From an optimization exercise on the open Yosys and OpenROAD flow, aimed at small area; shortcuts taken in it are not production practice. In this exercise RTL edits were held to simulation tests only and were not proved equivalent to the original. Not every run is shown, and edits may drop behaviour that the tests do not exercise. Treat power and IR drop as tool artefacts here; the default activity estimate runs too high for this design.

Figure 1. Sequential cells grouped by signal name (run 1).
Scale: 1.5 px per um. Other sequential cells in the stronger grey, the rest of the logic in the fainter grey.
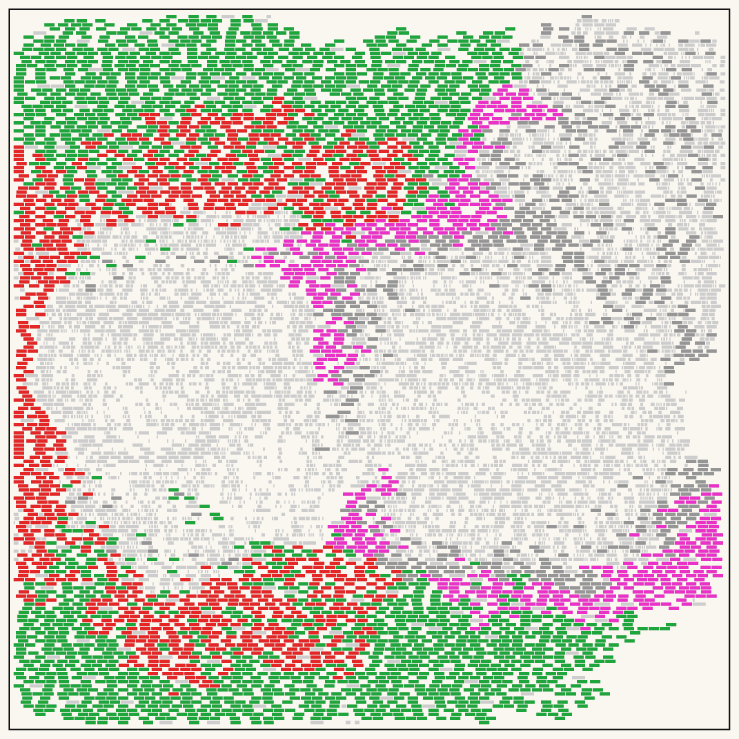
Figure 2. IR drop over the die (run 1).
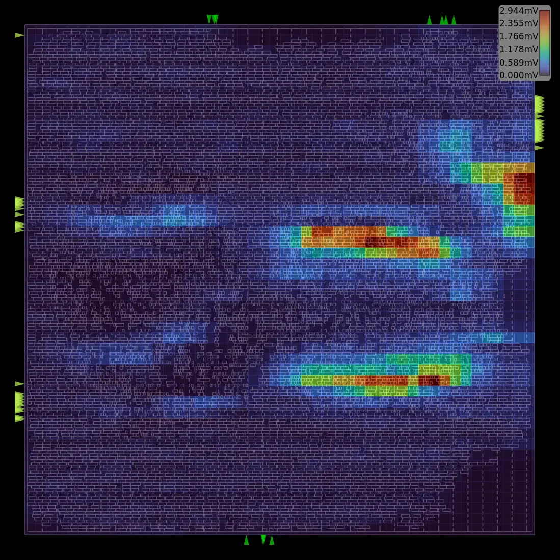
Figure 3. Clock wires, drivers and flops (run 1).
Scale: 1 px per um.
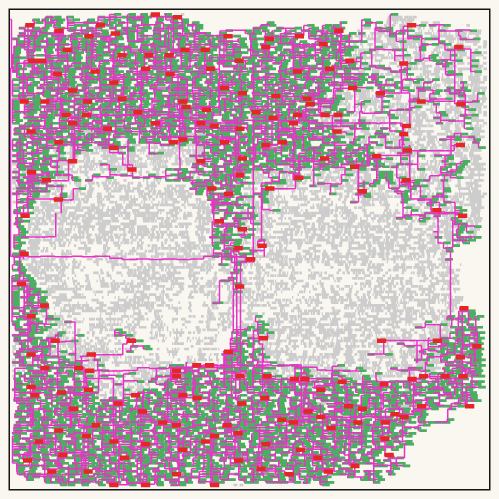
--- flow/design.v: outline only ---
// module Top_FFT: 2589 lines
module Top_FFT #(parameter INTEGER_SIZE = 8, FRACT_SIZE = 8, NFFT = 128) (
    input  wire clk, rst,
    input  wire start_FFT,
    input  wire signed [INTEGER_SIZE+FRACT_SIZE-1:0] serial_in_r, serial_in_i,
    output wire signed [INTEGER_SIZE+FRACT_SIZE-1:0] serial_out_r, serial_out_i,
    output wire end_FFT, data_valid_FFT
);
  // ...
==> flow/run.sh <==
#!/bin/bash
# synth_recipe.tcl (not shown) runs the flow's synth.tcl, then flattens the netlist and writes it again
# the make line also repeats each setting of config.mk as NAME=value (left out here)
make -C /OpenROAD-flow-scripts/flow DESIGN_CONFIG=/design/flow/config.mk WORK_HOME=/design/flow/orfs CLKGATE_MAP_FILE= SYNTH_SCRIPT=/design/flow/synth_recipe.tcl finish
==> flow/config.mk <==
export PLATFORM = sky130hd
export DESIGN_NAME = Top_FFT
export DESIGN_NICKNAME = Top_FFT
export VERILOG_FILES = /design/flow/design.v
export SDC_FILE = /design/flow/constraint.sdc
export NUM_CORES = 4
export LEC_CHECK = 0
export CAP_MARGIN = 20
export CORE_MARGIN = 2
export CORE_UTILIZATION = 60
export CTS_CLUSTER_DIAMETER = 100
export CTS_CLUSTER_SIZE = 25
export PLACE_DENSITY = 0.7
export SLEW_MARGIN = 20
==> flow/constraint.sdc <==
create_clock -name core_clock -period 12.0 [get_ports {clk}]
set_input_delay 2.4000 -clock core_clock [delete_from_list [all_inputs] [get_ports {clk}]]
set_output_delay 2.4000 -clock core_clock [all_outputs]
set_load 0.01 [all_outputs]
==> impl_metrics.py, run 1 <==
metrics = {
    "setup_path": {
        "rrSetupSlack_ps": 900,
        "max_stage_delay_ps": 610,
        "worst-path-max-fanout": 45,
        "critPathBufInv": 3,
        "slowest_stage": "dfrtp_4",
        "critPathLaunchType": "flip-flop",
    },
    "floorplanning": {
        "rows": 174,
        "design.core.area_sq_mm": 0.225,
        "initial_core_util": 0.603,
        "fp.dieArea_sq_mm": 0.230,
        "ios": 69,
    },
    "timing": {
        "fmax_mhz": 87.6,
        "finalSetupTns_ps": 0,
        "hold_slack_ps": 258,
        "slew_violations": 0,
        "rsz0062_at_grt": "no",
        "finalCritPeriodShare": 0.951,
        "tightest_slew_ps": 1240,
    },
    "finish": {
        "multi_input_area_sq_mm": 0.0461,
        "mostFrequentLayoutCell": "dfxtp_1",
        "clock_cell_area_share": 0.0386,
        "final_cell_mix": "dfxtp_1, fa_1, inv_1",
        "buffers": 254,
        "seq_area_sq_mm": 0.0848,
        "final-nonclk-buf-share": 0.0145,
        "design_area_sq_mm": 0.146,
        "largestClassByArea": "flip-flops and latches",
        "fillers": 16700,
        "diodes": 7,
    },
    "clock_tree": {
        "cts_max_level": 4,
        "cts_made_buffers": 195,
        "hold_buffers": 0,
    },
    "min_path": {
        "worstHoldPathCells": 0,
    },
    "yosys": {
        "synthCells": 10400,
        "synth_ff_type": "dfxtp_1",
        "ys_seq_elements": 4233,
        "yosys.area_share.simple": 0.0394,
        "synth_top_cell_by_area": "dfxtp_1",
        "synth_enable_flop_cells": 0,
        "synth_mux_area_frac": 0.0145,
    },
    "placement": {
        "gp_congestion": 0.931,
        "dpl_worst_slack_ps": 695,
    },
    "route": {
        "dr.first_iter.drc_count": 5104,
        "vias": 70100,
        "dr.pass1.iters": 7,
        "ant_nets": 0,
    },
    "global_routing": {
        "antenna_found_initial": 12,
        "globalRoute.busiestLayer": "met2",
        "grtUsageMet1": 0.325,
        "use_met3": 0.0400,
        "grt-ovfl-total": 0,
    },
    "flow_run": {
        "maxCapViolCount": 0,
    },
    "run_status": {
        "status": "timing/DRC/antenna clean",
    },
}
About Figure 1:
green -> `s1_dl`  # sequential cells 2048, where all over the die
magenta -> `s3_dl`  # sequential cells 512
red -> `s2_dl`  # sequential cells 1024
Seq area share: 0.583
Final Util: 0.648

About Figure 2:

About Figure 3:
red -> clock-net drivers  # count 195
magenta -> clock wires  # length 35.5 mm
green -> flip-flops  # count 4233
flops lie = all over the die
routed clock nets = 196
Worst-Skew Late Latency: 880 ps
Worst Skew: 102 ps

Figure 4. Met3 routing (run 1).
Scale: 1 px per um.
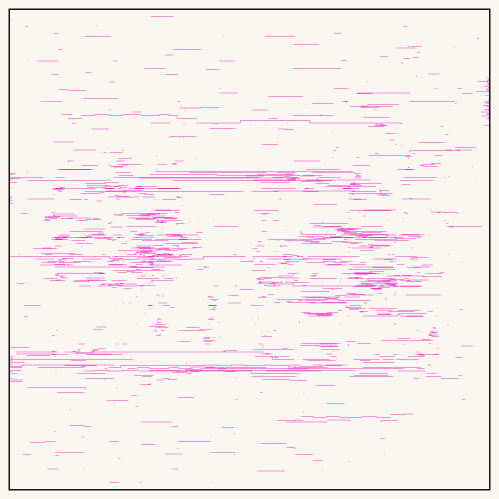

==> run 2, diff against run 1 <==
==> flow/config.mk (replaced) <==
export PLATFORM = sky130hd
export DESIGN_NAME = Top_FFT
export DESIGN_NICKNAME = Top_FFT
export VERILOG_FILES = /design/flow/design.v
export SDC_FILE = /design/flow/constraint.sdc
export NUM_CORES = 4
export LEC_CHECK = 0
export CAP_MARGIN = 5
export CORE_MARGIN = 2
export CORE_UTILIZATION = 60
export CTS_CLUSTER_DIAMETER = 70
export CTS_CLUSTER_SIZE = 32
export PLACE_DENSITY = 0.7
export SLEW_MARGIN = 5
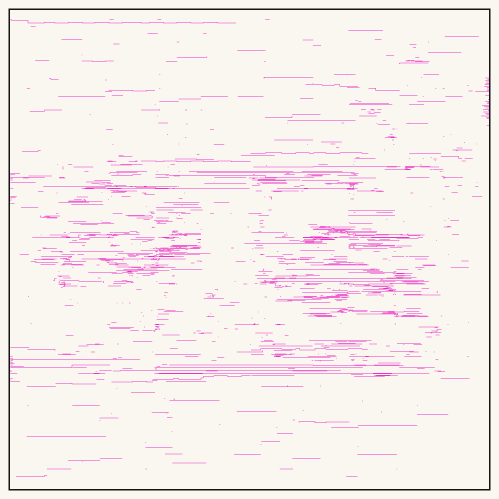
Figure 5: run 2, met3 routing.
Scale: 1 px per um.
longest straight run = 274 um
wire length on this layer = 15600 um
main direction = horizontal
final wirelength: 260000 um
met3 Track Usage GR: 0.0401

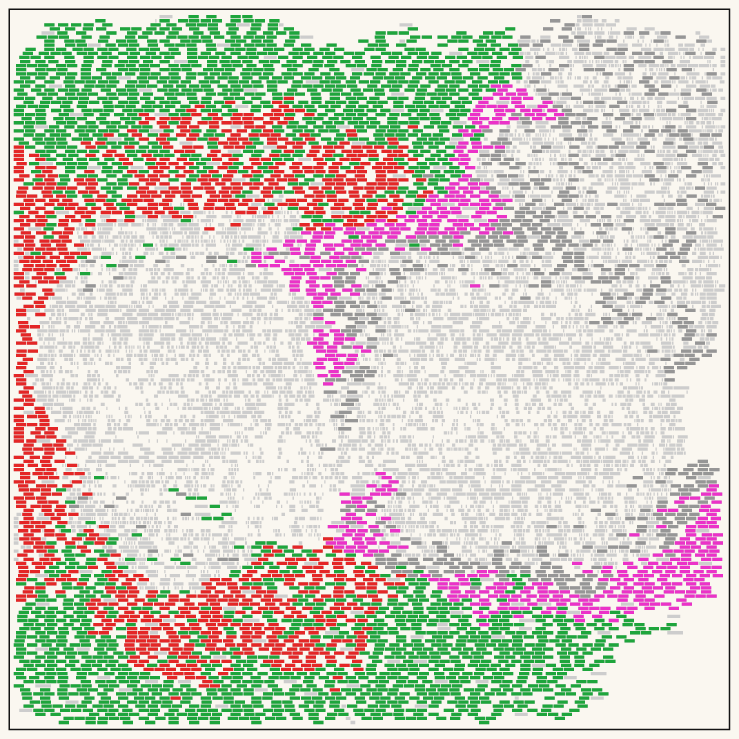
Figure 6: run 2, sequential cells grouped by signal name.
Scale: 1.5 px per um. Other sequential cells in the stronger grey, the rest of the logic in the fainter grey.
red -> `s2_dl`  # sequential cells 1024
green -> `s1_dl`  # sequential cells 2048, where all over the die
magenta -> `s3_dl`  # sequential cells 512
not coloured = 649

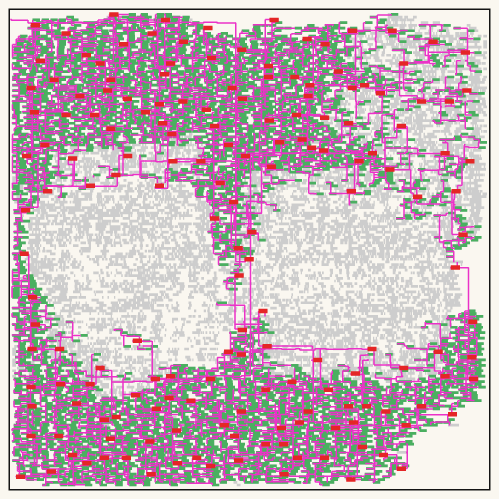
Figure 7: run 2, clock wires, drivers and flops.
Scale: 1 px per um.
green -> flip-flops  # count 4233
magenta -> clock wires  # length 35.1 mm
red -> clock-net drivers  # count 171
routed clock nets = 172
Worst Skew: 83.5 ps

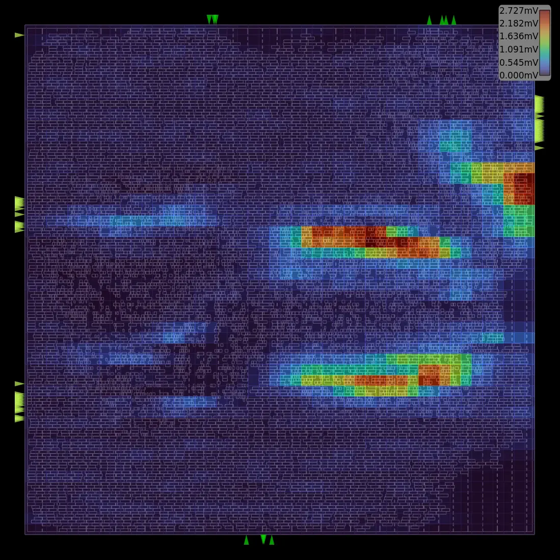
Figure 8: run 2, IR drop over the die.

==> impl_metrics.py, run 2 <==
metrics = {
    "flow_run": {
        "maxCapViolCount": 0,
    },
    "finish": {
        "fin_util": 0.647,
        "largestClassByArea": "flip-flops and latches",
        "clock_cell_area_share": 0.0382,
        "fillers": 16800,
        "seq_area_sq_mm": 0.0848,
        "diodes": 5,
        "design_area_sq_mm": 0.145,
        "seq_share": 0.583,
    },
    "floorplanning": {
        "fp.dieArea_sq_mm": 0.230,
        "design.core.area_sq_mm": 0.225,
        "ios": 69,
    },
    "clock_tree": {
        "hold_buffers": 0,
        "insertion_delay_ps": 880,
    },
    "yosys": {
        "ys_seq_elements": 4233,
        "synth_enable_flop_cells": 0,
        "yosys.area_share.simple": 0.0394,
        "synthCells": 10400,
        "synth_mux_area_frac": 0.0145,
    },
    "setup_path": {
        "critPathBufInv": 3,
        "worst-path-max-fanout": 45,
        "max_stage_delay_ps": 620,
    },
    "route": {
        "ant_nets": 0,
        "vias": 69800,
    },
    "global_routing": {
        "grt-ovfl-total": 0,
        "antenna_found_initial": 14,
        "grtUsageMet1": 0.328,
    },
    "min_path": {
        "worstHoldPathCells": 0,
    },
    "timing": {
        "finalCritPeriodShare": 0.951,
    },
    "run_status": {
        "status": "timing/DRC/antenna clean",
    },
    "placement": {
        "dpl_worst_slack_ps": 704,
        "gp_congestion": 0.931,
    },
}
==> run 3: too many edits to list; what changed since run 2 <==
flow/design.v: 2589 -> 2510 lines; modules unchanged: 0
  Top_FFT: edited, 2589 -> 2510 lines
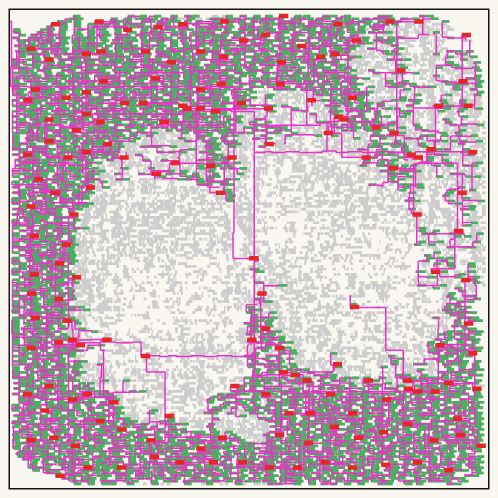
Figure 9: run 3, clock wires, drivers and flops.
Scale: 1 px per um.
magenta -> clock wires  # length 35.6 mm
red -> clock-net drivers  # count 168
green -> flip-flops  # count 4233
flops lie = all over the die

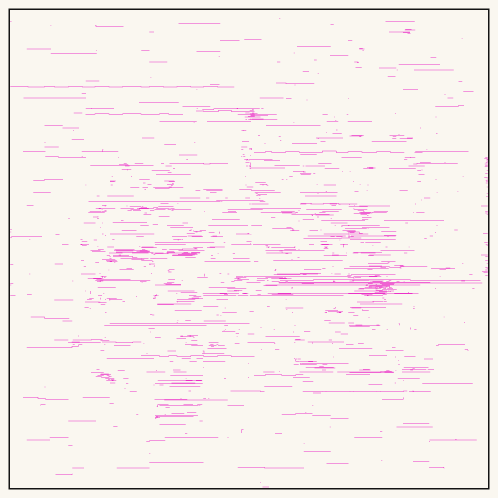
Figure 10: run 3, met3 routing.
Scale: 1 px per um.
nets with wire on the layer = 534
wire length on this layer = 13400 um
longest straight run = 203 um
share of all routed wire = 4.7%
main direction = horizontal
Vias: 70300
final wirelength: 287000 um
met3 Track Usage GR: 0.0367

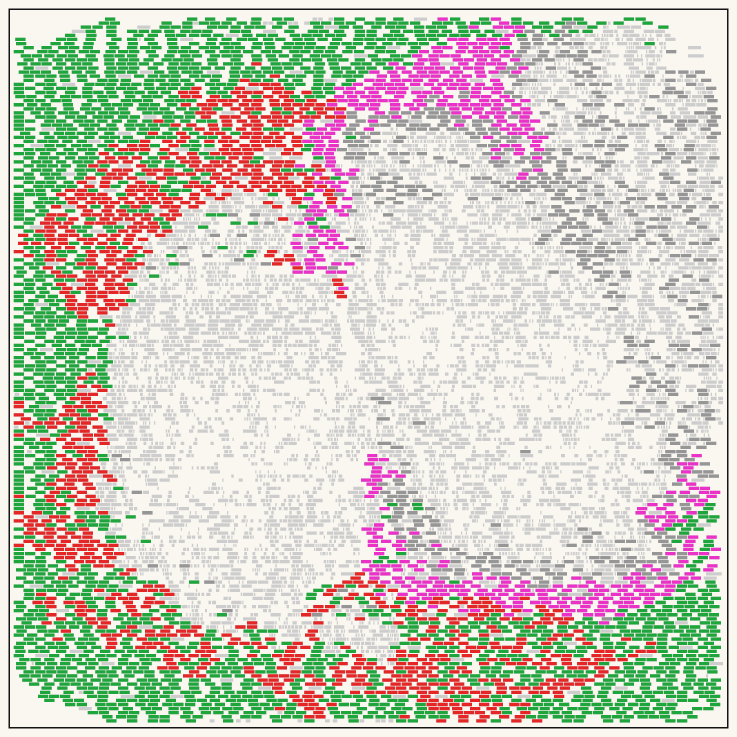
Figure 11: run 3, sequential cells grouped by signal name.
Scale: 1.5 px per um. Other sequential cells in the stronger grey, the rest of the logic in the fainter grey.
red -> `s2_dl`  # sequential cells 1024
green -> `s1_dl`  # sequential cells 2048, where all over the die
magenta -> `s3_dl`  # sequential cells 512
register area: 0.0848 sq mm
Seq area share: 0.585
Final Util: 0.651

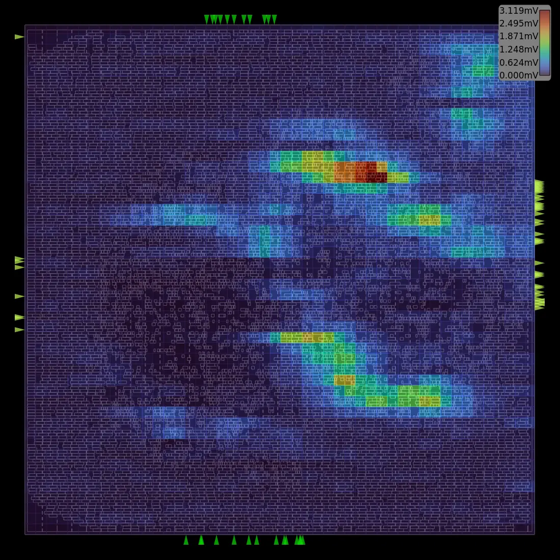
Figure 12: run 3, IR drop over the die.

==> impl_metrics.py, run 3 <==
metrics = {
    "finish": {
        "design_area_sq_mm": 0.145,
        "final_cell_mix": "dfxtp_1, fa_1, inv_1",
        "largestClassByArea": "flip-flops and latches",
        "mostFrequentLayoutCell": "dfxtp_1",
        "buffers": 281,
        "fillers": 16300,
        "final-nonclk-buf-share": 0.0158,
    },
    "setup_path": {
        "max_stage_delay_ps": 620,
        "critPathBufInv": 4,
        "rrSetupSlack_ps": 940,
        "critPathLaunchType": "flip-flop",
        "worst-path-max-fanout": 12,
    },
    "min_path": {
        "worstHoldPathCells": 0,
    },
    "timing": {
        "fmax_mhz": 86.9,
        "finalClockSkew_ps": 72.6,
        "finalSetupTns_ps": 0,
        "hold_slack_ps": 269,
    },
    "route": {
        "ant_nets": 0,
        "dr.first_iter.drc_count": 4712,
        "dr.pass1.iters": 6,
    },
    "clock_tree": {
        "cts_made_buffers": 168,
        "cts_max_level": 4,
    },
    "floorplanning": {
        "design.core.area_sq_mm": 0.223,
        "rows": 173,
        "ios": 69,
        "initial_core_util": 0.605,
        "fp.dieArea_sq_mm": 0.228,
    },
    "yosys": {
        "synth_ff_type": "dfxtp_1",
        "synth_enable_flop_cells": 0,
        "ys_seq_elements": 4233,
        "synth_top_cell_by_area": "dfxtp_1",
        "synth_mux_area_frac": 0.0110,
        "yosys.area_share.simple": 0.0408,
    },
    "run_status": {
        "status": "timing/DRC/antenna clean",
    },
    "global_routing": {
        "globalRoute.busiestLayer": "met2",
        "antenna_found_initial": 10,
    },
    "flow_run": {
        "maxCapViolCount": 0,
    },
    "placement": {
        "dpl_worst_slack_ps": 461,
    },
}
==> run 4, diff against run 3 <==
--- a/flow/config.mk
+++ b/flow/config.mk
@@ -7,8 +7,8 @@
 export LEC_CHECK = 0
 export CAP_MARGIN = 5
 export CORE_MARGIN = 2
-export CORE_UTILIZATION = 60
+export CORE_UTILIZATION = 45
 export CTS_CLUSTER_DIAMETER = 70
 export CTS_CLUSTER_SIZE = 32
-export PLACE_DENSITY = 0.7
+export PLACE_DENSITY = 0.6
 export SLEW_MARGIN = 5
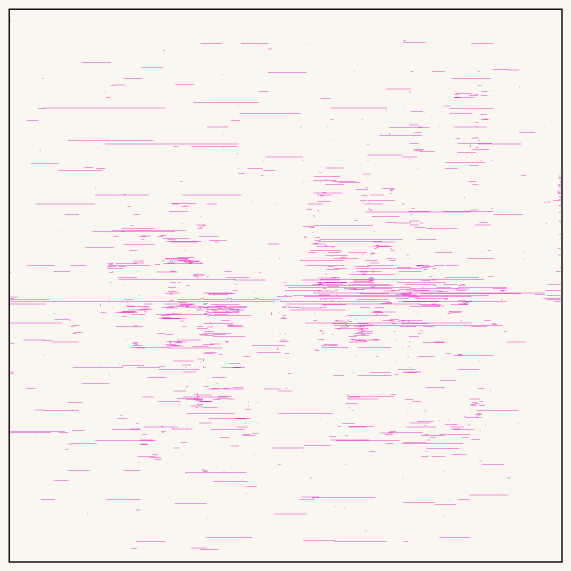
Figure 13: run 4, met3 routing.
Scale: 1 px per um.
wire length on this layer = 14200 um
share of all routed wire = 4.9%
met3 Track Usage GR: 0.0269
Vias: 70600
final wirelength: 288000 um

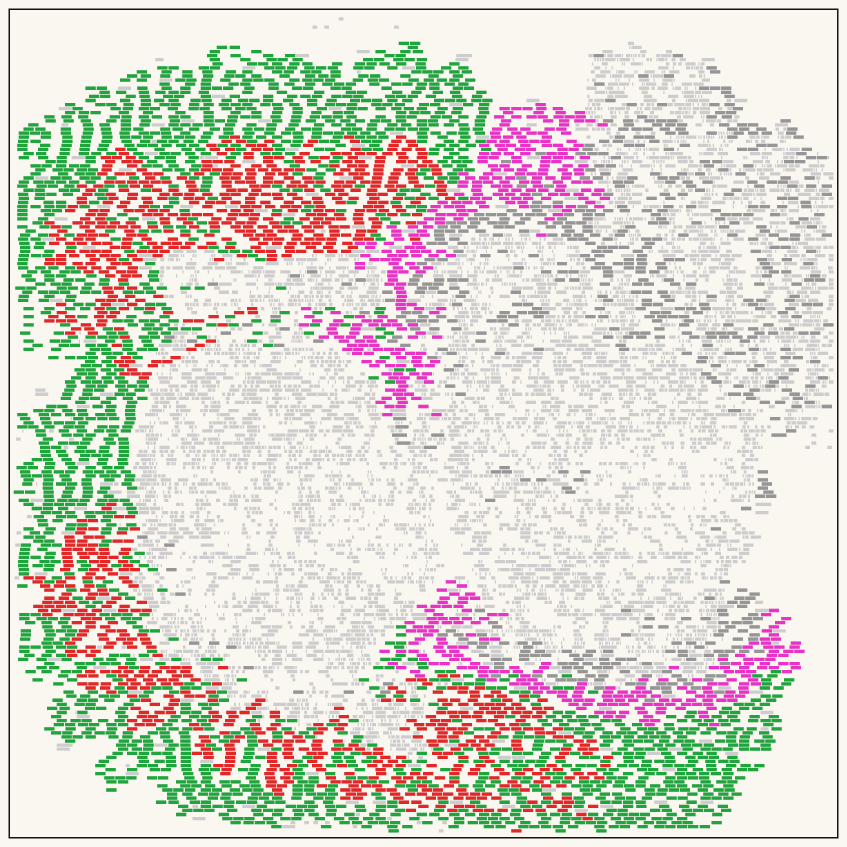
Figure 14: run 4, sequential cells grouped by signal name.
Scale: 1.5 px per um. Other sequential cells in the stronger grey, the rest of the logic in the fainter grey.
magenta -> `s3_dl`  # sequential cells 512
red -> `s2_dl`  # sequential cells 1024
green -> `s1_dl`  # sequential cells 2048, where all over the die
not coloured = 649

==> impl_metrics.py, run 4 <==
metrics = {
    "setup_path": {
        "worst-path-max-fanout": 18,
        "slowest_stage": "dfrtp_4",
        "rrSetupSlack_ps": 1030,
        "max_stage_delay_ps": 610,
        "critPathLaunchType": "flip-flop",
        "critPathBufInv": 4,
    },
    "placement": {
        "gp_congestion": 0.957,
        "dpl_worst_slack_ps": 431,
    },
    "global_routing": {
        "antenna_found_initial": 17,
        "grt-ovfl-total": 0,
        "grtUsageMet1": 0.264,
        "globalRoute.busiestLayer": "met2",
        "grt_usage": 0.192,
    },
    "clock_tree": {
        "cts_made_buffers": 184,
        "hold_buffers": 0,
        "cts_max_level": 4,
        "insertion_delay_ps": 920,
    },
    "timing": {
        "finalCritPeriodShare": 0.967,
        "finalSetupTns_ps": 0,
        "finalClockSkew_ps": 76.6,
        "rsz0062_at_grt": "no",
        "slew_violations": 0,
        "tightest_slew_ps": 1330,
    },
    "yosys": {
        "yosys.area_share.simple": 0.0408,
        "synth_ff_type": "dfxtp_1",
        "synth_compound_area_frac": 0.0679,
        "synth_top_family_by_area": "adder cells",
        "avgSynthCellArea_sq_um": 13.0,
        "synthCells": 10400,
        "synth_enable_flop_cells": 0,
        "ys_seq_elements": 4233,
        "synth_top_cell_by_area": "dfxtp_1",
        "synth_mux_area_frac": 0.0110,
    },
    "finish": {
        "largestClassByArea": "flip-flops and latches",
        "seq_area_sq_mm": 0.0848,
        "diodes": 7,
        "buffers": 325,
        "final-nonclk-buf-share": 0.0178,
        "multi_input_area_sq_mm": 0.0457,
        "final_cell_mix": "dfxtp_1, fa_1, inv_1",
        "design_area_sq_mm": 0.147,
        "clock_cell_area_share": 0.0404,
        "mostFrequentLayoutCell": "dfxtp_1",
        "fin_util": 0.494,
        "fillers": 25700,
        "seq_share": 0.577,
    },
    "run_status": {
        "status": "timing/DRC/antenna clean",
    },
    "route": {
        "ant_nets": 0,
        "dr.pass1.iters": 6,
        "dr.first_iter.drc_count": 4687,
    },
    "floorplanning": {
        "design.core.area_sq_mm": 0.298,
        "ios": 69,
        "rows": 200,
        "initial_core_util": 0.453,
        "fp.dieArea_sq_mm": 0.304,
    },
    "flow_run": {
        "maxCapViolCount": 0,
    },
    "min_path": {
        "worstHoldPathCells": 0,
    },
}
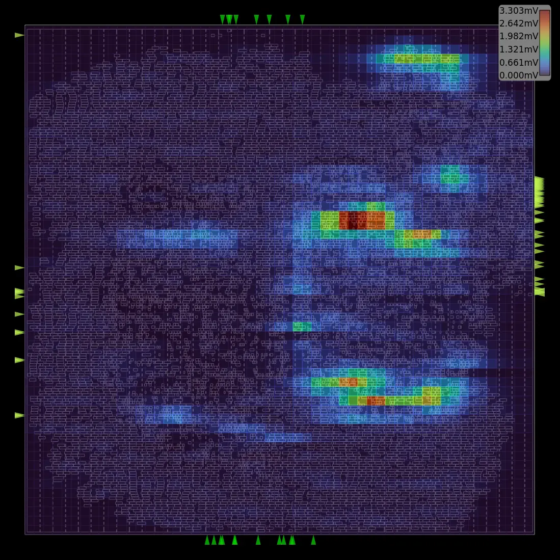
Figure 15: run 4, IR drop over the die.

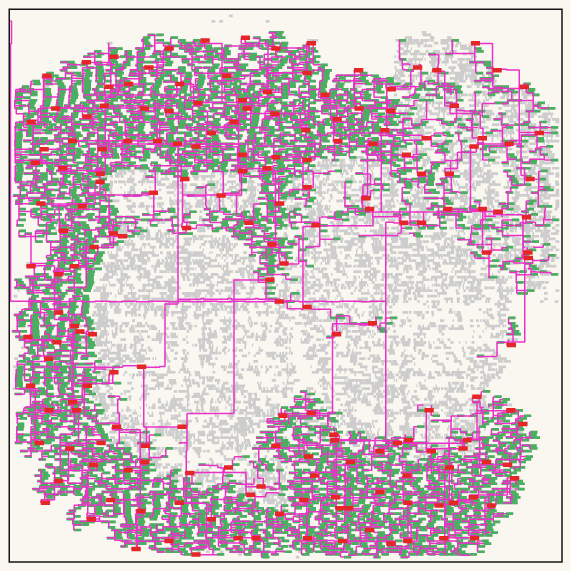
Figure 16: run 4, clock wires, drivers and flops.
Scale: 1 px per um.
green -> flip-flops  # count 4233
magenta -> clock wires  # length 37.5 mm
red -> clock-net drivers  # count 184
routed clock nets = 185

==> run 5, diff against run 4 <==
--- a/flow/design.v
+++ b/flow/design.v
@@ -917,7 +917,91 @@
 assign {m1_n482, m1_n481} = m1_n388 + m1_n433 + m1_n432;
 wire [23:0] m1_rx = {m1_n481, m1_n479, m1_n477, m1_n475, m1_n473, m1_n471, m1_n469, m1_n467, m1_n465, m1_n463, m1_n461, m1_n459, m1_n457, m1_n455, m1_n453, m1_n451, m1_n449, m1_n447, m1_n445, m1_n443, m1_n441, m1_n439, m1_n437, m1_n389};
 wire [23:0] m1_ry = {m1_n480, m1_n478, m1_n476, m1_n474, m1_n472, m1_n470, m1_n468, m1_n466, m1_n464, m1_n462, m1_n460, m1_n458, m1_n456, m1_n454, m1_n452, m1_n450, m1_n448, m1_n446, m1_n444, m1_n442, m1_n440, m1_n438, m1_n436, m1_n435};
-wire [23:0] m1_rs = m1_rx + m1_ry;
+wire [23:0] m1_rs_p = m1_rx ^ m1_ry;
+wire [23:0] m1_rs_g = m1_rx & m1_ry;
+wire m1_rs_G1 = m1_rs_g[1] | (m1_rs_p[1] & m1_rs_g[0]);
+wire m1_rs_P1 = m1_rs_p[1] & m1_rs_p[0];
+wire m1_rs_G2 = m1_rs_g[3] | (m1_rs_p[3] & m1_rs_g[2]);
+wire m1_rs_P2 = m1_rs_p[3] & m1_rs_p[2];
+wire m1_rs_G3 = m1_rs_g[5] | (m1_rs_p[5] & m1_rs_g[4]);
+wire m1_rs_P3 = m1_rs_p[5] & m1_rs_p[4];
+wire m1_rs_G4 = m1_rs_g[7] | (m1_rs_p[7] & m1_rs_g[6]);
+wire m1_rs_P4 = m1_rs_p[7] & m1_rs_p[6];
+wire m1_rs_G5 = m1_rs_g[9] | (m1_rs_p[9] & m1_rs_g[8]);
+wire m1_rs_P5 = m1_rs_p[9] & m1_rs_p[8];
+wire m1_rs_G6 = m1_rs_g[11] | (m1_rs_p[11] & m1_rs_g[10]);
+wire m1_rs_P6 = m1_rs_p[11] & m1_rs_p[10];
+wire m1_rs_G7 = m1_rs_g[13] | (m1_rs_p[13] & m1_rs_g[12]);
+wire m1_rs_P7 = m1_rs_p[13] & m1_rs_p[12];
+wire m1_rs_G8 = m1_rs_g[15] | (m1_rs_p[15] & m1_rs_g[14]);
+wire m1_rs_P8 = m1_rs_p[15] & m1_rs_p[14];
+wire m1_rs_G9 = m1_rs_g[17] | (m1_rs_p[17] & m1_rs_g[16]);
+wire m1_rs_P9 = m1_rs_p[17] & m1_rs_p[16];
+wire m1_rs_G10 = m1_rs_g[19] | (m1_rs_p[19] & m1_rs_g[18]);
+wire m1_rs_P10 = m1_rs_p[19] & m1_rs_p[18];
+wire m1_rs_G11 = m1_rs_g[21] | (m1_rs_p[21] & m1_rs_g[20]);
+wire m1_rs_P11 = m1_rs_p[21] & m1_rs_p[20];
+wire m1_rs_G12 = m1_rs_g[23] | (m1_rs_p[23] & m1_rs_g[22]);
+wire m1_rs_P12 = m1_rs_p[23] & m1_rs_p[22];
+wire m1_rs_G13 = m1_rs_G2 | (m1_rs_P2 & m1_rs_G1);
+wire m1_rs_P13 = m1_rs_P2 & m1_rs_P1;
+wire m1_rs_G14 = m1_rs_G4 | (m1_rs_P4 & m1_rs_G3);
+wire m1_rs_P14 = m1_rs_P4 & m1_rs_P3;
+wire m1_rs_G15 = m1_rs_G6 | (m1_rs_P6 & m1_rs_G5);
+wire m1_rs_P15 = m1_rs_P6 & m1_rs_P5;
+wire m1_rs_G16 = m1_rs_G8 | (m1_rs_P8 & m1_rs_G7);
+wire m1_rs_P16 = m1_rs_P8 & m1_rs_P7;
+wire m1_rs_G17 = m1_rs_G10 | (m1_rs_P10 & m1_rs_G9);
+wire m1_rs_P17 = m1_rs_P10 & m1_rs_P9;
+wire m1_rs_G18 = m1_rs_G12 | (m1_rs_P12 & m1_rs_G11);
+wire m1_rs_P18 = m1_rs_P12 & m1_rs_P11;
+wire m1_rs_G19 = m1_rs_G14 | (m1_rs_P14 & m1_rs_G13);
+wire m1_rs_P19 = m1_rs_P14 & m1_rs_P13;
+wire m1_rs_G20 = m1_rs_G16 | (m1_rs_P16 & m1_rs_G15);
+wire m1_rs_P20 = m1_rs_P16 & m1_rs_P15;
+wire m1_rs_G21 = m1_rs_G18 | (m1_rs_P18 & m1_rs_G17);
+wire m1_rs_P21 = m1_rs_P18 & m1_rs_P17;
+wire m1_rs_G22 = m1_rs_G20 | (m1_rs_P20 & m1_rs_G19);
+wire m1_rs_P22 = m1_rs_P20 & m1_rs_P19;
+wire m1_rs_G23 = m1_rs_G21 | (m1_rs_P21 & m1_rs_G22);
+wire m1_rs_P23 = m1_rs_P21 & m1_rs_P22;
+wire m1_rs_G24 = m1_rs_G15 | (m1_rs_P15 & m1_rs_G19);
+wire m1_rs_P24 = m1_rs_P15 & m1_rs_P19;
+wire m1_rs_G25 = m1_rs_G17 | (m1_rs_P17 & m1_rs_G22);
+wire m1_rs_P25 = m1_rs_P17 & m1_rs_P22;
+wire m1_rs_G26 = m1_rs_G3 | (m1_rs_P3 & m1_rs_G13);
+wire m1_rs_P26 = m1_rs_P3 & m1_rs_P13;
+wire m1_rs_G27 = m1_rs_G5 | (m1_rs_P5 & m1_rs_G19);
+wire m1_rs_P27 = m1_rs_P5 & m1_rs_P19;
+wire m1_rs_G28 = m1_rs_G7 | (m1_rs_P7 & m1_rs_G24);
+wire m1_rs_P28 = m1_rs_P7 & m1_rs_P24;
+wire m1_rs_G29 = m1_rs_G9 | (m1_rs_P9 & m1_rs_G22);
+wire m1_rs_P29 = m1_rs_P9 & m1_rs_P22;
+wire m1_rs_G30 = m1_rs_G11 | (m1_rs_P11 & m1_rs_G25);
+wire m1_rs_P30 = m1_rs_P11 & m1_rs_P25;
+wire m1_rs_G31 = m1_rs_g[2] | (m1_rs_p[2] & m1_rs_G1);
+wire m1_rs_P31 = m1_rs_p[2] & m1_rs_P1;
+wire m1_rs_G32 = m1_rs_g[4] | (m1_rs_p[4] & m1_rs_G13);
+wire m1_rs_P32 = m1_rs_p[4] & m1_rs_P13;
+wire m1_rs_G33 = m1_rs_g[6] | (m1_rs_p[6] & m1_rs_G26);
+wire m1_rs_P33 = m1_rs_p[6] & m1_rs_P26;
+wire m1_rs_G34 = m1_rs_g[8] | (m1_rs_p[8] & m1_rs_G19);
+wire m1_rs_P34 = m1_rs_p[8] & m1_rs_P19;
+wire m1_rs_G35 = m1_rs_g[10] | (m1_rs_p[10] & m1_rs_G27);
+wire m1_rs_P35 = m1_rs_p[10] & m1_rs_P27;
+wire m1_rs_G36 = m1_rs_g[12] | (m1_rs_p[12] & m1_rs_G24);
+wire m1_rs_P36 = m1_rs_p[12] & m1_rs_P24;
+wire m1_rs_G37 = m1_rs_g[14] | (m1_rs_p[14] & m1_rs_G28);
+wire m1_rs_P37 = m1_rs_p[14] & m1_rs_P28;
+wire m1_rs_G38 = m1_rs_g[16] | (m1_rs_p[16] & m1_rs_G22);
+wire m1_rs_P38 = m1_rs_p[16] & m1_rs_P22;
+wire m1_rs_G39 = m1_rs_g[18] | (m1_rs_p[18] & m1_rs_G29);
+wire m1_rs_P39 = m1_rs_p[18] & m1_rs_P29;
+wire m1_rs_G40 = m1_rs_g[20] | (m1_rs_p[20] & m1_rs_G25);
+wire m1_rs_P40 = m1_rs_p[20] & m1_rs_P25;
+wire m1_rs_G41 = m1_rs_g[22] | (m1_rs_p[22] & m1_rs_G30);
+wire m1_rs_P41 = m1_rs_p[22] & m1_rs_P30;
+wire [23:0] m1_rs = {(m1_rs_p[23] ^ m1_rs_G41), (m1_rs_p[22] ^ m1_rs_G30), (m1_rs_p[21] ^ m1_rs_G40), (m1_rs_p[20] ^ m1_rs_G25), (m1_rs_p[19] ^ m1_rs_G39), (m1_rs_p[18] ^ m1_rs_G29), (m1_rs_p[17] ^ m1_rs_G38), (m1_rs_p[16] ^ m1_rs_G22), (m1_rs_p[15] ^ m1_rs_G37), (m1_rs_p[14] ^ m1_rs_G28), (m1_rs_p[13] ^ m1_rs_G36), (m1_rs_p[12] ^ m1_rs_G24), (m1_rs_p[11] ^ m1_rs_G35), (m1_rs_p[10] ^ m1_rs_G27), (m1_rs_p[9] ^ m1_rs_G34), (m1_rs_p[8] ^ m1_rs_G19), (m1_rs_p[7] ^ m1_rs_G33), (m1_rs_p[6] ^ m1_rs_G26), (m1_rs_p[5] ^ m1_rs_G32), (m1_rs_p[4] ^ m1_rs_G13), (m1_rs_p[3] ^ m1_rs_G31), (m1_rs_p[2] ^ m1_rs_G1), (m1_rs_p[1] ^ m1_rs_g[0]), m1_rs_p[0]};
 wire [15:0] m1_r = m1_rs[23:8];
 assign m1_n483 = (((m1_db[1] & m1_ar[0]) | (m1_db[0] & 1'b0)) ^ ~m1_db[2]);
 assign m1_n484 = (((m1_db[1] & m1_ar[1]) | (m1_db[0] & m1_ar[0])) ^ ~m1_db[2]);
@@ -1251,7 +1335,91 @@
 assign {m1_n964, m1_n963} = m1_n870 + m1_n915 + m1_n914;
 wire [23:0] m1_ix = {m1_n963, m1_n961, m1_n959, m1_n957, m1_n955, m1_n953, m1_n951, m1_n949, m1_n947, m1_n945, m1_n943, m1_n941, m1_n939, m1_n937, m1_n935, m1_n933, m1_n931, m1_n929, m1_n927, m1_n925, m1_n923, m1_n921, m1_n919, m1_n871};
 wire [23:0] m1_iy = {m1_n962, m1_n960, m1_n958, m1_n956, m1_n954, m1_n952, m1_n950, m1_n948, m1_n946, m1_n944, m1_n942, m1_n940, m1_n938, m1_n936, m1_n934, m1_n932, m1_n930, m1_n928, m1_n926, m1_n924, m1_n922, m1_n920, m1_n918, m1_n917};
-wire [23:0] m1_is = m1_ix + m1_iy;
+wire [23:0] m1_is_p = m1_ix ^ m1_iy;
+wire [23:0] m1_is_g = m1_ix & m1_iy;
+wire m1_is_G1 = m1_is_g[1] | (m1_is_p[1] & m1_is_g[0]);
+wire m1_is_P1 = m1_is_p[1] & m1_is_p[0];
+wire m1_is_G2 = m1_is_g[3] | (m1_is_p[3] & m1_is_g[2]);
+wire m1_is_P2 = m1_is_p[3] & m1_is_p[2];
+wire m1_is_G3 = m1_is_g[5] | (m1_is_p[5] & m1_is_g[4]);
+wire m1_is_P3 = m1_is_p[5] & m1_is_p[4];
+wire m1_is_G4 = m1_is_g[7] | (m1_is_p[7] & m1_is_g[6]);
+wire m1_is_P4 = m1_is_p[7] & m1_is_p[6];
+wire m1_is_G5 = m1_is_g[9] | (m1_is_p[9] & m1_is_g[8]);
+wire m1_is_P5 = m1_is_p[9] & m1_is_p[8];
+wire m1_is_G6 = m1_is_g[11] | (m1_is_p[11] & m1_is_g[10]);
+wire m1_is_P6 = m1_is_p[11] & m1_is_p[10];
+wire m1_is_G7 = m1_is_g[13] | (m1_is_p[13] & m1_is_g[12]);
+wire m1_is_P7 = m1_is_p[13] & m1_is_p[12];
+wire m1_is_G8 = m1_is_g[15] | (m1_is_p[15] & m1_is_g[14]);
+wire m1_is_P8 = m1_is_p[15] & m1_is_p[14];
+wire m1_is_G9 = m1_is_g[17] | (m1_is_p[17] & m1_is_g[16]);
+wire m1_is_P9 = m1_is_p[17] & m1_is_p[16];
+wire m1_is_G10 = m1_is_g[19] | (m1_is_p[19] & m1_is_g[18]);
+wire m1_is_P10 = m1_is_p[19] & m1_is_p[18];
+wire m1_is_G11 = m1_is_g[21] | (m1_is_p[21] & m1_is_g[20]);
+wire m1_is_P11 = m1_is_p[21] & m1_is_p[20];
+wire m1_is_G12 = m1_is_g[23] | (m1_is_p[23] & m1_is_g[22]);
+wire m1_is_P12 = m1_is_p[23] & m1_is_p[22];
+wire m1_is_G13 = m1_is_G2 | (m1_is_P2 & m1_is_G1);
+wire m1_is_P13 = m1_is_P2 & m1_is_P1;
+wire m1_is_G14 = m1_is_G4 | (m1_is_P4 & m1_is_G3);
+wire m1_is_P14 = m1_is_P4 & m1_is_P3;
+wire m1_is_G15 = m1_is_G6 | (m1_is_P6 & m1_is_G5);
+wire m1_is_P15 = m1_is_P6 & m1_is_P5;
+wire m1_is_G16 = m1_is_G8 | (m1_is_P8 & m1_is_G7);
+wire m1_is_P16 = m1_is_P8 & m1_is_P7;
+wire m1_is_G17 = m1_is_G10 | (m1_is_P10 & m1_is_G9);
+wire m1_is_P17 = m1_is_P10 & m1_is_P9;
+wire m1_is_G18 = m1_is_G12 | (m1_is_P12 & m1_is_G11);
+wire m1_is_P18 = m1_is_P12 & m1_is_P11;
+wire m1_is_G19 = m1_is_G14 | (m1_is_P14 & m1_is_G13);
+wire m1_is_P19 = m1_is_P14 & m1_is_P13;
+wire m1_is_G20 = m1_is_G16 | (m1_is_P16 & m1_is_G15);
+wire m1_is_P20 = m1_is_P16 & m1_is_P15;
+wire m1_is_G21 = m1_is_G18 | (m1_is_P18 & m1_is_G17);
+wire m1_is_P21 = m1_is_P18 & m1_is_P17;
+wire m1_is_G22 = m1_is_G20 | (m1_is_P20 & m1_is_G19);
+wire m1_is_P22 = m1_is_P20 & m1_is_P19;
+wire m1_is_G23 = m1_is_G21 | (m1_is_P21 & m1_is_G22);
+wire m1_is_P23 = m1_is_P21 & m1_is_P22;
+wire m1_is_G24 = m1_is_G15 | (m1_is_P15 & m1_is_G19);
+wire m1_is_P24 = m1_is_P15 & m1_is_P19;
+wire m1_is_G25 = m1_is_G17 | (m1_is_P17 & m1_is_G22);
+wire m1_is_P25 = m1_is_P17 & m1_is_P22;
+wire m1_is_G26 = m1_is_G3 | (m1_is_P3 & m1_is_G13);
+wire m1_is_P26 = m1_is_P3 & m1_is_P13;
+wire m1_is_G27 = m1_is_G5 | (m1_is_P5 & m1_is_G19);
+wire m1_is_P27 = m1_is_P5 & m1_is_P19;
+wire m1_is_G28 = m1_is_G7 | (m1_is_P7 & m1_is_G24);
+wire m1_is_P28 = m1_is_P7 & m1_is_P24;
+wire m1_is_G29 = m1_is_G9 | (m1_is_P9 & m1_is_G22);
+wire m1_is_P29 = m1_is_P9 & m1_is_P22;
+wire m1_is_G30 = m1_is_G11 | (m1_is_P11 & m1_is_G25);
+wire m1_is_P30 = m1_is_P11 & m1_is_P25;
+wire m1_is_G31 = m1_is_g[2] | (m1_is_p[2] & m1_is_G1);
+wire m1_is_P31 = m1_is_p[2] & m1_is_P1;
+wire m1_is_G32 = m1_is_g[4] | (m1_is_p[4] & m1_is_G13);
+wire m1_is_P32 = m1_is_p[4] & m1_is_P13;
+wire m1_is_G33 = m1_is_g[6] | (m1_is_p[6] & m1_is_G26);
+wire m1_is_P33 = m1_is_p[6] & m1_is_P26;
+wire m1_is_G34 = m1_is_g[8] | (m1_is_p[8] & m1_is_G19);
+wire m1_is_P34 = m1_is_p[8] & m1_is_P19;
+wire m1_is_G35 = m1_is_g[10] | (m1_is_p[10] & m1_is_G27);
+wire m1_is_P35 = m1_is_p[10] & m1_is_P27;
+wire m1_is_G36 = m1_is_g[12] | (m1_is_p[12] & m1_is_G24);
+wire m1_is_P36 = m1_is_p[12] & m1_is_P24;
+wire m1_is_G37 = m1_is_g[14] | (m1_is_p[14] & m1_is_G28);
+wire m1_is_P37 = m1_is_p[14] & m1_is_P28;
+wire m1_is_G38 = m1_is_g[16] | (m1_is_p[16] & m1_is_G22);
+wire m1_is_P38 = m1_is_p[16] & m1_is_P22;
+wire m1_is_G39 = m1_is_g[18] | (m1_is_p[18] & m1_is_G29);
+wire m1_is_P39 = m1_is_p[18] & m1_is_P29;
+wire m1_is_G40 = m1_is_g[20] | (m1_is_p[20] & m1_is_G25);
+wire m1_is_P40 = m1_is_p[20] & m1_is_P25;
+wire m1_is_G41 = m1_is_g[22] | (m1_is_p[22] & m1_is_G30);
+wire m1_is_P41 = m1_is_p[22] & m1_is_P30;
+wire [23:0] m1_is = {(m1_is_p[23] ^ m1_is_G41), (m1_is_p[22] ^ m1_is_G30), (m1_is_p[21] ^ m1_is_G40), (m1_is_p[20] ^ m1_is_G25), (m1_is_p[19] ^ m1_is_G39), (m1_is_p[18] ^ m1_is_G29), (m1_is_p[17] ^ m1_is_G38), (m1_is_p[16] ^ m1_is_G22), (m1_is_p[15] ^ m1_is_G37), (m1_is_p[14] ^ m1_is_G28), (m1_is_p[13] ^ m1_is_G36), (m1_is_p[12] ^ m1_is_G24), (m1_is_p[11] ^ m1_is_G35), (m1_is_p[10] ^ m1_is_G27), (m1_is_p[9] ^ m1_is_G34), (m1_is_p[8] ^ m1_is_G19), (m1_is_p[7] ^ m1_is_G33), (m1_is_p[6] ^ m1_is_G26), (m1_is_p[5] ^ m1_is_G32), (m1_is_p[4] ^ m1_is_G13), (m1_is_p[3] ^ m1_is_G31), (m1_is_p[2] ^ m1_is_G1), (m1_is_p[1] ^ m1_is_g[0]), m1_is_p[0]};
 wire [15:0] m1_i = m1_is[23:8];
 wire m2_s3 = ~s3_b && (s3_j != 4'd0);
 wire m2_s4push = ~s4_l[4] && s4_b;
--- a/flow/config.mk
+++ b/flow/config.mk
@@ -7,8 +7,8 @@
 export LEC_CHECK = 0
 export CAP_MARGIN = 5
 export CORE_MARGIN = 2
-export CORE_UTILIZATION = 45
+export CORE_UTILIZATION = 60
 export CTS_CLUSTER_DIAMETER = 70
 export CTS_CLUSTER_SIZE = 32
-export PLACE_DENSITY = 0.6
+export PLACE_DENSITY = 0.7
 export SLEW_MARGIN = 5
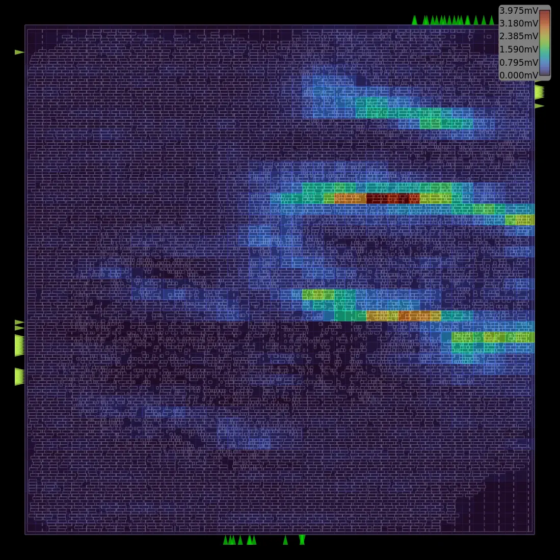
Figure 17: run 5, IR drop over the die.

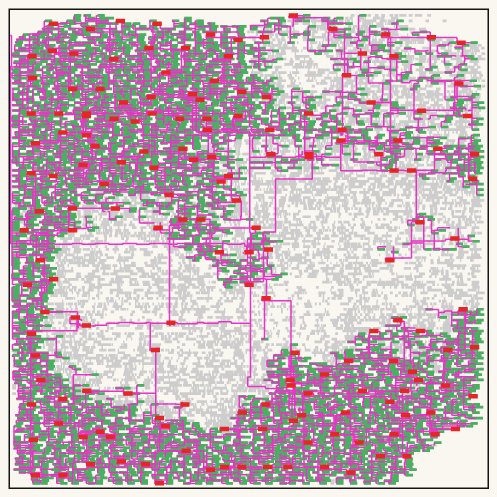
Figure 18: run 5, clock wires, drivers and flops.
Scale: 1 px per um.
magenta -> clock wires  # length 35.2 mm
red -> clock-net drivers  # count 171
green -> flip-flops  # count 4233
routed clock nets = 172
Worst Skew: 90.3 ps

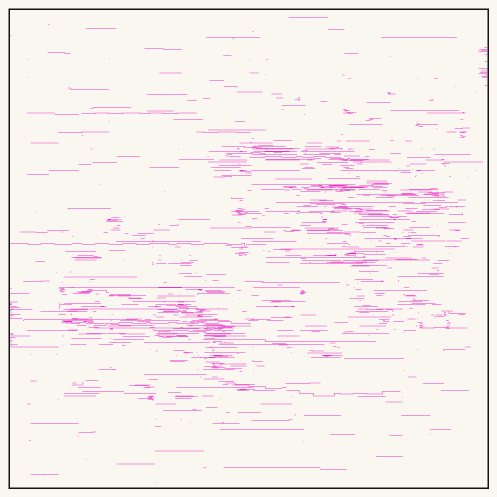
Figure 19: run 5, met3 routing.
Scale: 1 px per um.
share of all routed wire = 5.9%
main direction = horizontal
wire length on this layer = 15800 um
longest straight run = 164 um
nets with wire on the layer = 519

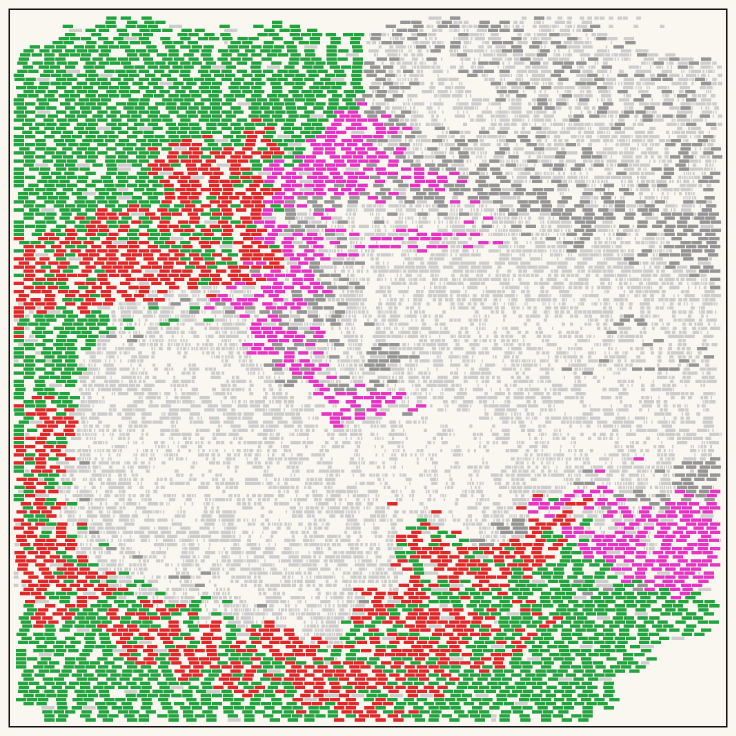
Figure 20: run 5, sequential cells grouped by signal name.
Scale: 1.5 px per um. Other sequential cells in the stronger grey, the rest of the logic in the fainter grey.
magenta -> `s3_dl`  # sequential cells 512
red -> `s2_dl`  # sequential cells 1024
green -> `s1_dl`  # sequential cells 2048, where all over the die

==> impl_metrics.py, run 5 <==
metrics = {
    "timing": {
        "hold_slack_ps": 244,
        "finalSetupTns_ps": 0,
        "slew_violations": 0,
        "fmax_mhz": 88.4,
    },
    "min_path": {
        "worstHoldPathCells": 0,
    },
    "route": {
        "dr.first_iter.drc_count": 5308,
        "wirelength_um": 269000,
        "dr.pass1.iters": 5,
    },
    "placement": {
        "gp_congestion": 0.928,
        "dpl_worst_slack_ps": 86.4,
    },
    "yosys": {
        "synth_mux_area_frac": 0.0107,
        "synthCells": 10300,
    },
    "setup_path": {
        "critPathLaunchType": "flip-flop",
        "critPathBufInv": 5,
    },
    "run_status": {
        "status": "timing/DRC/antenna clean",
    },
    "finish": {
        "buffers": 288,
        "clock_cell_area_share": 0.0379,
        "diodes": 5,
        "fin_util": 0.650,
        "largestClassByArea": "flip-flops and latches",
        "design_area_sq_mm": 0.145,
    },
    "global_routing": {
        "antenna_found_initial": 4,
        "globalRoute.busiestLayer": "met2",
    },
    "floorplanning": {
        "design.core.area_sq_mm": 0.223,
    },
}
==> run 6, diff against run 5 <==
--- a/flow/config.mk
+++ b/flow/config.mk
@@ -8,7 +8,8 @@
 export CAP_MARGIN = 5
 export CORE_MARGIN = 2
 export CORE_UTILIZATION = 60
-export CTS_CLUSTER_DIAMETER = 70
-export CTS_CLUSTER_SIZE = 32
+export CTS_BUF_LIST = sky130_fd_sc_hd__clkbuf_8
+export CTS_CLUSTER_DIAMETER = 60
+export CTS_CLUSTER_SIZE = 16
 export PLACE_DENSITY = 0.7
 export SLEW_MARGIN = 5
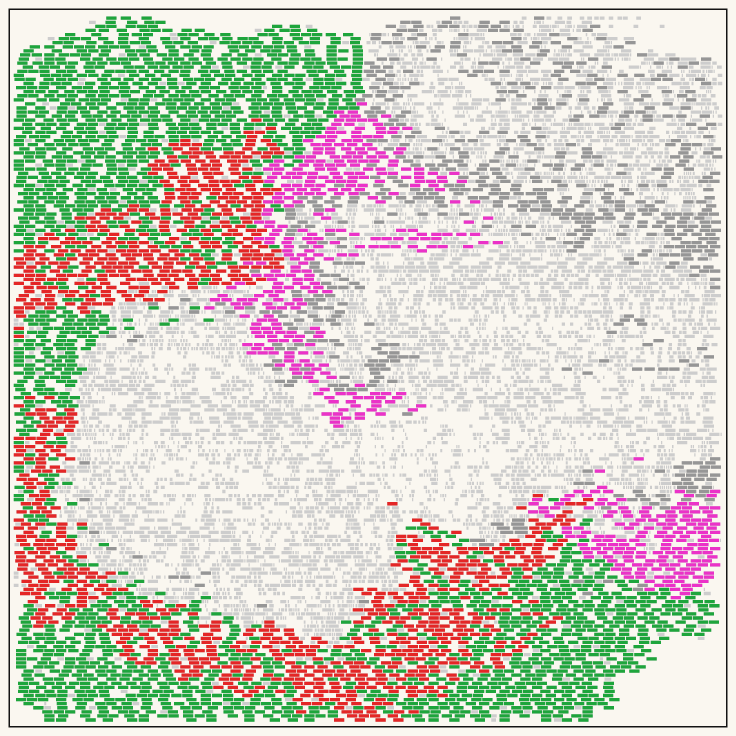
Figure 21: run 6, sequential cells grouped by signal name.
Scale: 1.5 px per um. Other sequential cells in the stronger grey, the rest of the logic in the fainter grey.
magenta -> `s3_dl`  # sequential cells 512
red -> `s2_dl`  # sequential cells 1024
green -> `s1_dl`  # sequential cells 2048, where all over the die
Seq area share: 0.588
register area: 0.0848 sq mm
Final Util: 0.648

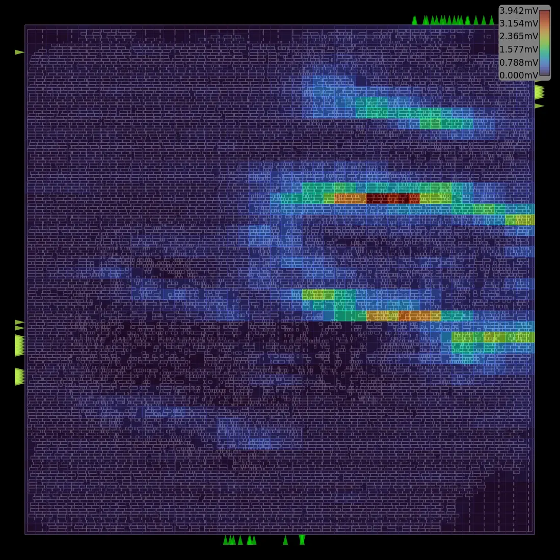
Figure 22: run 6, IR drop over the die.

==> impl_metrics.py, run 6 <==
metrics = {
    "run_status": {
        "status": "timing/DRC/antenna clean",
    },
    "timing": {
        "fmax_mhz": 87.3,
        "slew_violations": 0,
        "rsz0062_at_grt": "no",
        "tightest_slew_ps": 1170,
        "finalCritPeriodShare": 0.954,
        "finalSetupTns_ps": 0,
    },
    "floorplanning": {
        "ios": 69,
        "fp.dieArea_sq_mm": 0.228,
        "rows": 173,
    },
    "setup_path": {
        "critPathBufInv": 5,
        "rrSetupSlack_ps": 1050,
        "max_stage_delay_ps": 600,
    },
    "finish": {
        "clock_cell_area_share": 0.0352,
        "design_area_sq_mm": 0.144,
        "multi_input_area_sq_mm": 0.0452,
        "mostFrequentLayoutCell": "dfxtp_1",
        "buffers": 288,
        "diodes": 7,
        "final_cell_mix": "dfxtp_1, fa_1, inv_1",
        "fillers": 16600,
    },
    "flow_run": {
        "maxCapViolCount": 0,
    },
    "route": {
        "vias": 69900,
        "dr.first_iter.drc_count": 5227,
        "ant_nets": 0,
    },
    "yosys": {
        "synth_enable_flop_cells": 0,
        "synth_compound_area_frac": 0.0639,
        "synthCells": 10300,
    },
    "clock_tree": {
        "cts_made_buffers": 328,
    },
    "min_path": {
        "worstHoldPathCells": 0,
    },
}
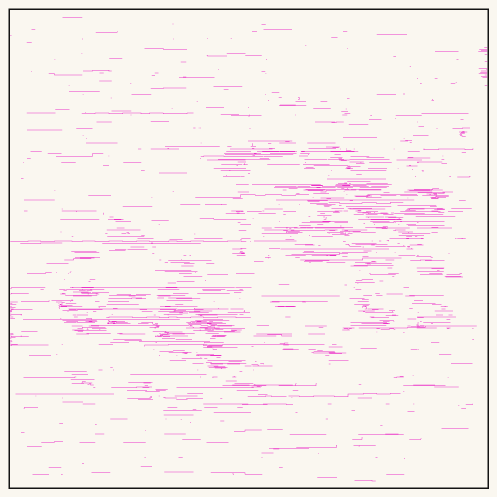
Figure 23: run 6, met3 routing.
Scale: 1 px per um.
nets with wire on the layer = 532
main direction = horizontal
share of all routed wire = 6.1%
wire length on this layer = 16400 um
longest straight run = 164 um

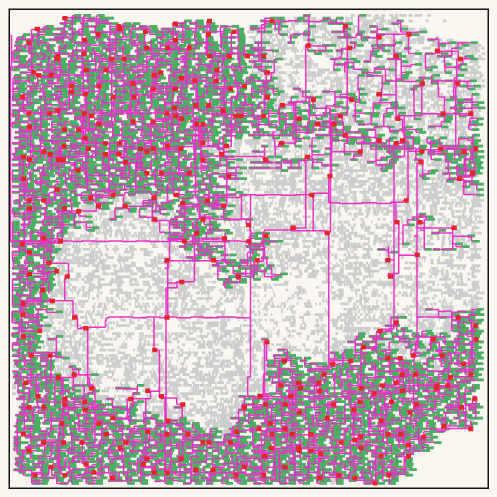
Figure 24: run 6, clock wires, drivers and flops.
Scale: 1 px per um.
green -> flip-flops  # count 4233
red -> clock-net drivers  # count 328
magenta -> clock wires  # length 37.9 mm
flops lie = all over the die
routed clock nets = 329
Worst Skew: 139 ps
Worst-Skew Late Latency: 1110 ps

==> run 7, diff against run 6 <==
--- a/flow/config.mk
+++ b/flow/config.mk
@@ -9,7 +9,7 @@
 export CORE_MARGIN = 2
 export CORE_UTILIZATION = 60
 export CTS_BUF_LIST = sky130_fd_sc_hd__clkbuf_8
-export CTS_CLUSTER_DIAMETER = 60
-export CTS_CLUSTER_SIZE = 16
+export CTS_CLUSTER_DIAMETER = 50
+export CTS_CLUSTER_SIZE = 20
 export PLACE_DENSITY = 0.7
 export SLEW_MARGIN = 5
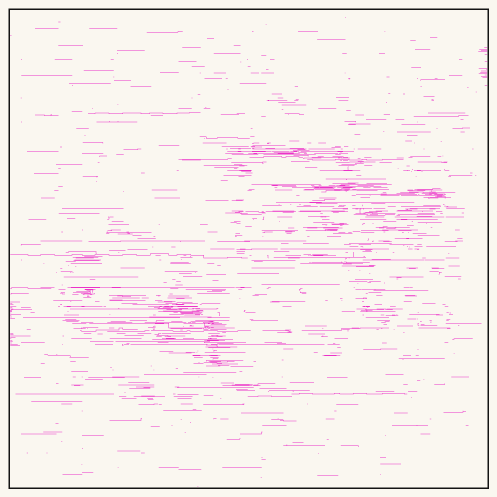
Figure 25: run 7, met3 routing.
Scale: 1 px per um.
main direction = horizontal
nets with wire on the layer = 542
wire length on this layer = 16100 um
longest straight run = 164 um
share of all routed wire = 6.0%

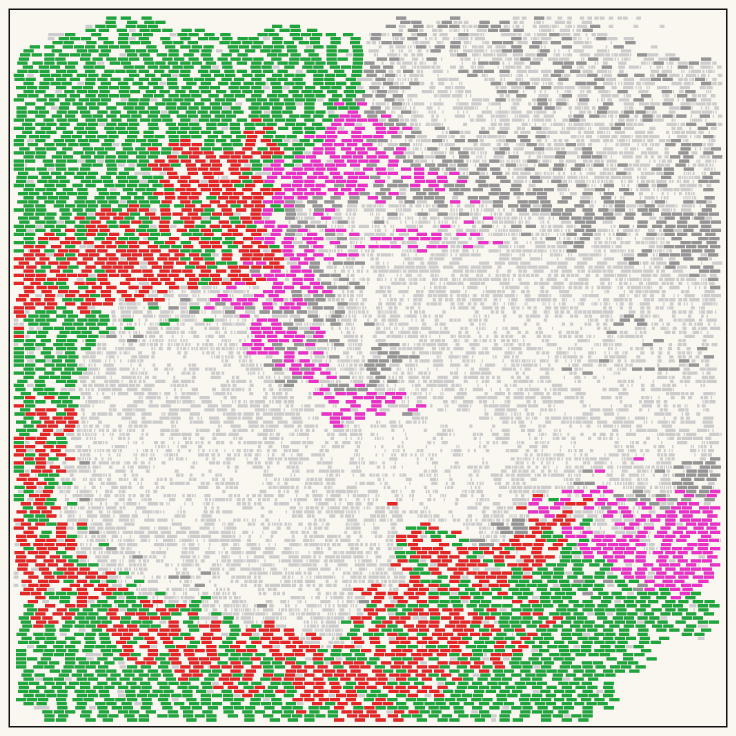
Figure 26: run 7, sequential cells grouped by signal name.
Scale: 1.5 px per um. Other sequential cells in the stronger grey, the rest of the logic in the fainter grey.
magenta -> `s3_dl`  # sequential cells 512
red -> `s2_dl`  # sequential cells 1024
green -> `s1_dl`  # sequential cells 2048, where all over the die
Seq area share: 0.586
Final Util: 0.650

==> impl_metrics.py, run 7 <==
metrics = {
    "run_status": {
        "status": "timing/DRC/antenna clean",
    },
    "yosys": {
        "synth_mux_area_frac": 0.0107,
        "avgSynthCellArea_sq_um": 13.1,
        "synth_fa_ha_area_frac": 0.170,
        "async_flop_share": 0.00213,
        "synth_enable_flop_cells": 0,
        "synth_top_family_by_area": "adder cells",
        "synthCells": 10300,
        "yosys-top-cells-count": "dfxtp_1, fa_1, inv_1",
        "synth_top_cell_by_area": "dfxtp_1",
        "synth_compound_area_frac": 0.0639,
        "synth_ff_type": "dfxtp_1",
    },
    "finish": {
        "multi_input_area_sq_mm": 0.0452,
        "largestClassByArea": "flip-flops and latches",
        "final_cell_mix": "dfxtp_1, fa_1, inv_1",
        "clock_cell_area_share": 0.0379,
        "design_area_sq_mm": 0.145,
        "final-nonclk-buf-share": 0.0161,
        "diodes": 8,
        "fillers": 16600,
    },
    "global_routing": {
        "use_met3": 0.0429,
        "grt_pass1_vias": 72800,
        "antenna_found_initial": 4,
        "grtUsageMet1": 0.346,
        "grt_usage": 0.241,
    },
    "placement": {
        "dpl_worst_slack_ps": 86.4,
    },
    "timing": {
        "tightest_slew_ps": 1200,
        "fmax_mhz": 87.7,
        "slew_violations": 0,
        "finalCritPeriodShare": 0.951,
    },
    "setup_path": {
        "critPathLaunchType": "flip-flop",
        "slowest_stage": "dfrtp_4",
        "rr_worst_depth": 44,
        "worst-path-max-fanout": 8,
        "critPathBufInv": 5,
        "rrSetupSlack_ps": 1080,
    },
    "floorplanning": {
        "initial_core_util": 0.604,
        "design.core.area_sq_mm": 0.223,
        "fp.dieArea_sq_mm": 0.228,
        "ios": 69,
        "rows": 173,
    },
    "route": {
        "ant_nets": 0,
        "vias": 69800,
        "dr.pass1.iters": 6,
        "wirelength_um": 270000,
    },
    "clock_tree": {
        "clk_path_buf_depth": 4,
        "cts_max_level": 5,
        "hold_buffers": 0,
        "post_cts_resized": 0,
        "cts_made_buffers": 300,
    },
    "flow_run": {
        "maxCapViolCount": 0,
    },
    "min_path": {
        "worstHoldPathCells": 0,
    },
}
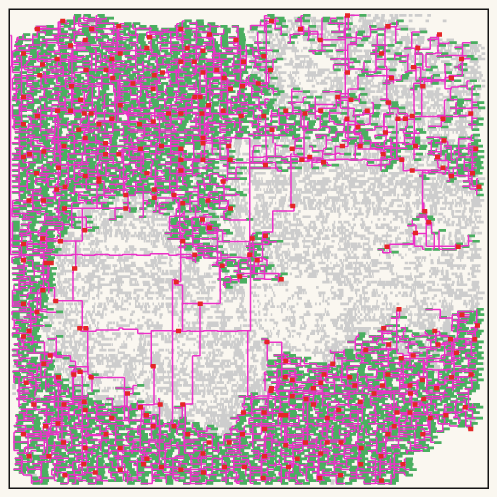
Figure 27: run 7, clock wires, drivers and flops.
Scale: 1 px per um.
magenta -> clock wires  # length 37.5 mm
red -> clock-net drivers  # count 300
green -> flip-flops  # count 4233
routed clock nets = 301
Worst-Skew Late Latency: 1080 ps
Worst Skew: 130 ps

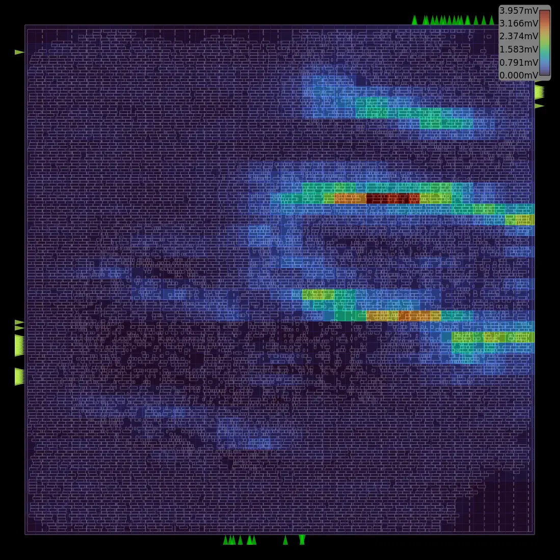
Figure 28: run 7, IR drop over the die.

==> run 8, diff against run 7 <==
--- a/flow/config.mk
+++ b/flow/config.mk
@@ -7,9 +7,9 @@
 export LEC_CHECK = 0
 export CAP_MARGIN = 5
 export CORE_MARGIN = 2
-export CORE_UTILIZATION = 60
+export CORE_UTILIZATION = 65
 export CTS_BUF_LIST = sky130_fd_sc_hd__clkbuf_8
-export CTS_CLUSTER_DIAMETER = 50
-export CTS_CLUSTER_SIZE = 20
-export PLACE_DENSITY = 0.7
+export CTS_CLUSTER_DIAMETER = 60
+export CTS_CLUSTER_SIZE = 16
+export PLACE_DENSITY = 0.72
 export SLEW_MARGIN = 5
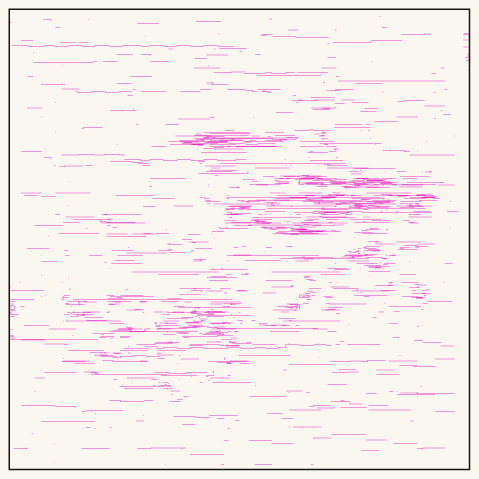
Figure 29: run 8, met3 routing.
Scale: 1 px per um.
wire length on this layer = 17300 um
nets with wire on the layer = 518

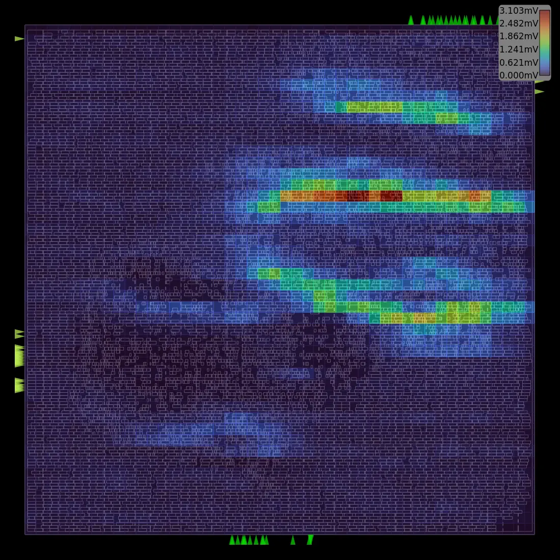
Figure 30: run 8, IR drop over the die.

==> impl_metrics.py, run 8 <==
metrics = {
    "timing": {
        "finalClockSkew_ps": 114,
        "fmax_mhz": 87.7,
        "slew_violations": 0,
        "finalCritPeriodShare": 0.950,
    },
    "clock_tree": {
        "post_cts_resized": 0,
        "clk_path_buf_depth": 4,
        "cts_max_level": 5,
    },
    "yosys": {
        "synth_fa_ha_area_frac": 0.170,
        "async_flop_share": 0.00213,
        "ys_seq_elements": 4233,
        "synth_mux_area_frac": 0.0107,
    },
    "finish": {
        "fillers": 14000,
        "final_cell_mix": "dfxtp_1, fa_1, inv_1",
        "seq_area_sq_mm": 0.0848,
    },
    "global_routing": {
        "use_met3": 0.0512,
        "grt_pass1_vias": 73800,
        "grt-ovfl-total": 0,
        "grt_usage": 0.259,
        "globalRoute.busiestLayer": "met2",
    },
    "setup_path": {
        "critPathBufInv": 5,
        "max_stage_delay_ps": 570,
        "rrSetupSlack_ps": 910,
    },
    "floorplanning": {
        "rows": 166,
        "design.core.area_sq_mm": 0.205,
    },
    "run_status": {
        "status": "timing/DRC/antenna clean",
    },
    "placement": {
        "dpl_worst_slack_ps": 196,
    },
    "route": {
        "vias": 69900,
    },
}
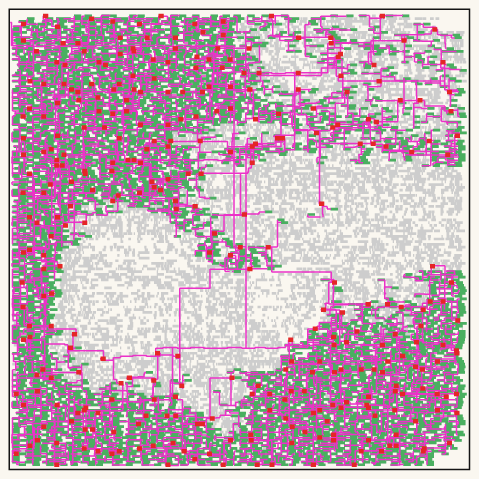
Figure 31: run 8, clock wires, drivers and flops.
Scale: 1 px per um.
red -> clock-net drivers  # count 327
magenta -> clock wires  # length 38.1 mm
green -> flip-flops  # count 4233
routed clock nets = 328
flops lie = all over the die
Worst-Skew Late Latency: 1120 ps

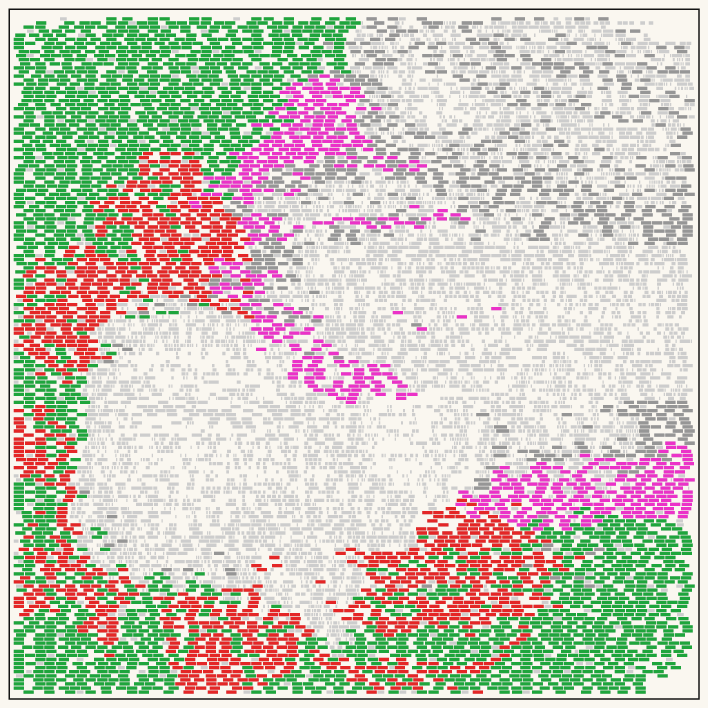
Figure 32: run 8, sequential cells grouped by signal name.
Scale: 1.5 px per um. Other sequential cells in the stronger grey, the rest of the logic in the fainter grey.
magenta -> `s3_dl`  # sequential cells 512
green -> `s1_dl`  # sequential cells 2048, where all over the die
red -> `s2_dl`  # sequential cells 1024, where all over the die
not coloured = 649
Final Util: 0.700
Seq area share: 0.590

==> run 9, diff against run 8 <==
--- a/flow/config.mk
+++ b/flow/config.mk
@@ -9,7 +9,7 @@
 export CORE_MARGIN = 2
 export CORE_UTILIZATION = 65
 export CTS_BUF_LIST = sky130_fd_sc_hd__clkbuf_8
-export CTS_CLUSTER_DIAMETER = 60
-export CTS_CLUSTER_SIZE = 16
+export CTS_CLUSTER_DIAMETER = 70
+export CTS_CLUSTER_SIZE = 14
 export PLACE_DENSITY = 0.72
 export SLEW_MARGIN = 5
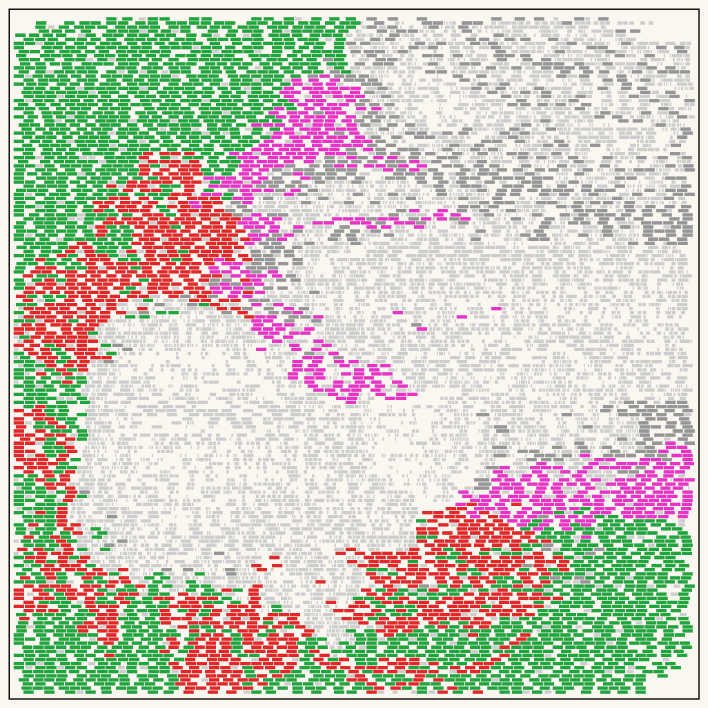
Figure 33: run 9, sequential cells grouped by signal name.
Scale: 1.5 px per um. Other sequential cells in the stronger grey, the rest of the logic in the fainter grey.
green -> `s1_dl`  # sequential cells 2048, where all over the die
magenta -> `s3_dl`  # sequential cells 512
red -> `s2_dl`  # sequential cells 1024, where all over the die
not coloured = 649

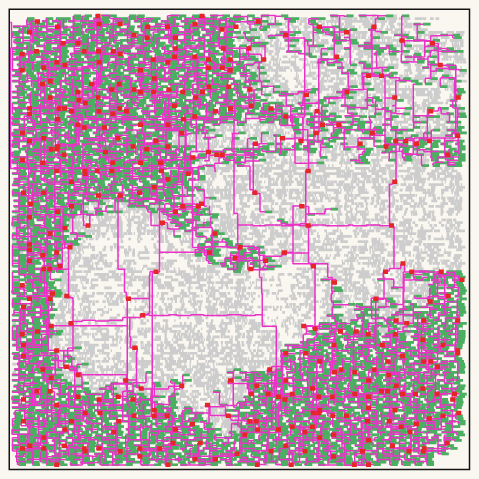
Figure 34: run 9, clock wires, drivers and flops.
Scale: 1 px per um.
green -> flip-flops  # count 4233
red -> clock-net drivers  # count 359
magenta -> clock wires  # length 38.3 mm
flops lie = all over the die
Worst Skew: 125 ps

==> impl_metrics.py, run 9 <==
metrics = {
    "finish": {
        "mostFrequentLayoutCell": "dfxtp_1",
        "clock_cell_area_share": 0.0367,
        "final_cell_mix": "dfxtp_1, fa_1, inv_1",
        "seq_share": 0.590,
        "largestClassByArea": "flip-flops and latches",
        "design_area_sq_mm": 0.144,
        "multi_input_area_sq_mm": 0.0452,
        "fillers": 14000,
        "buffers": 252,
        "fin_util": 0.701,
        "final-nonclk-buf-share": 0.0146,
        "seq_area_sq_mm": 0.0848,
    },
    "min_path": {
        "worstHoldPathCells": 0,
    },
    "yosys": {
        "ys_seq_elements": 4233,
        "yosys.area_share.simple": 0.0397,
        "synth_top_family_by_area": "adder cells",
        "synth_fa_ha_area_frac": 0.170,
        "async_flop_share": 0.00213,
        "synth_mux_area_frac": 0.0107,
        "synth_ff_type": "dfxtp_1",
        "avgSynthCellArea_sq_um": 13.1,
        "synthCells": 10300,
    },
    "global_routing": {
        "grt_pass1_vias": 73900,
        "grtUsageMet1": 0.370,
        "grt-ovfl-total": 0,
        "antenna_found_initial": 11,
        "use_met3": 0.0475,
    },
    "floorplanning": {
        "rows": 166,
        "fp.dieArea_sq_mm": 0.211,
        "design.core.area_sq_mm": 0.205,
        "initial_core_util": 0.655,
        "ios": 69,
    },
    "setup_path": {
        "slowest_stage": "clkdlybuf4s50_1",
        "critPathBufInv": 5,
        "worst-path-max-fanout": 48,
        "rrSetupSlack_ps": 1060,
        "rr_worst_depth": 35,
        "critPathLaunchType": "flip-flop",
    },
    "flow_run": {
        "maxCapViolCount": 0,
    },
    "route": {
        "wirelength_um": 264000,
        "vias": 70000,
        "ant_nets": 0,
    },
    "timing": {
        "finalCritPeriodShare": 0.948,
    },
    "clock_tree": {
        "post_cts_resized": 0,
        "cts_max_level": 5,
        "insertion_delay_ps": 1120,
        "cts_made_buffers": 359,
    },
    "placement": {
        "dpl_worst_slack_ps": 196,
        "gp_congestion": 0.948,
    },
    "run_status": {
        "status": "timing/DRC/antenna clean",
    },
}
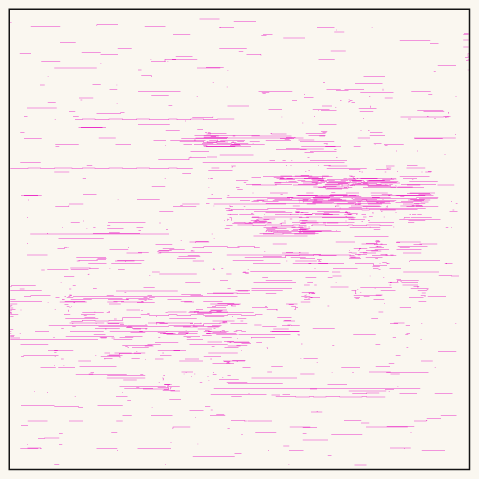
Figure 35: run 9, met3 routing.
Scale: 1 px per um.
nets with wire on the layer = 536
share of all routed wire = 6.6%

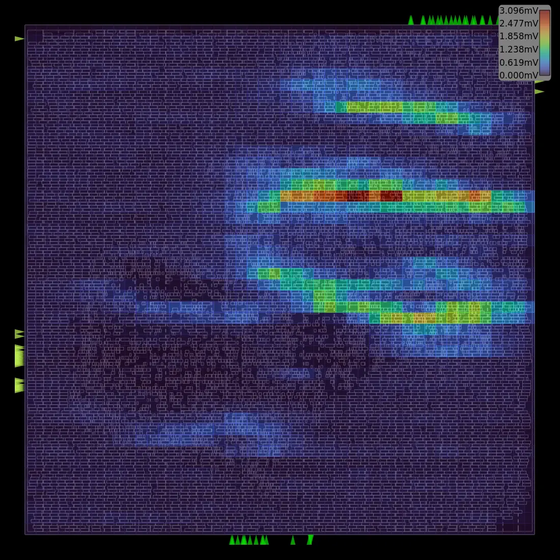
Figure 36: run 9, IR drop over the die.

==> run 10: too many edits to list; what changed since run 9 <==
flow/design.v: 2678 -> 2676 lines; modules unchanged: 0
  Top_FFT: edited, 2678 -> 2676 lines
--- a/flow/config.mk
+++ b/flow/config.mk
@@ -10,6 +10,6 @@
 export CORE_UTILIZATION = 65
 export CTS_BUF_LIST = sky130_fd_sc_hd__clkbuf_8
-export CTS_CLUSTER_DIAMETER = 70
-export CTS_CLUSTER_SIZE = 14
+export CTS_CLUSTER_DIAMETER = 60
+export CTS_CLUSTER_SIZE = 16
 export PLACE_DENSITY = 0.72
 export SLEW_MARGIN = 5
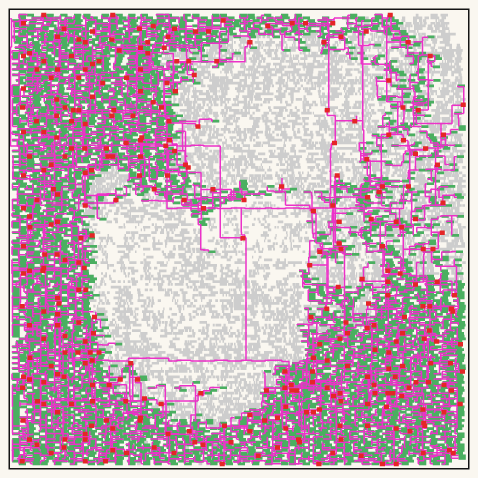
Figure 37: run 10, clock wires, drivers and flops.
Scale: 1 px per um.
green -> flip-flops  # count 4233
red -> clock-net drivers  # count 327
magenta -> clock wires  # length 37.3 mm
flops lie = all over the die

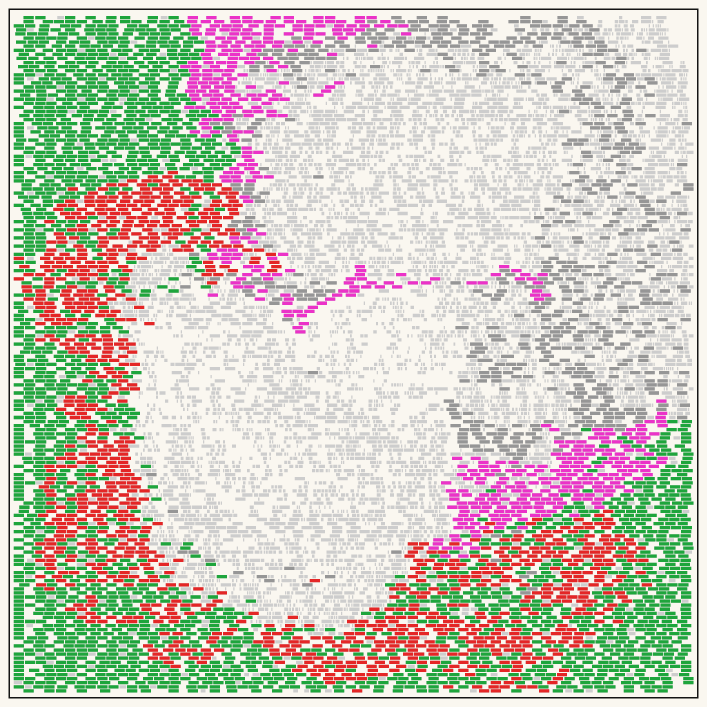
Figure 38: run 10, sequential cells grouped by signal name.
Scale: 1.5 px per um. Other sequential cells in the stronger grey, the rest of the logic in the fainter grey.
green -> `s1_dl`  # sequential cells 2048, where all over the die
magenta -> `s3_dl`  # sequential cells 512
red -> `s2_dl`  # sequential cells 1024, where all over the die
not coloured = 649

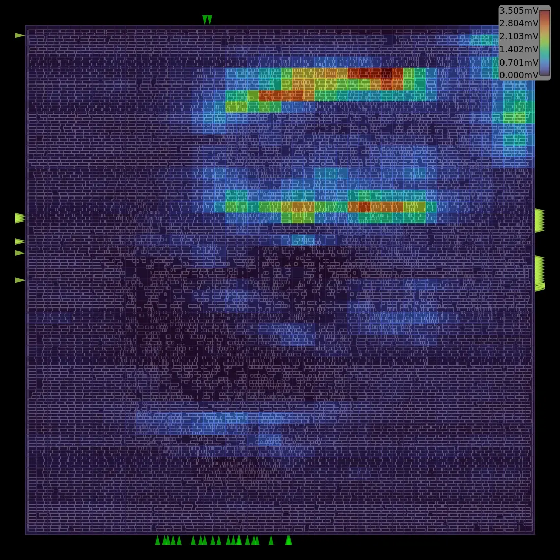
Figure 39: run 10, IR drop over the die.

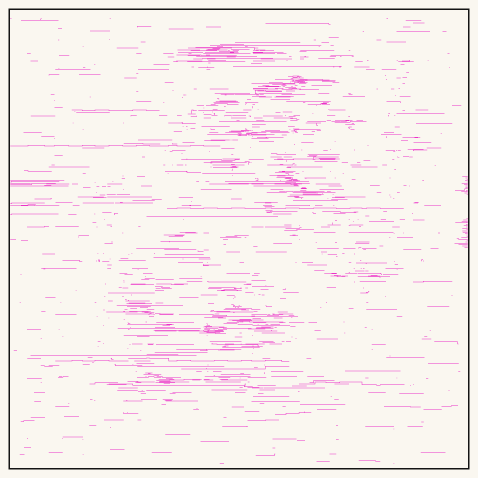
Figure 40: run 10, met3 routing.
Scale: 1 px per um.
main direction = horizontal
longest straight run = 166 um
nets with wire on the layer = 565
wire length on this layer = 15400 um
final wirelength: 271000 um
met3 Track Usage GR: 0.0463
Vias: 69600

==> impl_metrics.py, run 10 <==
metrics = {
    "run_status": {
        "status": "timing/DRC/antenna clean",
    },
    "yosys": {
        "synth_top_family_by_area": "adder cells",
        "synth_compound_area_frac": 0.0626,
        "synth_top_cell_by_area": "dfxtp_1",
        "yosys.area_share.simple": 0.0373,
        "synth_mux_area_frac": 0.0143,
        "synth_enable_flop_cells": 0,
        "yosys-top-cells-count": "dfxtp_1, fa_1, inv_1",
        "avgSynthCellArea_sq_um": 13.2,
        "synth_ff_type": "dfxtp_1",
    },
    "floorplanning": {
        "design.core.area_sq_mm": 0.205,
        "ios": 69,
        "fp.dieArea_sq_mm": 0.210,
    },
    "timing": {
        "rsz0062_at_grt": "no",
        "finalClockSkew_ps": 131,
        "hold_slack_ps": 230,
        "finalCritPeriodShare": 0.964,
    },
    "global_routing": {
        "grt_pass1_vias": 73700,
        "grt-ovfl-total": 0,
    },
    "clock_tree": {
        "clk_path_buf_depth": 4,
        "hold_buffers": 0,
        "insertion_delay_ps": 1080,
        "cts_made_buffers": 327,
        "cts_max_level": 5,
    },
    "setup_path": {
        "critPathLaunchType": "flip-flop",
        "worst-path-max-fanout": 54,
        "rr_worst_depth": 41,
        "max_stage_delay_ps": 600,
    },
    "finish": {
        "fillers": 13700,
        "largestClassByArea": "flip-flops and latches",
        "buffers": 304,
        "final-nonclk-buf-share": 0.0173,
        "multi_input_area_sq_mm": 0.0450,
        "seq_area_sq_mm": 0.0848,
        "fin_util": 0.700,
    },
    "route": {
        "ant_nets": 0,
    },
    "placement": {
        "dpl_worst_slack_ps": 266,
        "gp_congestion": 0.921,
    },
    "flow_run": {
        "maxCapViolCount": 0,
    },
    "min_path": {
        "worstHoldPathCells": 0,
    },
}
==> run 11, diff against run 10 <==
--- a/flow/config.mk
+++ b/flow/config.mk
@@ -9,7 +9,7 @@
 export CORE_MARGIN = 2
 export CORE_UTILIZATION = 65
 export CTS_BUF_LIST = sky130_fd_sc_hd__clkbuf_8
-export CTS_CLUSTER_DIAMETER = 60
-export CTS_CLUSTER_SIZE = 16
+export CTS_CLUSTER_DIAMETER = 70
+export CTS_CLUSTER_SIZE = 14
 export PLACE_DENSITY = 0.72
 export SLEW_MARGIN = 5
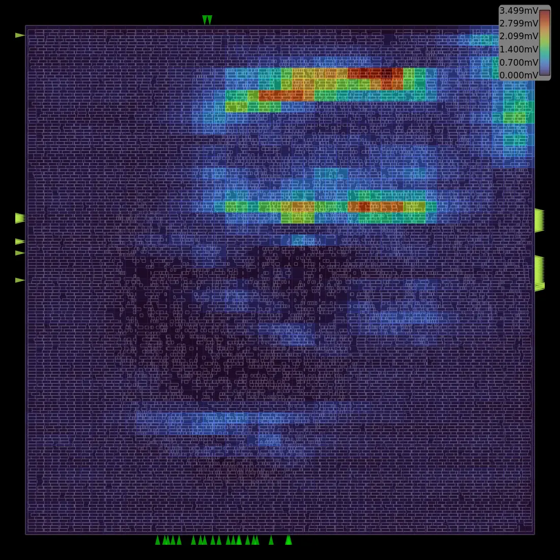
Figure 41: run 11, IR drop over the die.

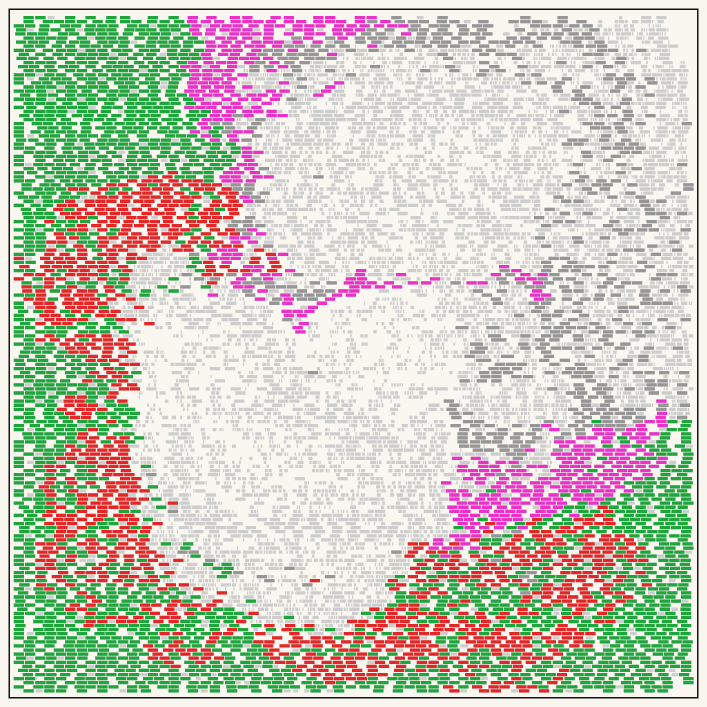
Figure 42: run 11, sequential cells grouped by signal name.
Scale: 1.5 px per um. Other sequential cells in the stronger grey, the rest of the logic in the fainter grey.
green -> `s1_dl`  # sequential cells 2048, where all over the die
red -> `s2_dl`  # sequential cells 1024, where all over the die
magenta -> `s3_dl`  # sequential cells 512
not coloured = 649

==> impl_metrics.py, run 11 <==
metrics = {
    "run_status": {
        "status": "timing/DRC/antenna clean",
    },
    "timing": {
        "slew_violations": 0,
        "finalSetupTns_ps": 0,
        "finalCritPeriodShare": 0.966,
        "rsz0062_at_grt": "no",
        "fmax_mhz": 86.3,
        "tightest_slew_ps": 1390,
    },
    "finish": {
        "design_area_sq_mm": 0.144,
        "largestClassByArea": "flip-flops and latches",
        "fin_util": 0.702,
        "seq_area_sq_mm": 0.0848,
        "clock_cell_area_share": 0.0367,
        "fillers": 13800,
        "final-nonclk-buf-share": 0.0173,
    },
    "setup_path": {
        "rrSetupSlack_ps": 980,
        "rr_worst_depth": 41,
        "critPathLaunchType": "flip-flop",
        "slowest_stage": "clkdlybuf4s50_1",
        "worst-path-max-fanout": 54,
    },
    "floorplanning": {
        "fp.dieArea_sq_mm": 0.210,
        "design.core.area_sq_mm": 0.205,
        "initial_core_util": 0.654,
    },
    "clock_tree": {
        "cts_made_buffers": 358,
        "post_cts_resized": 0,
        "hold_buffers": 0,
    },
    "route": {
        "vias": 69900,
        "ant_nets": 0,
    },
    "yosys": {
        "avgSynthCellArea_sq_um": 13.2,
        "synth_top_family_by_area": "adder cells",
        "yosys.area_share.simple": 0.0373,
        "synth_ff_type": "dfxtp_1",
        "synth_compound_area_frac": 0.0626,
        "ys_seq_elements": 4233,
        "yosys-top-cells-count": "dfxtp_1, fa_1, inv_1",
    },
    "global_routing": {
        "use_met3": 0.0436,
        "grtUsageMet1": 0.362,
    },
    "flow_run": {
        "maxCapViolCount": 0,
    },
}
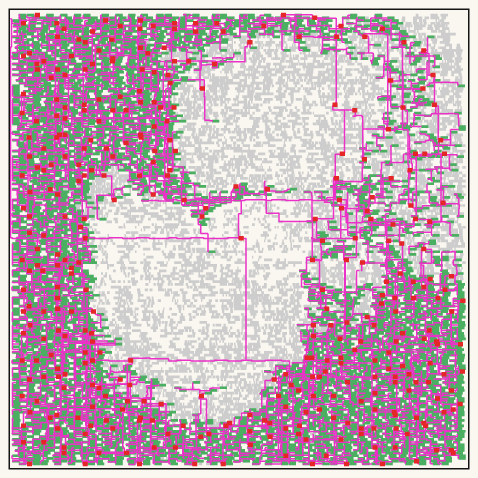
Figure 43: run 11, clock wires, drivers and flops.
Scale: 1 px per um.
red -> clock-net drivers  # count 358
green -> flip-flops  # count 4233
magenta -> clock wires  # length 38.4 mm
flops lie = all over the die
Worst-Skew Late Latency: 1090 ps
Worst Skew: 111 ps

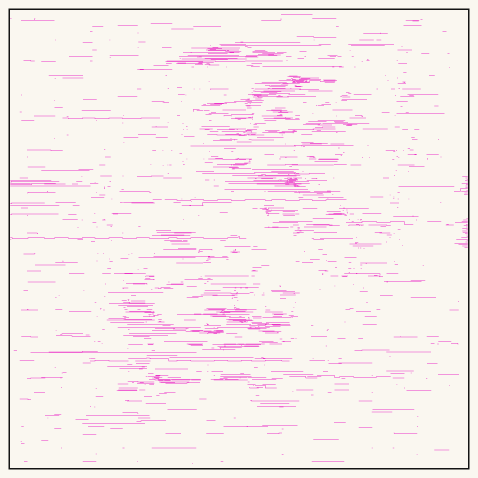
Figure 44: run 11, met3 routing.
Scale: 1 px per um.
nets with wire on the layer = 568
share of all routed wire = 5.8%
wire length on this layer = 15700 um
longest straight run = 166 um

==> run 12, diff against run 11 <==
==> flow/flow/run.sh (new file) <==
#!/bin/bash
# The standard layout (standard.sh) with one change: clock tree synthesis without dummy loads.
# The CTS arguments are otherwise those that config.mk's CTS settings give the standard flow.
set -o pipefail
export CTS_ARGS="-sink_clustering_enable -repair_clock_nets -sink_clustering_size 16 -sink_clustering_max_diameter 60 -buf_list sky130_fd_sc_hd__clkbuf_8 -dont_use_dummy_load"
echo "CTS_ARGS=$CTS_ARGS" > run.log
bash standard.sh > standard.log 2>&1
status=$?
echo "standard.sh exit $status" >> run.log
exit $status
==> flow/standard.sh (new file) <==
#!/bin/bash
# synth_recipe.tcl (not shown) runs the flow's synth.tcl, then flattens the netlist and writes it again
# the make line also repeats each setting of config.mk as NAME=value (left out here)
make -C /OpenROAD-flow-scripts/flow DESIGN_CONFIG=/design/flow/config.mk WORK_HOME=/design/flow/orfs CLKGATE_MAP_FILE= SYNTH_SCRIPT=/design/flow/synth_recipe.tcl "${@:-finish}"
--- a/flow/config.mk
+++ b/flow/config.mk
@@ -9,7 +9,7 @@
 export CORE_MARGIN = 2
 export CORE_UTILIZATION = 65
 export CTS_BUF_LIST = sky130_fd_sc_hd__clkbuf_8
-export CTS_CLUSTER_DIAMETER = 70
-export CTS_CLUSTER_SIZE = 14
+export CTS_CLUSTER_DIAMETER = 60
+export CTS_CLUSTER_SIZE = 16
 export PLACE_DENSITY = 0.72
 export SLEW_MARGIN = 5
removed: flow/run.sh
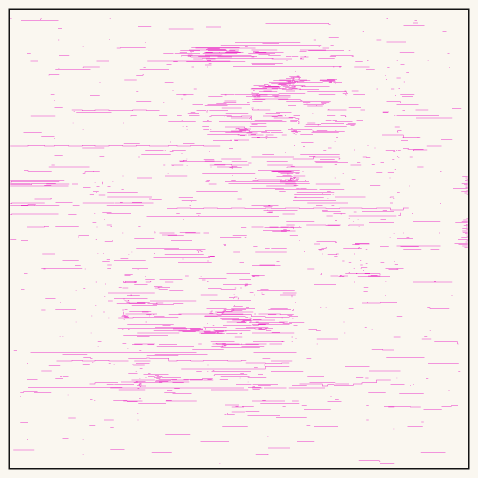
Figure 45: run 12, met3 routing.
Scale: 1 px per um.
share of all routed wire = 5.9%
main direction = horizontal
longest straight run = 166 um
nets with wire on the layer = 589
wire length on this layer = 15900 um

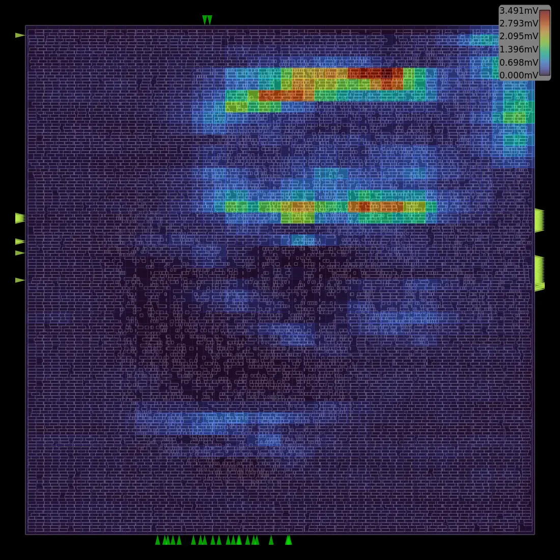
Figure 46: run 12, IR drop over the die.

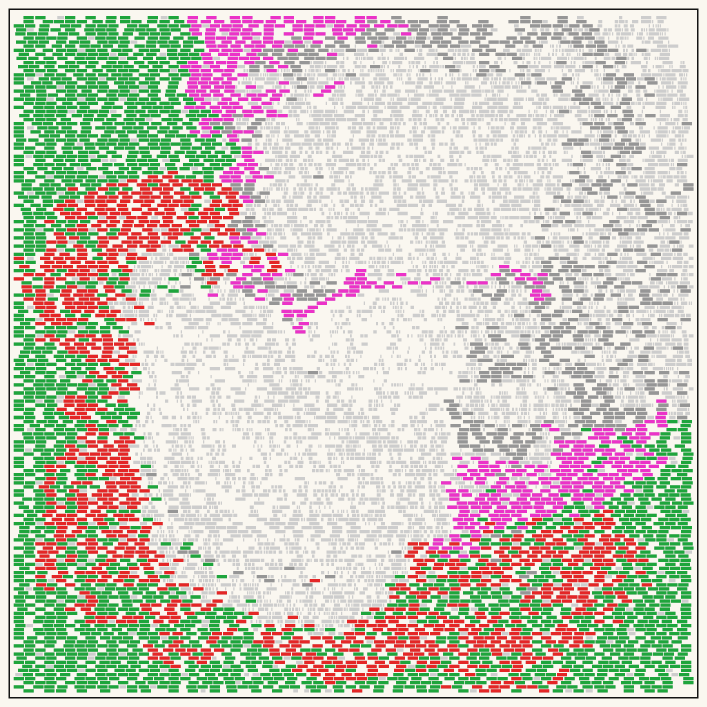
Figure 47: run 12, sequential cells grouped by signal name.
Scale: 1.5 px per um. Other sequential cells in the stronger grey, the rest of the logic in the fainter grey.
magenta -> `s3_dl`  # sequential cells 512
green -> `s1_dl`  # sequential cells 2048, where all over the die
red -> `s2_dl`  # sequential cells 1024, where all over the die
not coloured = 649
Seq area share: 0.593
Final Util: 0.698

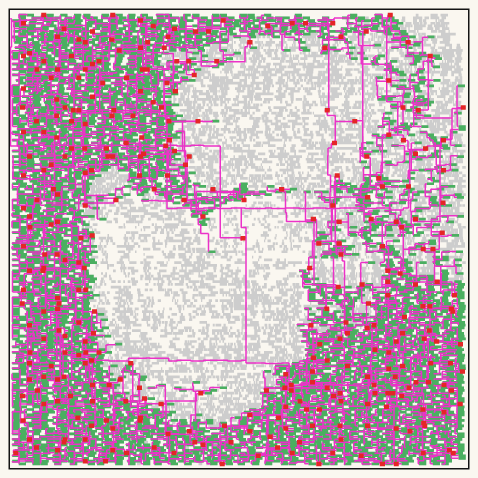
Figure 48: run 12, clock wires, drivers and flops.
Scale: 1 px per um.
red -> clock-net drivers  # count 327
green -> flip-flops  # count 4233
magenta -> clock wires  # length 36.9 mm
routed clock nets = 328
Worst-Skew Late Latency: 1060 ps
Worst Skew: 138 ps

==> impl_metrics.py, run 12 <==
metrics = {
    "setup_path": {
        "worst-path-max-fanout": 54,
        "critPathLaunchType": "flip-flop",
        "rrSetupSlack_ps": 850,
        "critPathBufInv": 4,
        "max_stage_delay_ps": 600,
    },
    "timing": {
        "finalCritPeriodShare": 0.964,
        "finalSetupTns_ps": 0,
        "tightest_slew_ps": 1370,
        "fmax_mhz": 86.5,
        "rsz0062_at_grt": "no",
        "slew_violations": 0,
        "hold_slack_ps": 243,
    },
    "finish": {
        "design_area_sq_mm": 0.143,
        "seq_area_sq_mm": 0.0848,
        "final_cell_mix": "dfxtp_1, fa_1, inv_1",
        "clock_cell_area_share": 0.0315,
        "fillers": 13800,
        "layout.cells.non_filler": 13000,
        "largestClassByArea": "flip-flops and latches",
        "diodes": 7,
        "buffers": 304,
        "final-nonclk-buf-share": 0.0174,
    },
    "yosys": {
        "synth_top_cell_by_area": "dfxtp_1",
        "synth_compound_area_frac": 0.0626,
        "ys_seq_elements": 4233,
        "synth_enable_flop_cells": 0,
        "avgSynthCellArea_sq_um": 13.2,
        "async_flop_share": 0.00213,
        "synth_ff_type": "dfxtp_1",
        "synth_top_family_by_area": "adder cells",
    },
    "floorplanning": {
        "design.core.area_sq_mm": 0.205,
        "initial_core_util": 0.654,
        "rows": 166,
        "ios": 69,
    },
    "placement": {
        "dpl_worst_slack_ps": 266,
        "gp_congestion": 0.921,
    },
    "clock_tree": {
        "post_cts_resized": 0,
        "cts_max_level": 5,
        "cts_made_buffers": 327,
    },
    "global_routing": {
        "use_met3": 0.0460,
        "grt_usage": 0.263,
        "antenna_found_initial": 21,
        "grt-ovfl-total": 0,
        "grtUsageMet1": 0.356,
    },
    "route": {
        "wirelength_um": 269000,
        "ant_nets": 0,
        "met3_length_um": 15900,
        "dr.first_iter.drc_count": 4879,
        "vias": 69500,
    },
    "flow_run": {
        "maxCapViolCount": 0,
    },
    "run_status": {
        "status": "timing/DRC/antenna clean",
    },
}
==> run 13, diff against run 12 <==
==> flow/flow/run.sh (replaced) <==
#!/bin/bash
# The standard layout (standard.sh) with two changes: clock tree synthesis without dummy loads
# (the CTS arguments are otherwise those that config.mk's CTS settings give the standard flow), and
# every input and output port still gets its own buffer, but a sky130_fd_sc_hd__buf_1.
set -o pipefail
export CTS_ARGS="-sink_clustering_enable -repair_clock_nets -sink_clustering_size 16 -sink_clustering_max_diameter 60 -buf_list sky130_fd_sc_hd__clkbuf_8 -dont_use_dummy_load"
export BUFFER_PORTS_ARGS="-buffer_cell sky130_fd_sc_hd__buf_1"
echo "CTS_ARGS=$CTS_ARGS" > run.log
echo "BUFFER_PORTS_ARGS=$BUFFER_PORTS_ARGS" >> run.log
bash standard.sh > standard.log 2>&1
status=$?
echo "standard.sh exit $status" >> run.log
exit $status
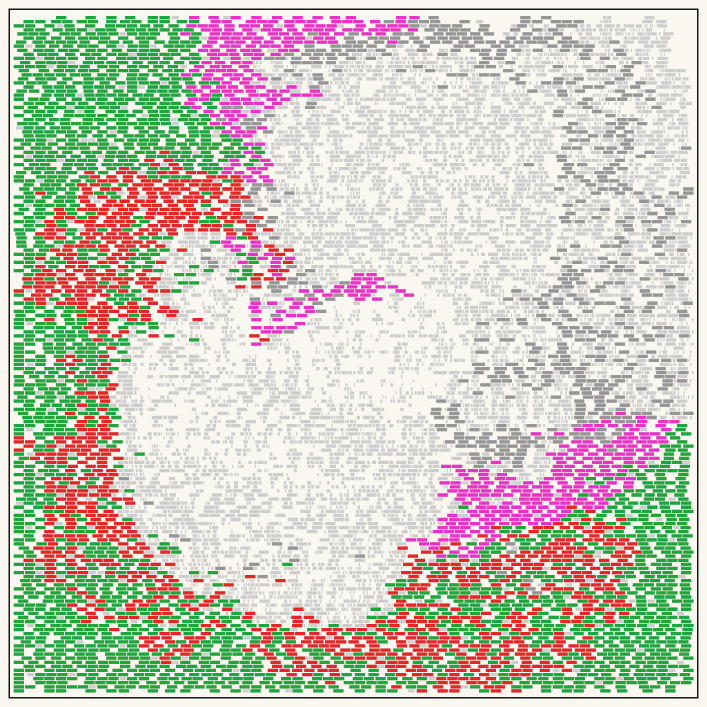
Figure 49: run 13, sequential cells grouped by signal name.
Scale: 1.5 px per um. Other sequential cells in the stronger grey, the rest of the logic in the fainter grey.
green -> `s1_dl`  # sequential cells 2048, where all over the die
magenta -> `s3_dl`  # sequential cells 512
red -> `s2_dl`  # sequential cells 1024, where all over the die
Seq area share: 0.596
Final Util: 0.695

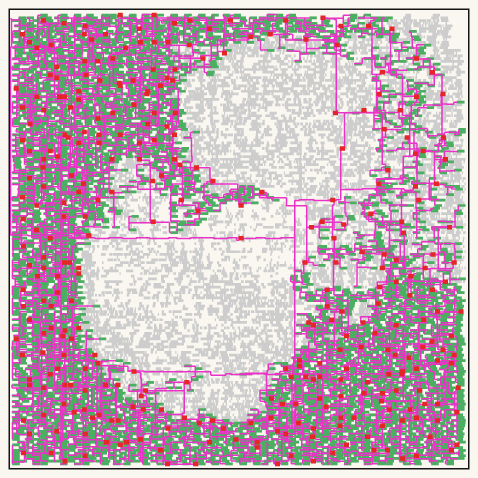
Figure 50: run 13, clock wires, drivers and flops.
Scale: 1 px per um.
green -> flip-flops  # count 4233
magenta -> clock wires  # length 36.9 mm
red -> clock-net drivers  # count 323
routed clock nets = 324

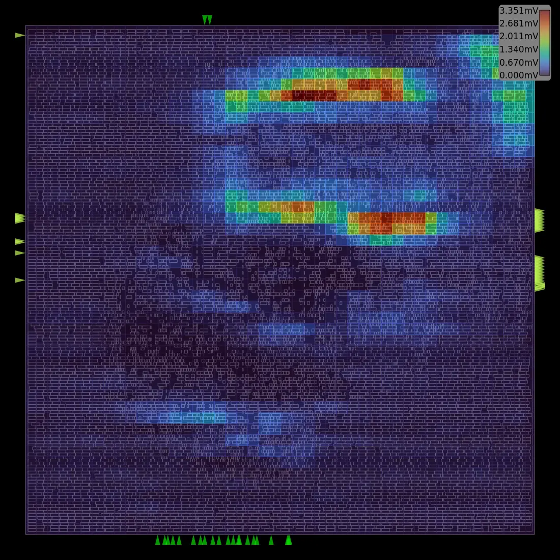
Figure 51: run 13, IR drop over the die.

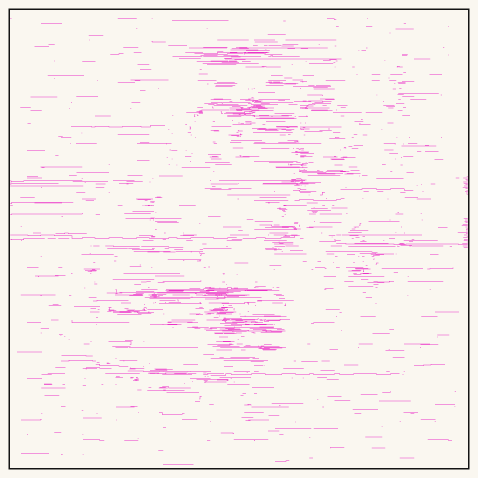
Figure 52: run 13, met3 routing.
Scale: 1 px per um.
main direction = horizontal
longest straight run = 116 um
nets with wire on the layer = 607

==> impl_metrics.py, run 13 <==
metrics = {
    "run_status": {
        "status": "timing/DRC/antenna clean",
    },
    "min_path": {
        "worstHoldPathCells": 0,
    },
    "yosys": {
        "yosys-top-cells-count": "dfxtp_1, fa_1, inv_1",
        "avgSynthCellArea_sq_um": 13.2,
        "synth_ff_type": "dfxtp_1",
        "synth_top_cell_by_area": "dfxtp_1",
        "async_flop_share": 0.00213,
        "synth_compound_area_frac": 0.0626,
        "synth_top_family_by_area": "adder cells",
        "ys_seq_elements": 4233,
        "yosys.area_share.simple": 0.0373,
        "synth_mux_area_frac": 0.0143,
    },
    "setup_path": {
        "worst-path-max-fanout": 56,
        "rr_worst_depth": 45,
        "slowest_stage": "buf_4",
        "max_stage_delay_ps": 640,
        "critPathLaunchType": "flip-flop",
        "rrSetupSlack_ps": 920,
    },
    "timing": {
        "hold_slack_ps": 234,
        "finalCritPeriodShare": 0.950,
        "finalSetupTns_ps": 0,
        "tightest_slew_ps": 1310,
        "finalClockSkew_ps": 170,
        "rsz0062_at_grt": "no",
        "fmax_mhz": 87.7,
    },
    "floorplanning": {
        "rows": 166,
        "design.core.area_sq_mm": 0.205,
        "ios": 69,
        "initial_core_util": 0.654,
    },
    "finish": {
        "buffers": 292,
        "mostFrequentLayoutCell": "dfxtp_1",
        "layout.cells.non_filler": 13000,
        "design_area_sq_mm": 0.142,
        "fillers": 14000,
        "final-nonclk-buf-share": 0.0138,
        "diodes": 11,
        "final_cell_mix": "dfxtp_1, fa_1, inv_1",
        "multi_input_area_sq_mm": 0.0450,
        "seq_area_sq_mm": 0.0848,
    },
    "placement": {
        "gp_congestion": 0.942,
        "dpl_worst_slack_ps": 377,
    },
    "global_routing": {
        "antenna_found_initial": 24,
        "grtUsageMet1": 0.367,
        "grt_pass1_vias": 72400,
        "use_met3": 0.0419,
        "grt-ovfl-total": 0,
        "globalRoute.busiestLayer": "met2",
        "grt_usage": 0.264,
    },
    "clock_tree": {
        "post_cts_resized": 0,
        "insertion_delay_ps": 1100,
        "hold_buffers": 0,
    },
    "route": {
        "met3_length_um": 15600,
        "dr.pass1.iters": 6,
        "dr.first_iter.drc_count": 5530,
        "vias": 69700,
    },
}

==> afterwards: timing with drivers on the ports <==
Ports are ideal in the flow. The routed layouts listed here were re-timed in OpenROAD.
Step 1 sets driving cells, clkbuf_16 on the clock port and buf_2 on the other inputs (assumed; they add their load-dependent delay and slew).
Step 2 also shifts input and output timing later by t, the mid clock arrival at the registers, as if the neighbouring blocks saw the same clock.
Slacks: ideal / step 1 / step 2; pairs: ideal / step 1.
| run | shift t [ns] | slack for setup (ns) | worst setup path after step 2 | clock arrival spread, ns | pins driven straight from the clock port |
|---|---|---|---|---|---|
| run 1 | 0.921 | 0.589 / 0.494 / 0.528 | input to register | 0.110 / 0.110 | 1 |
| run 2 | 0.939 | 0.590 / 0.495 / 0.528 | input to register | 0.088 / 0.088 | 1 |
| run 3 | 0.937 | 0.488 / 0.390 / 0.420 | input to register | 0.075 / 0.076 | 1 |
| run 4 | 0.978 | 0.393 / 0.298 / 0.407 | input to register | 0.083 / 0.083 | 1 |
| run 5 | 0.921 | 0.689 / 0.600 / -0.022 | input to register | 0.091 / 0.091 | 1 |
| run 6 | 1.122 | 0.548 / 0.465 / -0.079 | input to register | 0.142 / 0.142 | 1 |
| run 7 | 1.104 | 0.594 / 0.504 / -0.019 | input to register | 0.136 / 0.136 | 1 |
| run 8 | 1.155 | 0.600 / 0.504 / 0.094 | input to register | 0.117 / 0.117 | 1 |
| run 9 | 1.139 | 0.620 / 0.534 / 0.169 | input to register | 0.133 / 0.134 | 1 |
| run 10 | 1.107 | 0.429 / 0.343 / 0.118 | input to register | 0.154 / 0.154 | 1 |
| run 11 | 1.119 | 0.411 / 0.328 / 0.184 | input to register | 0.123 / 0.123 | 1 |
| run 12 | 1.097 | 0.435 / 0.348 / 0.135 | input to register | 0.169 / 0.169 | 1 |
| run 13 | 1.103 | 0.597 / 0.514 / 0.230 | input to register | 0.180 / 0.180 | 1 |
With both steps, setup timing fails in run 5, run 6 and run 7, where it was met with ideal ports. The setup slack of run 5, which loses most, moves by -0.089 ns with the drivers and by -0.711 ns with both steps.
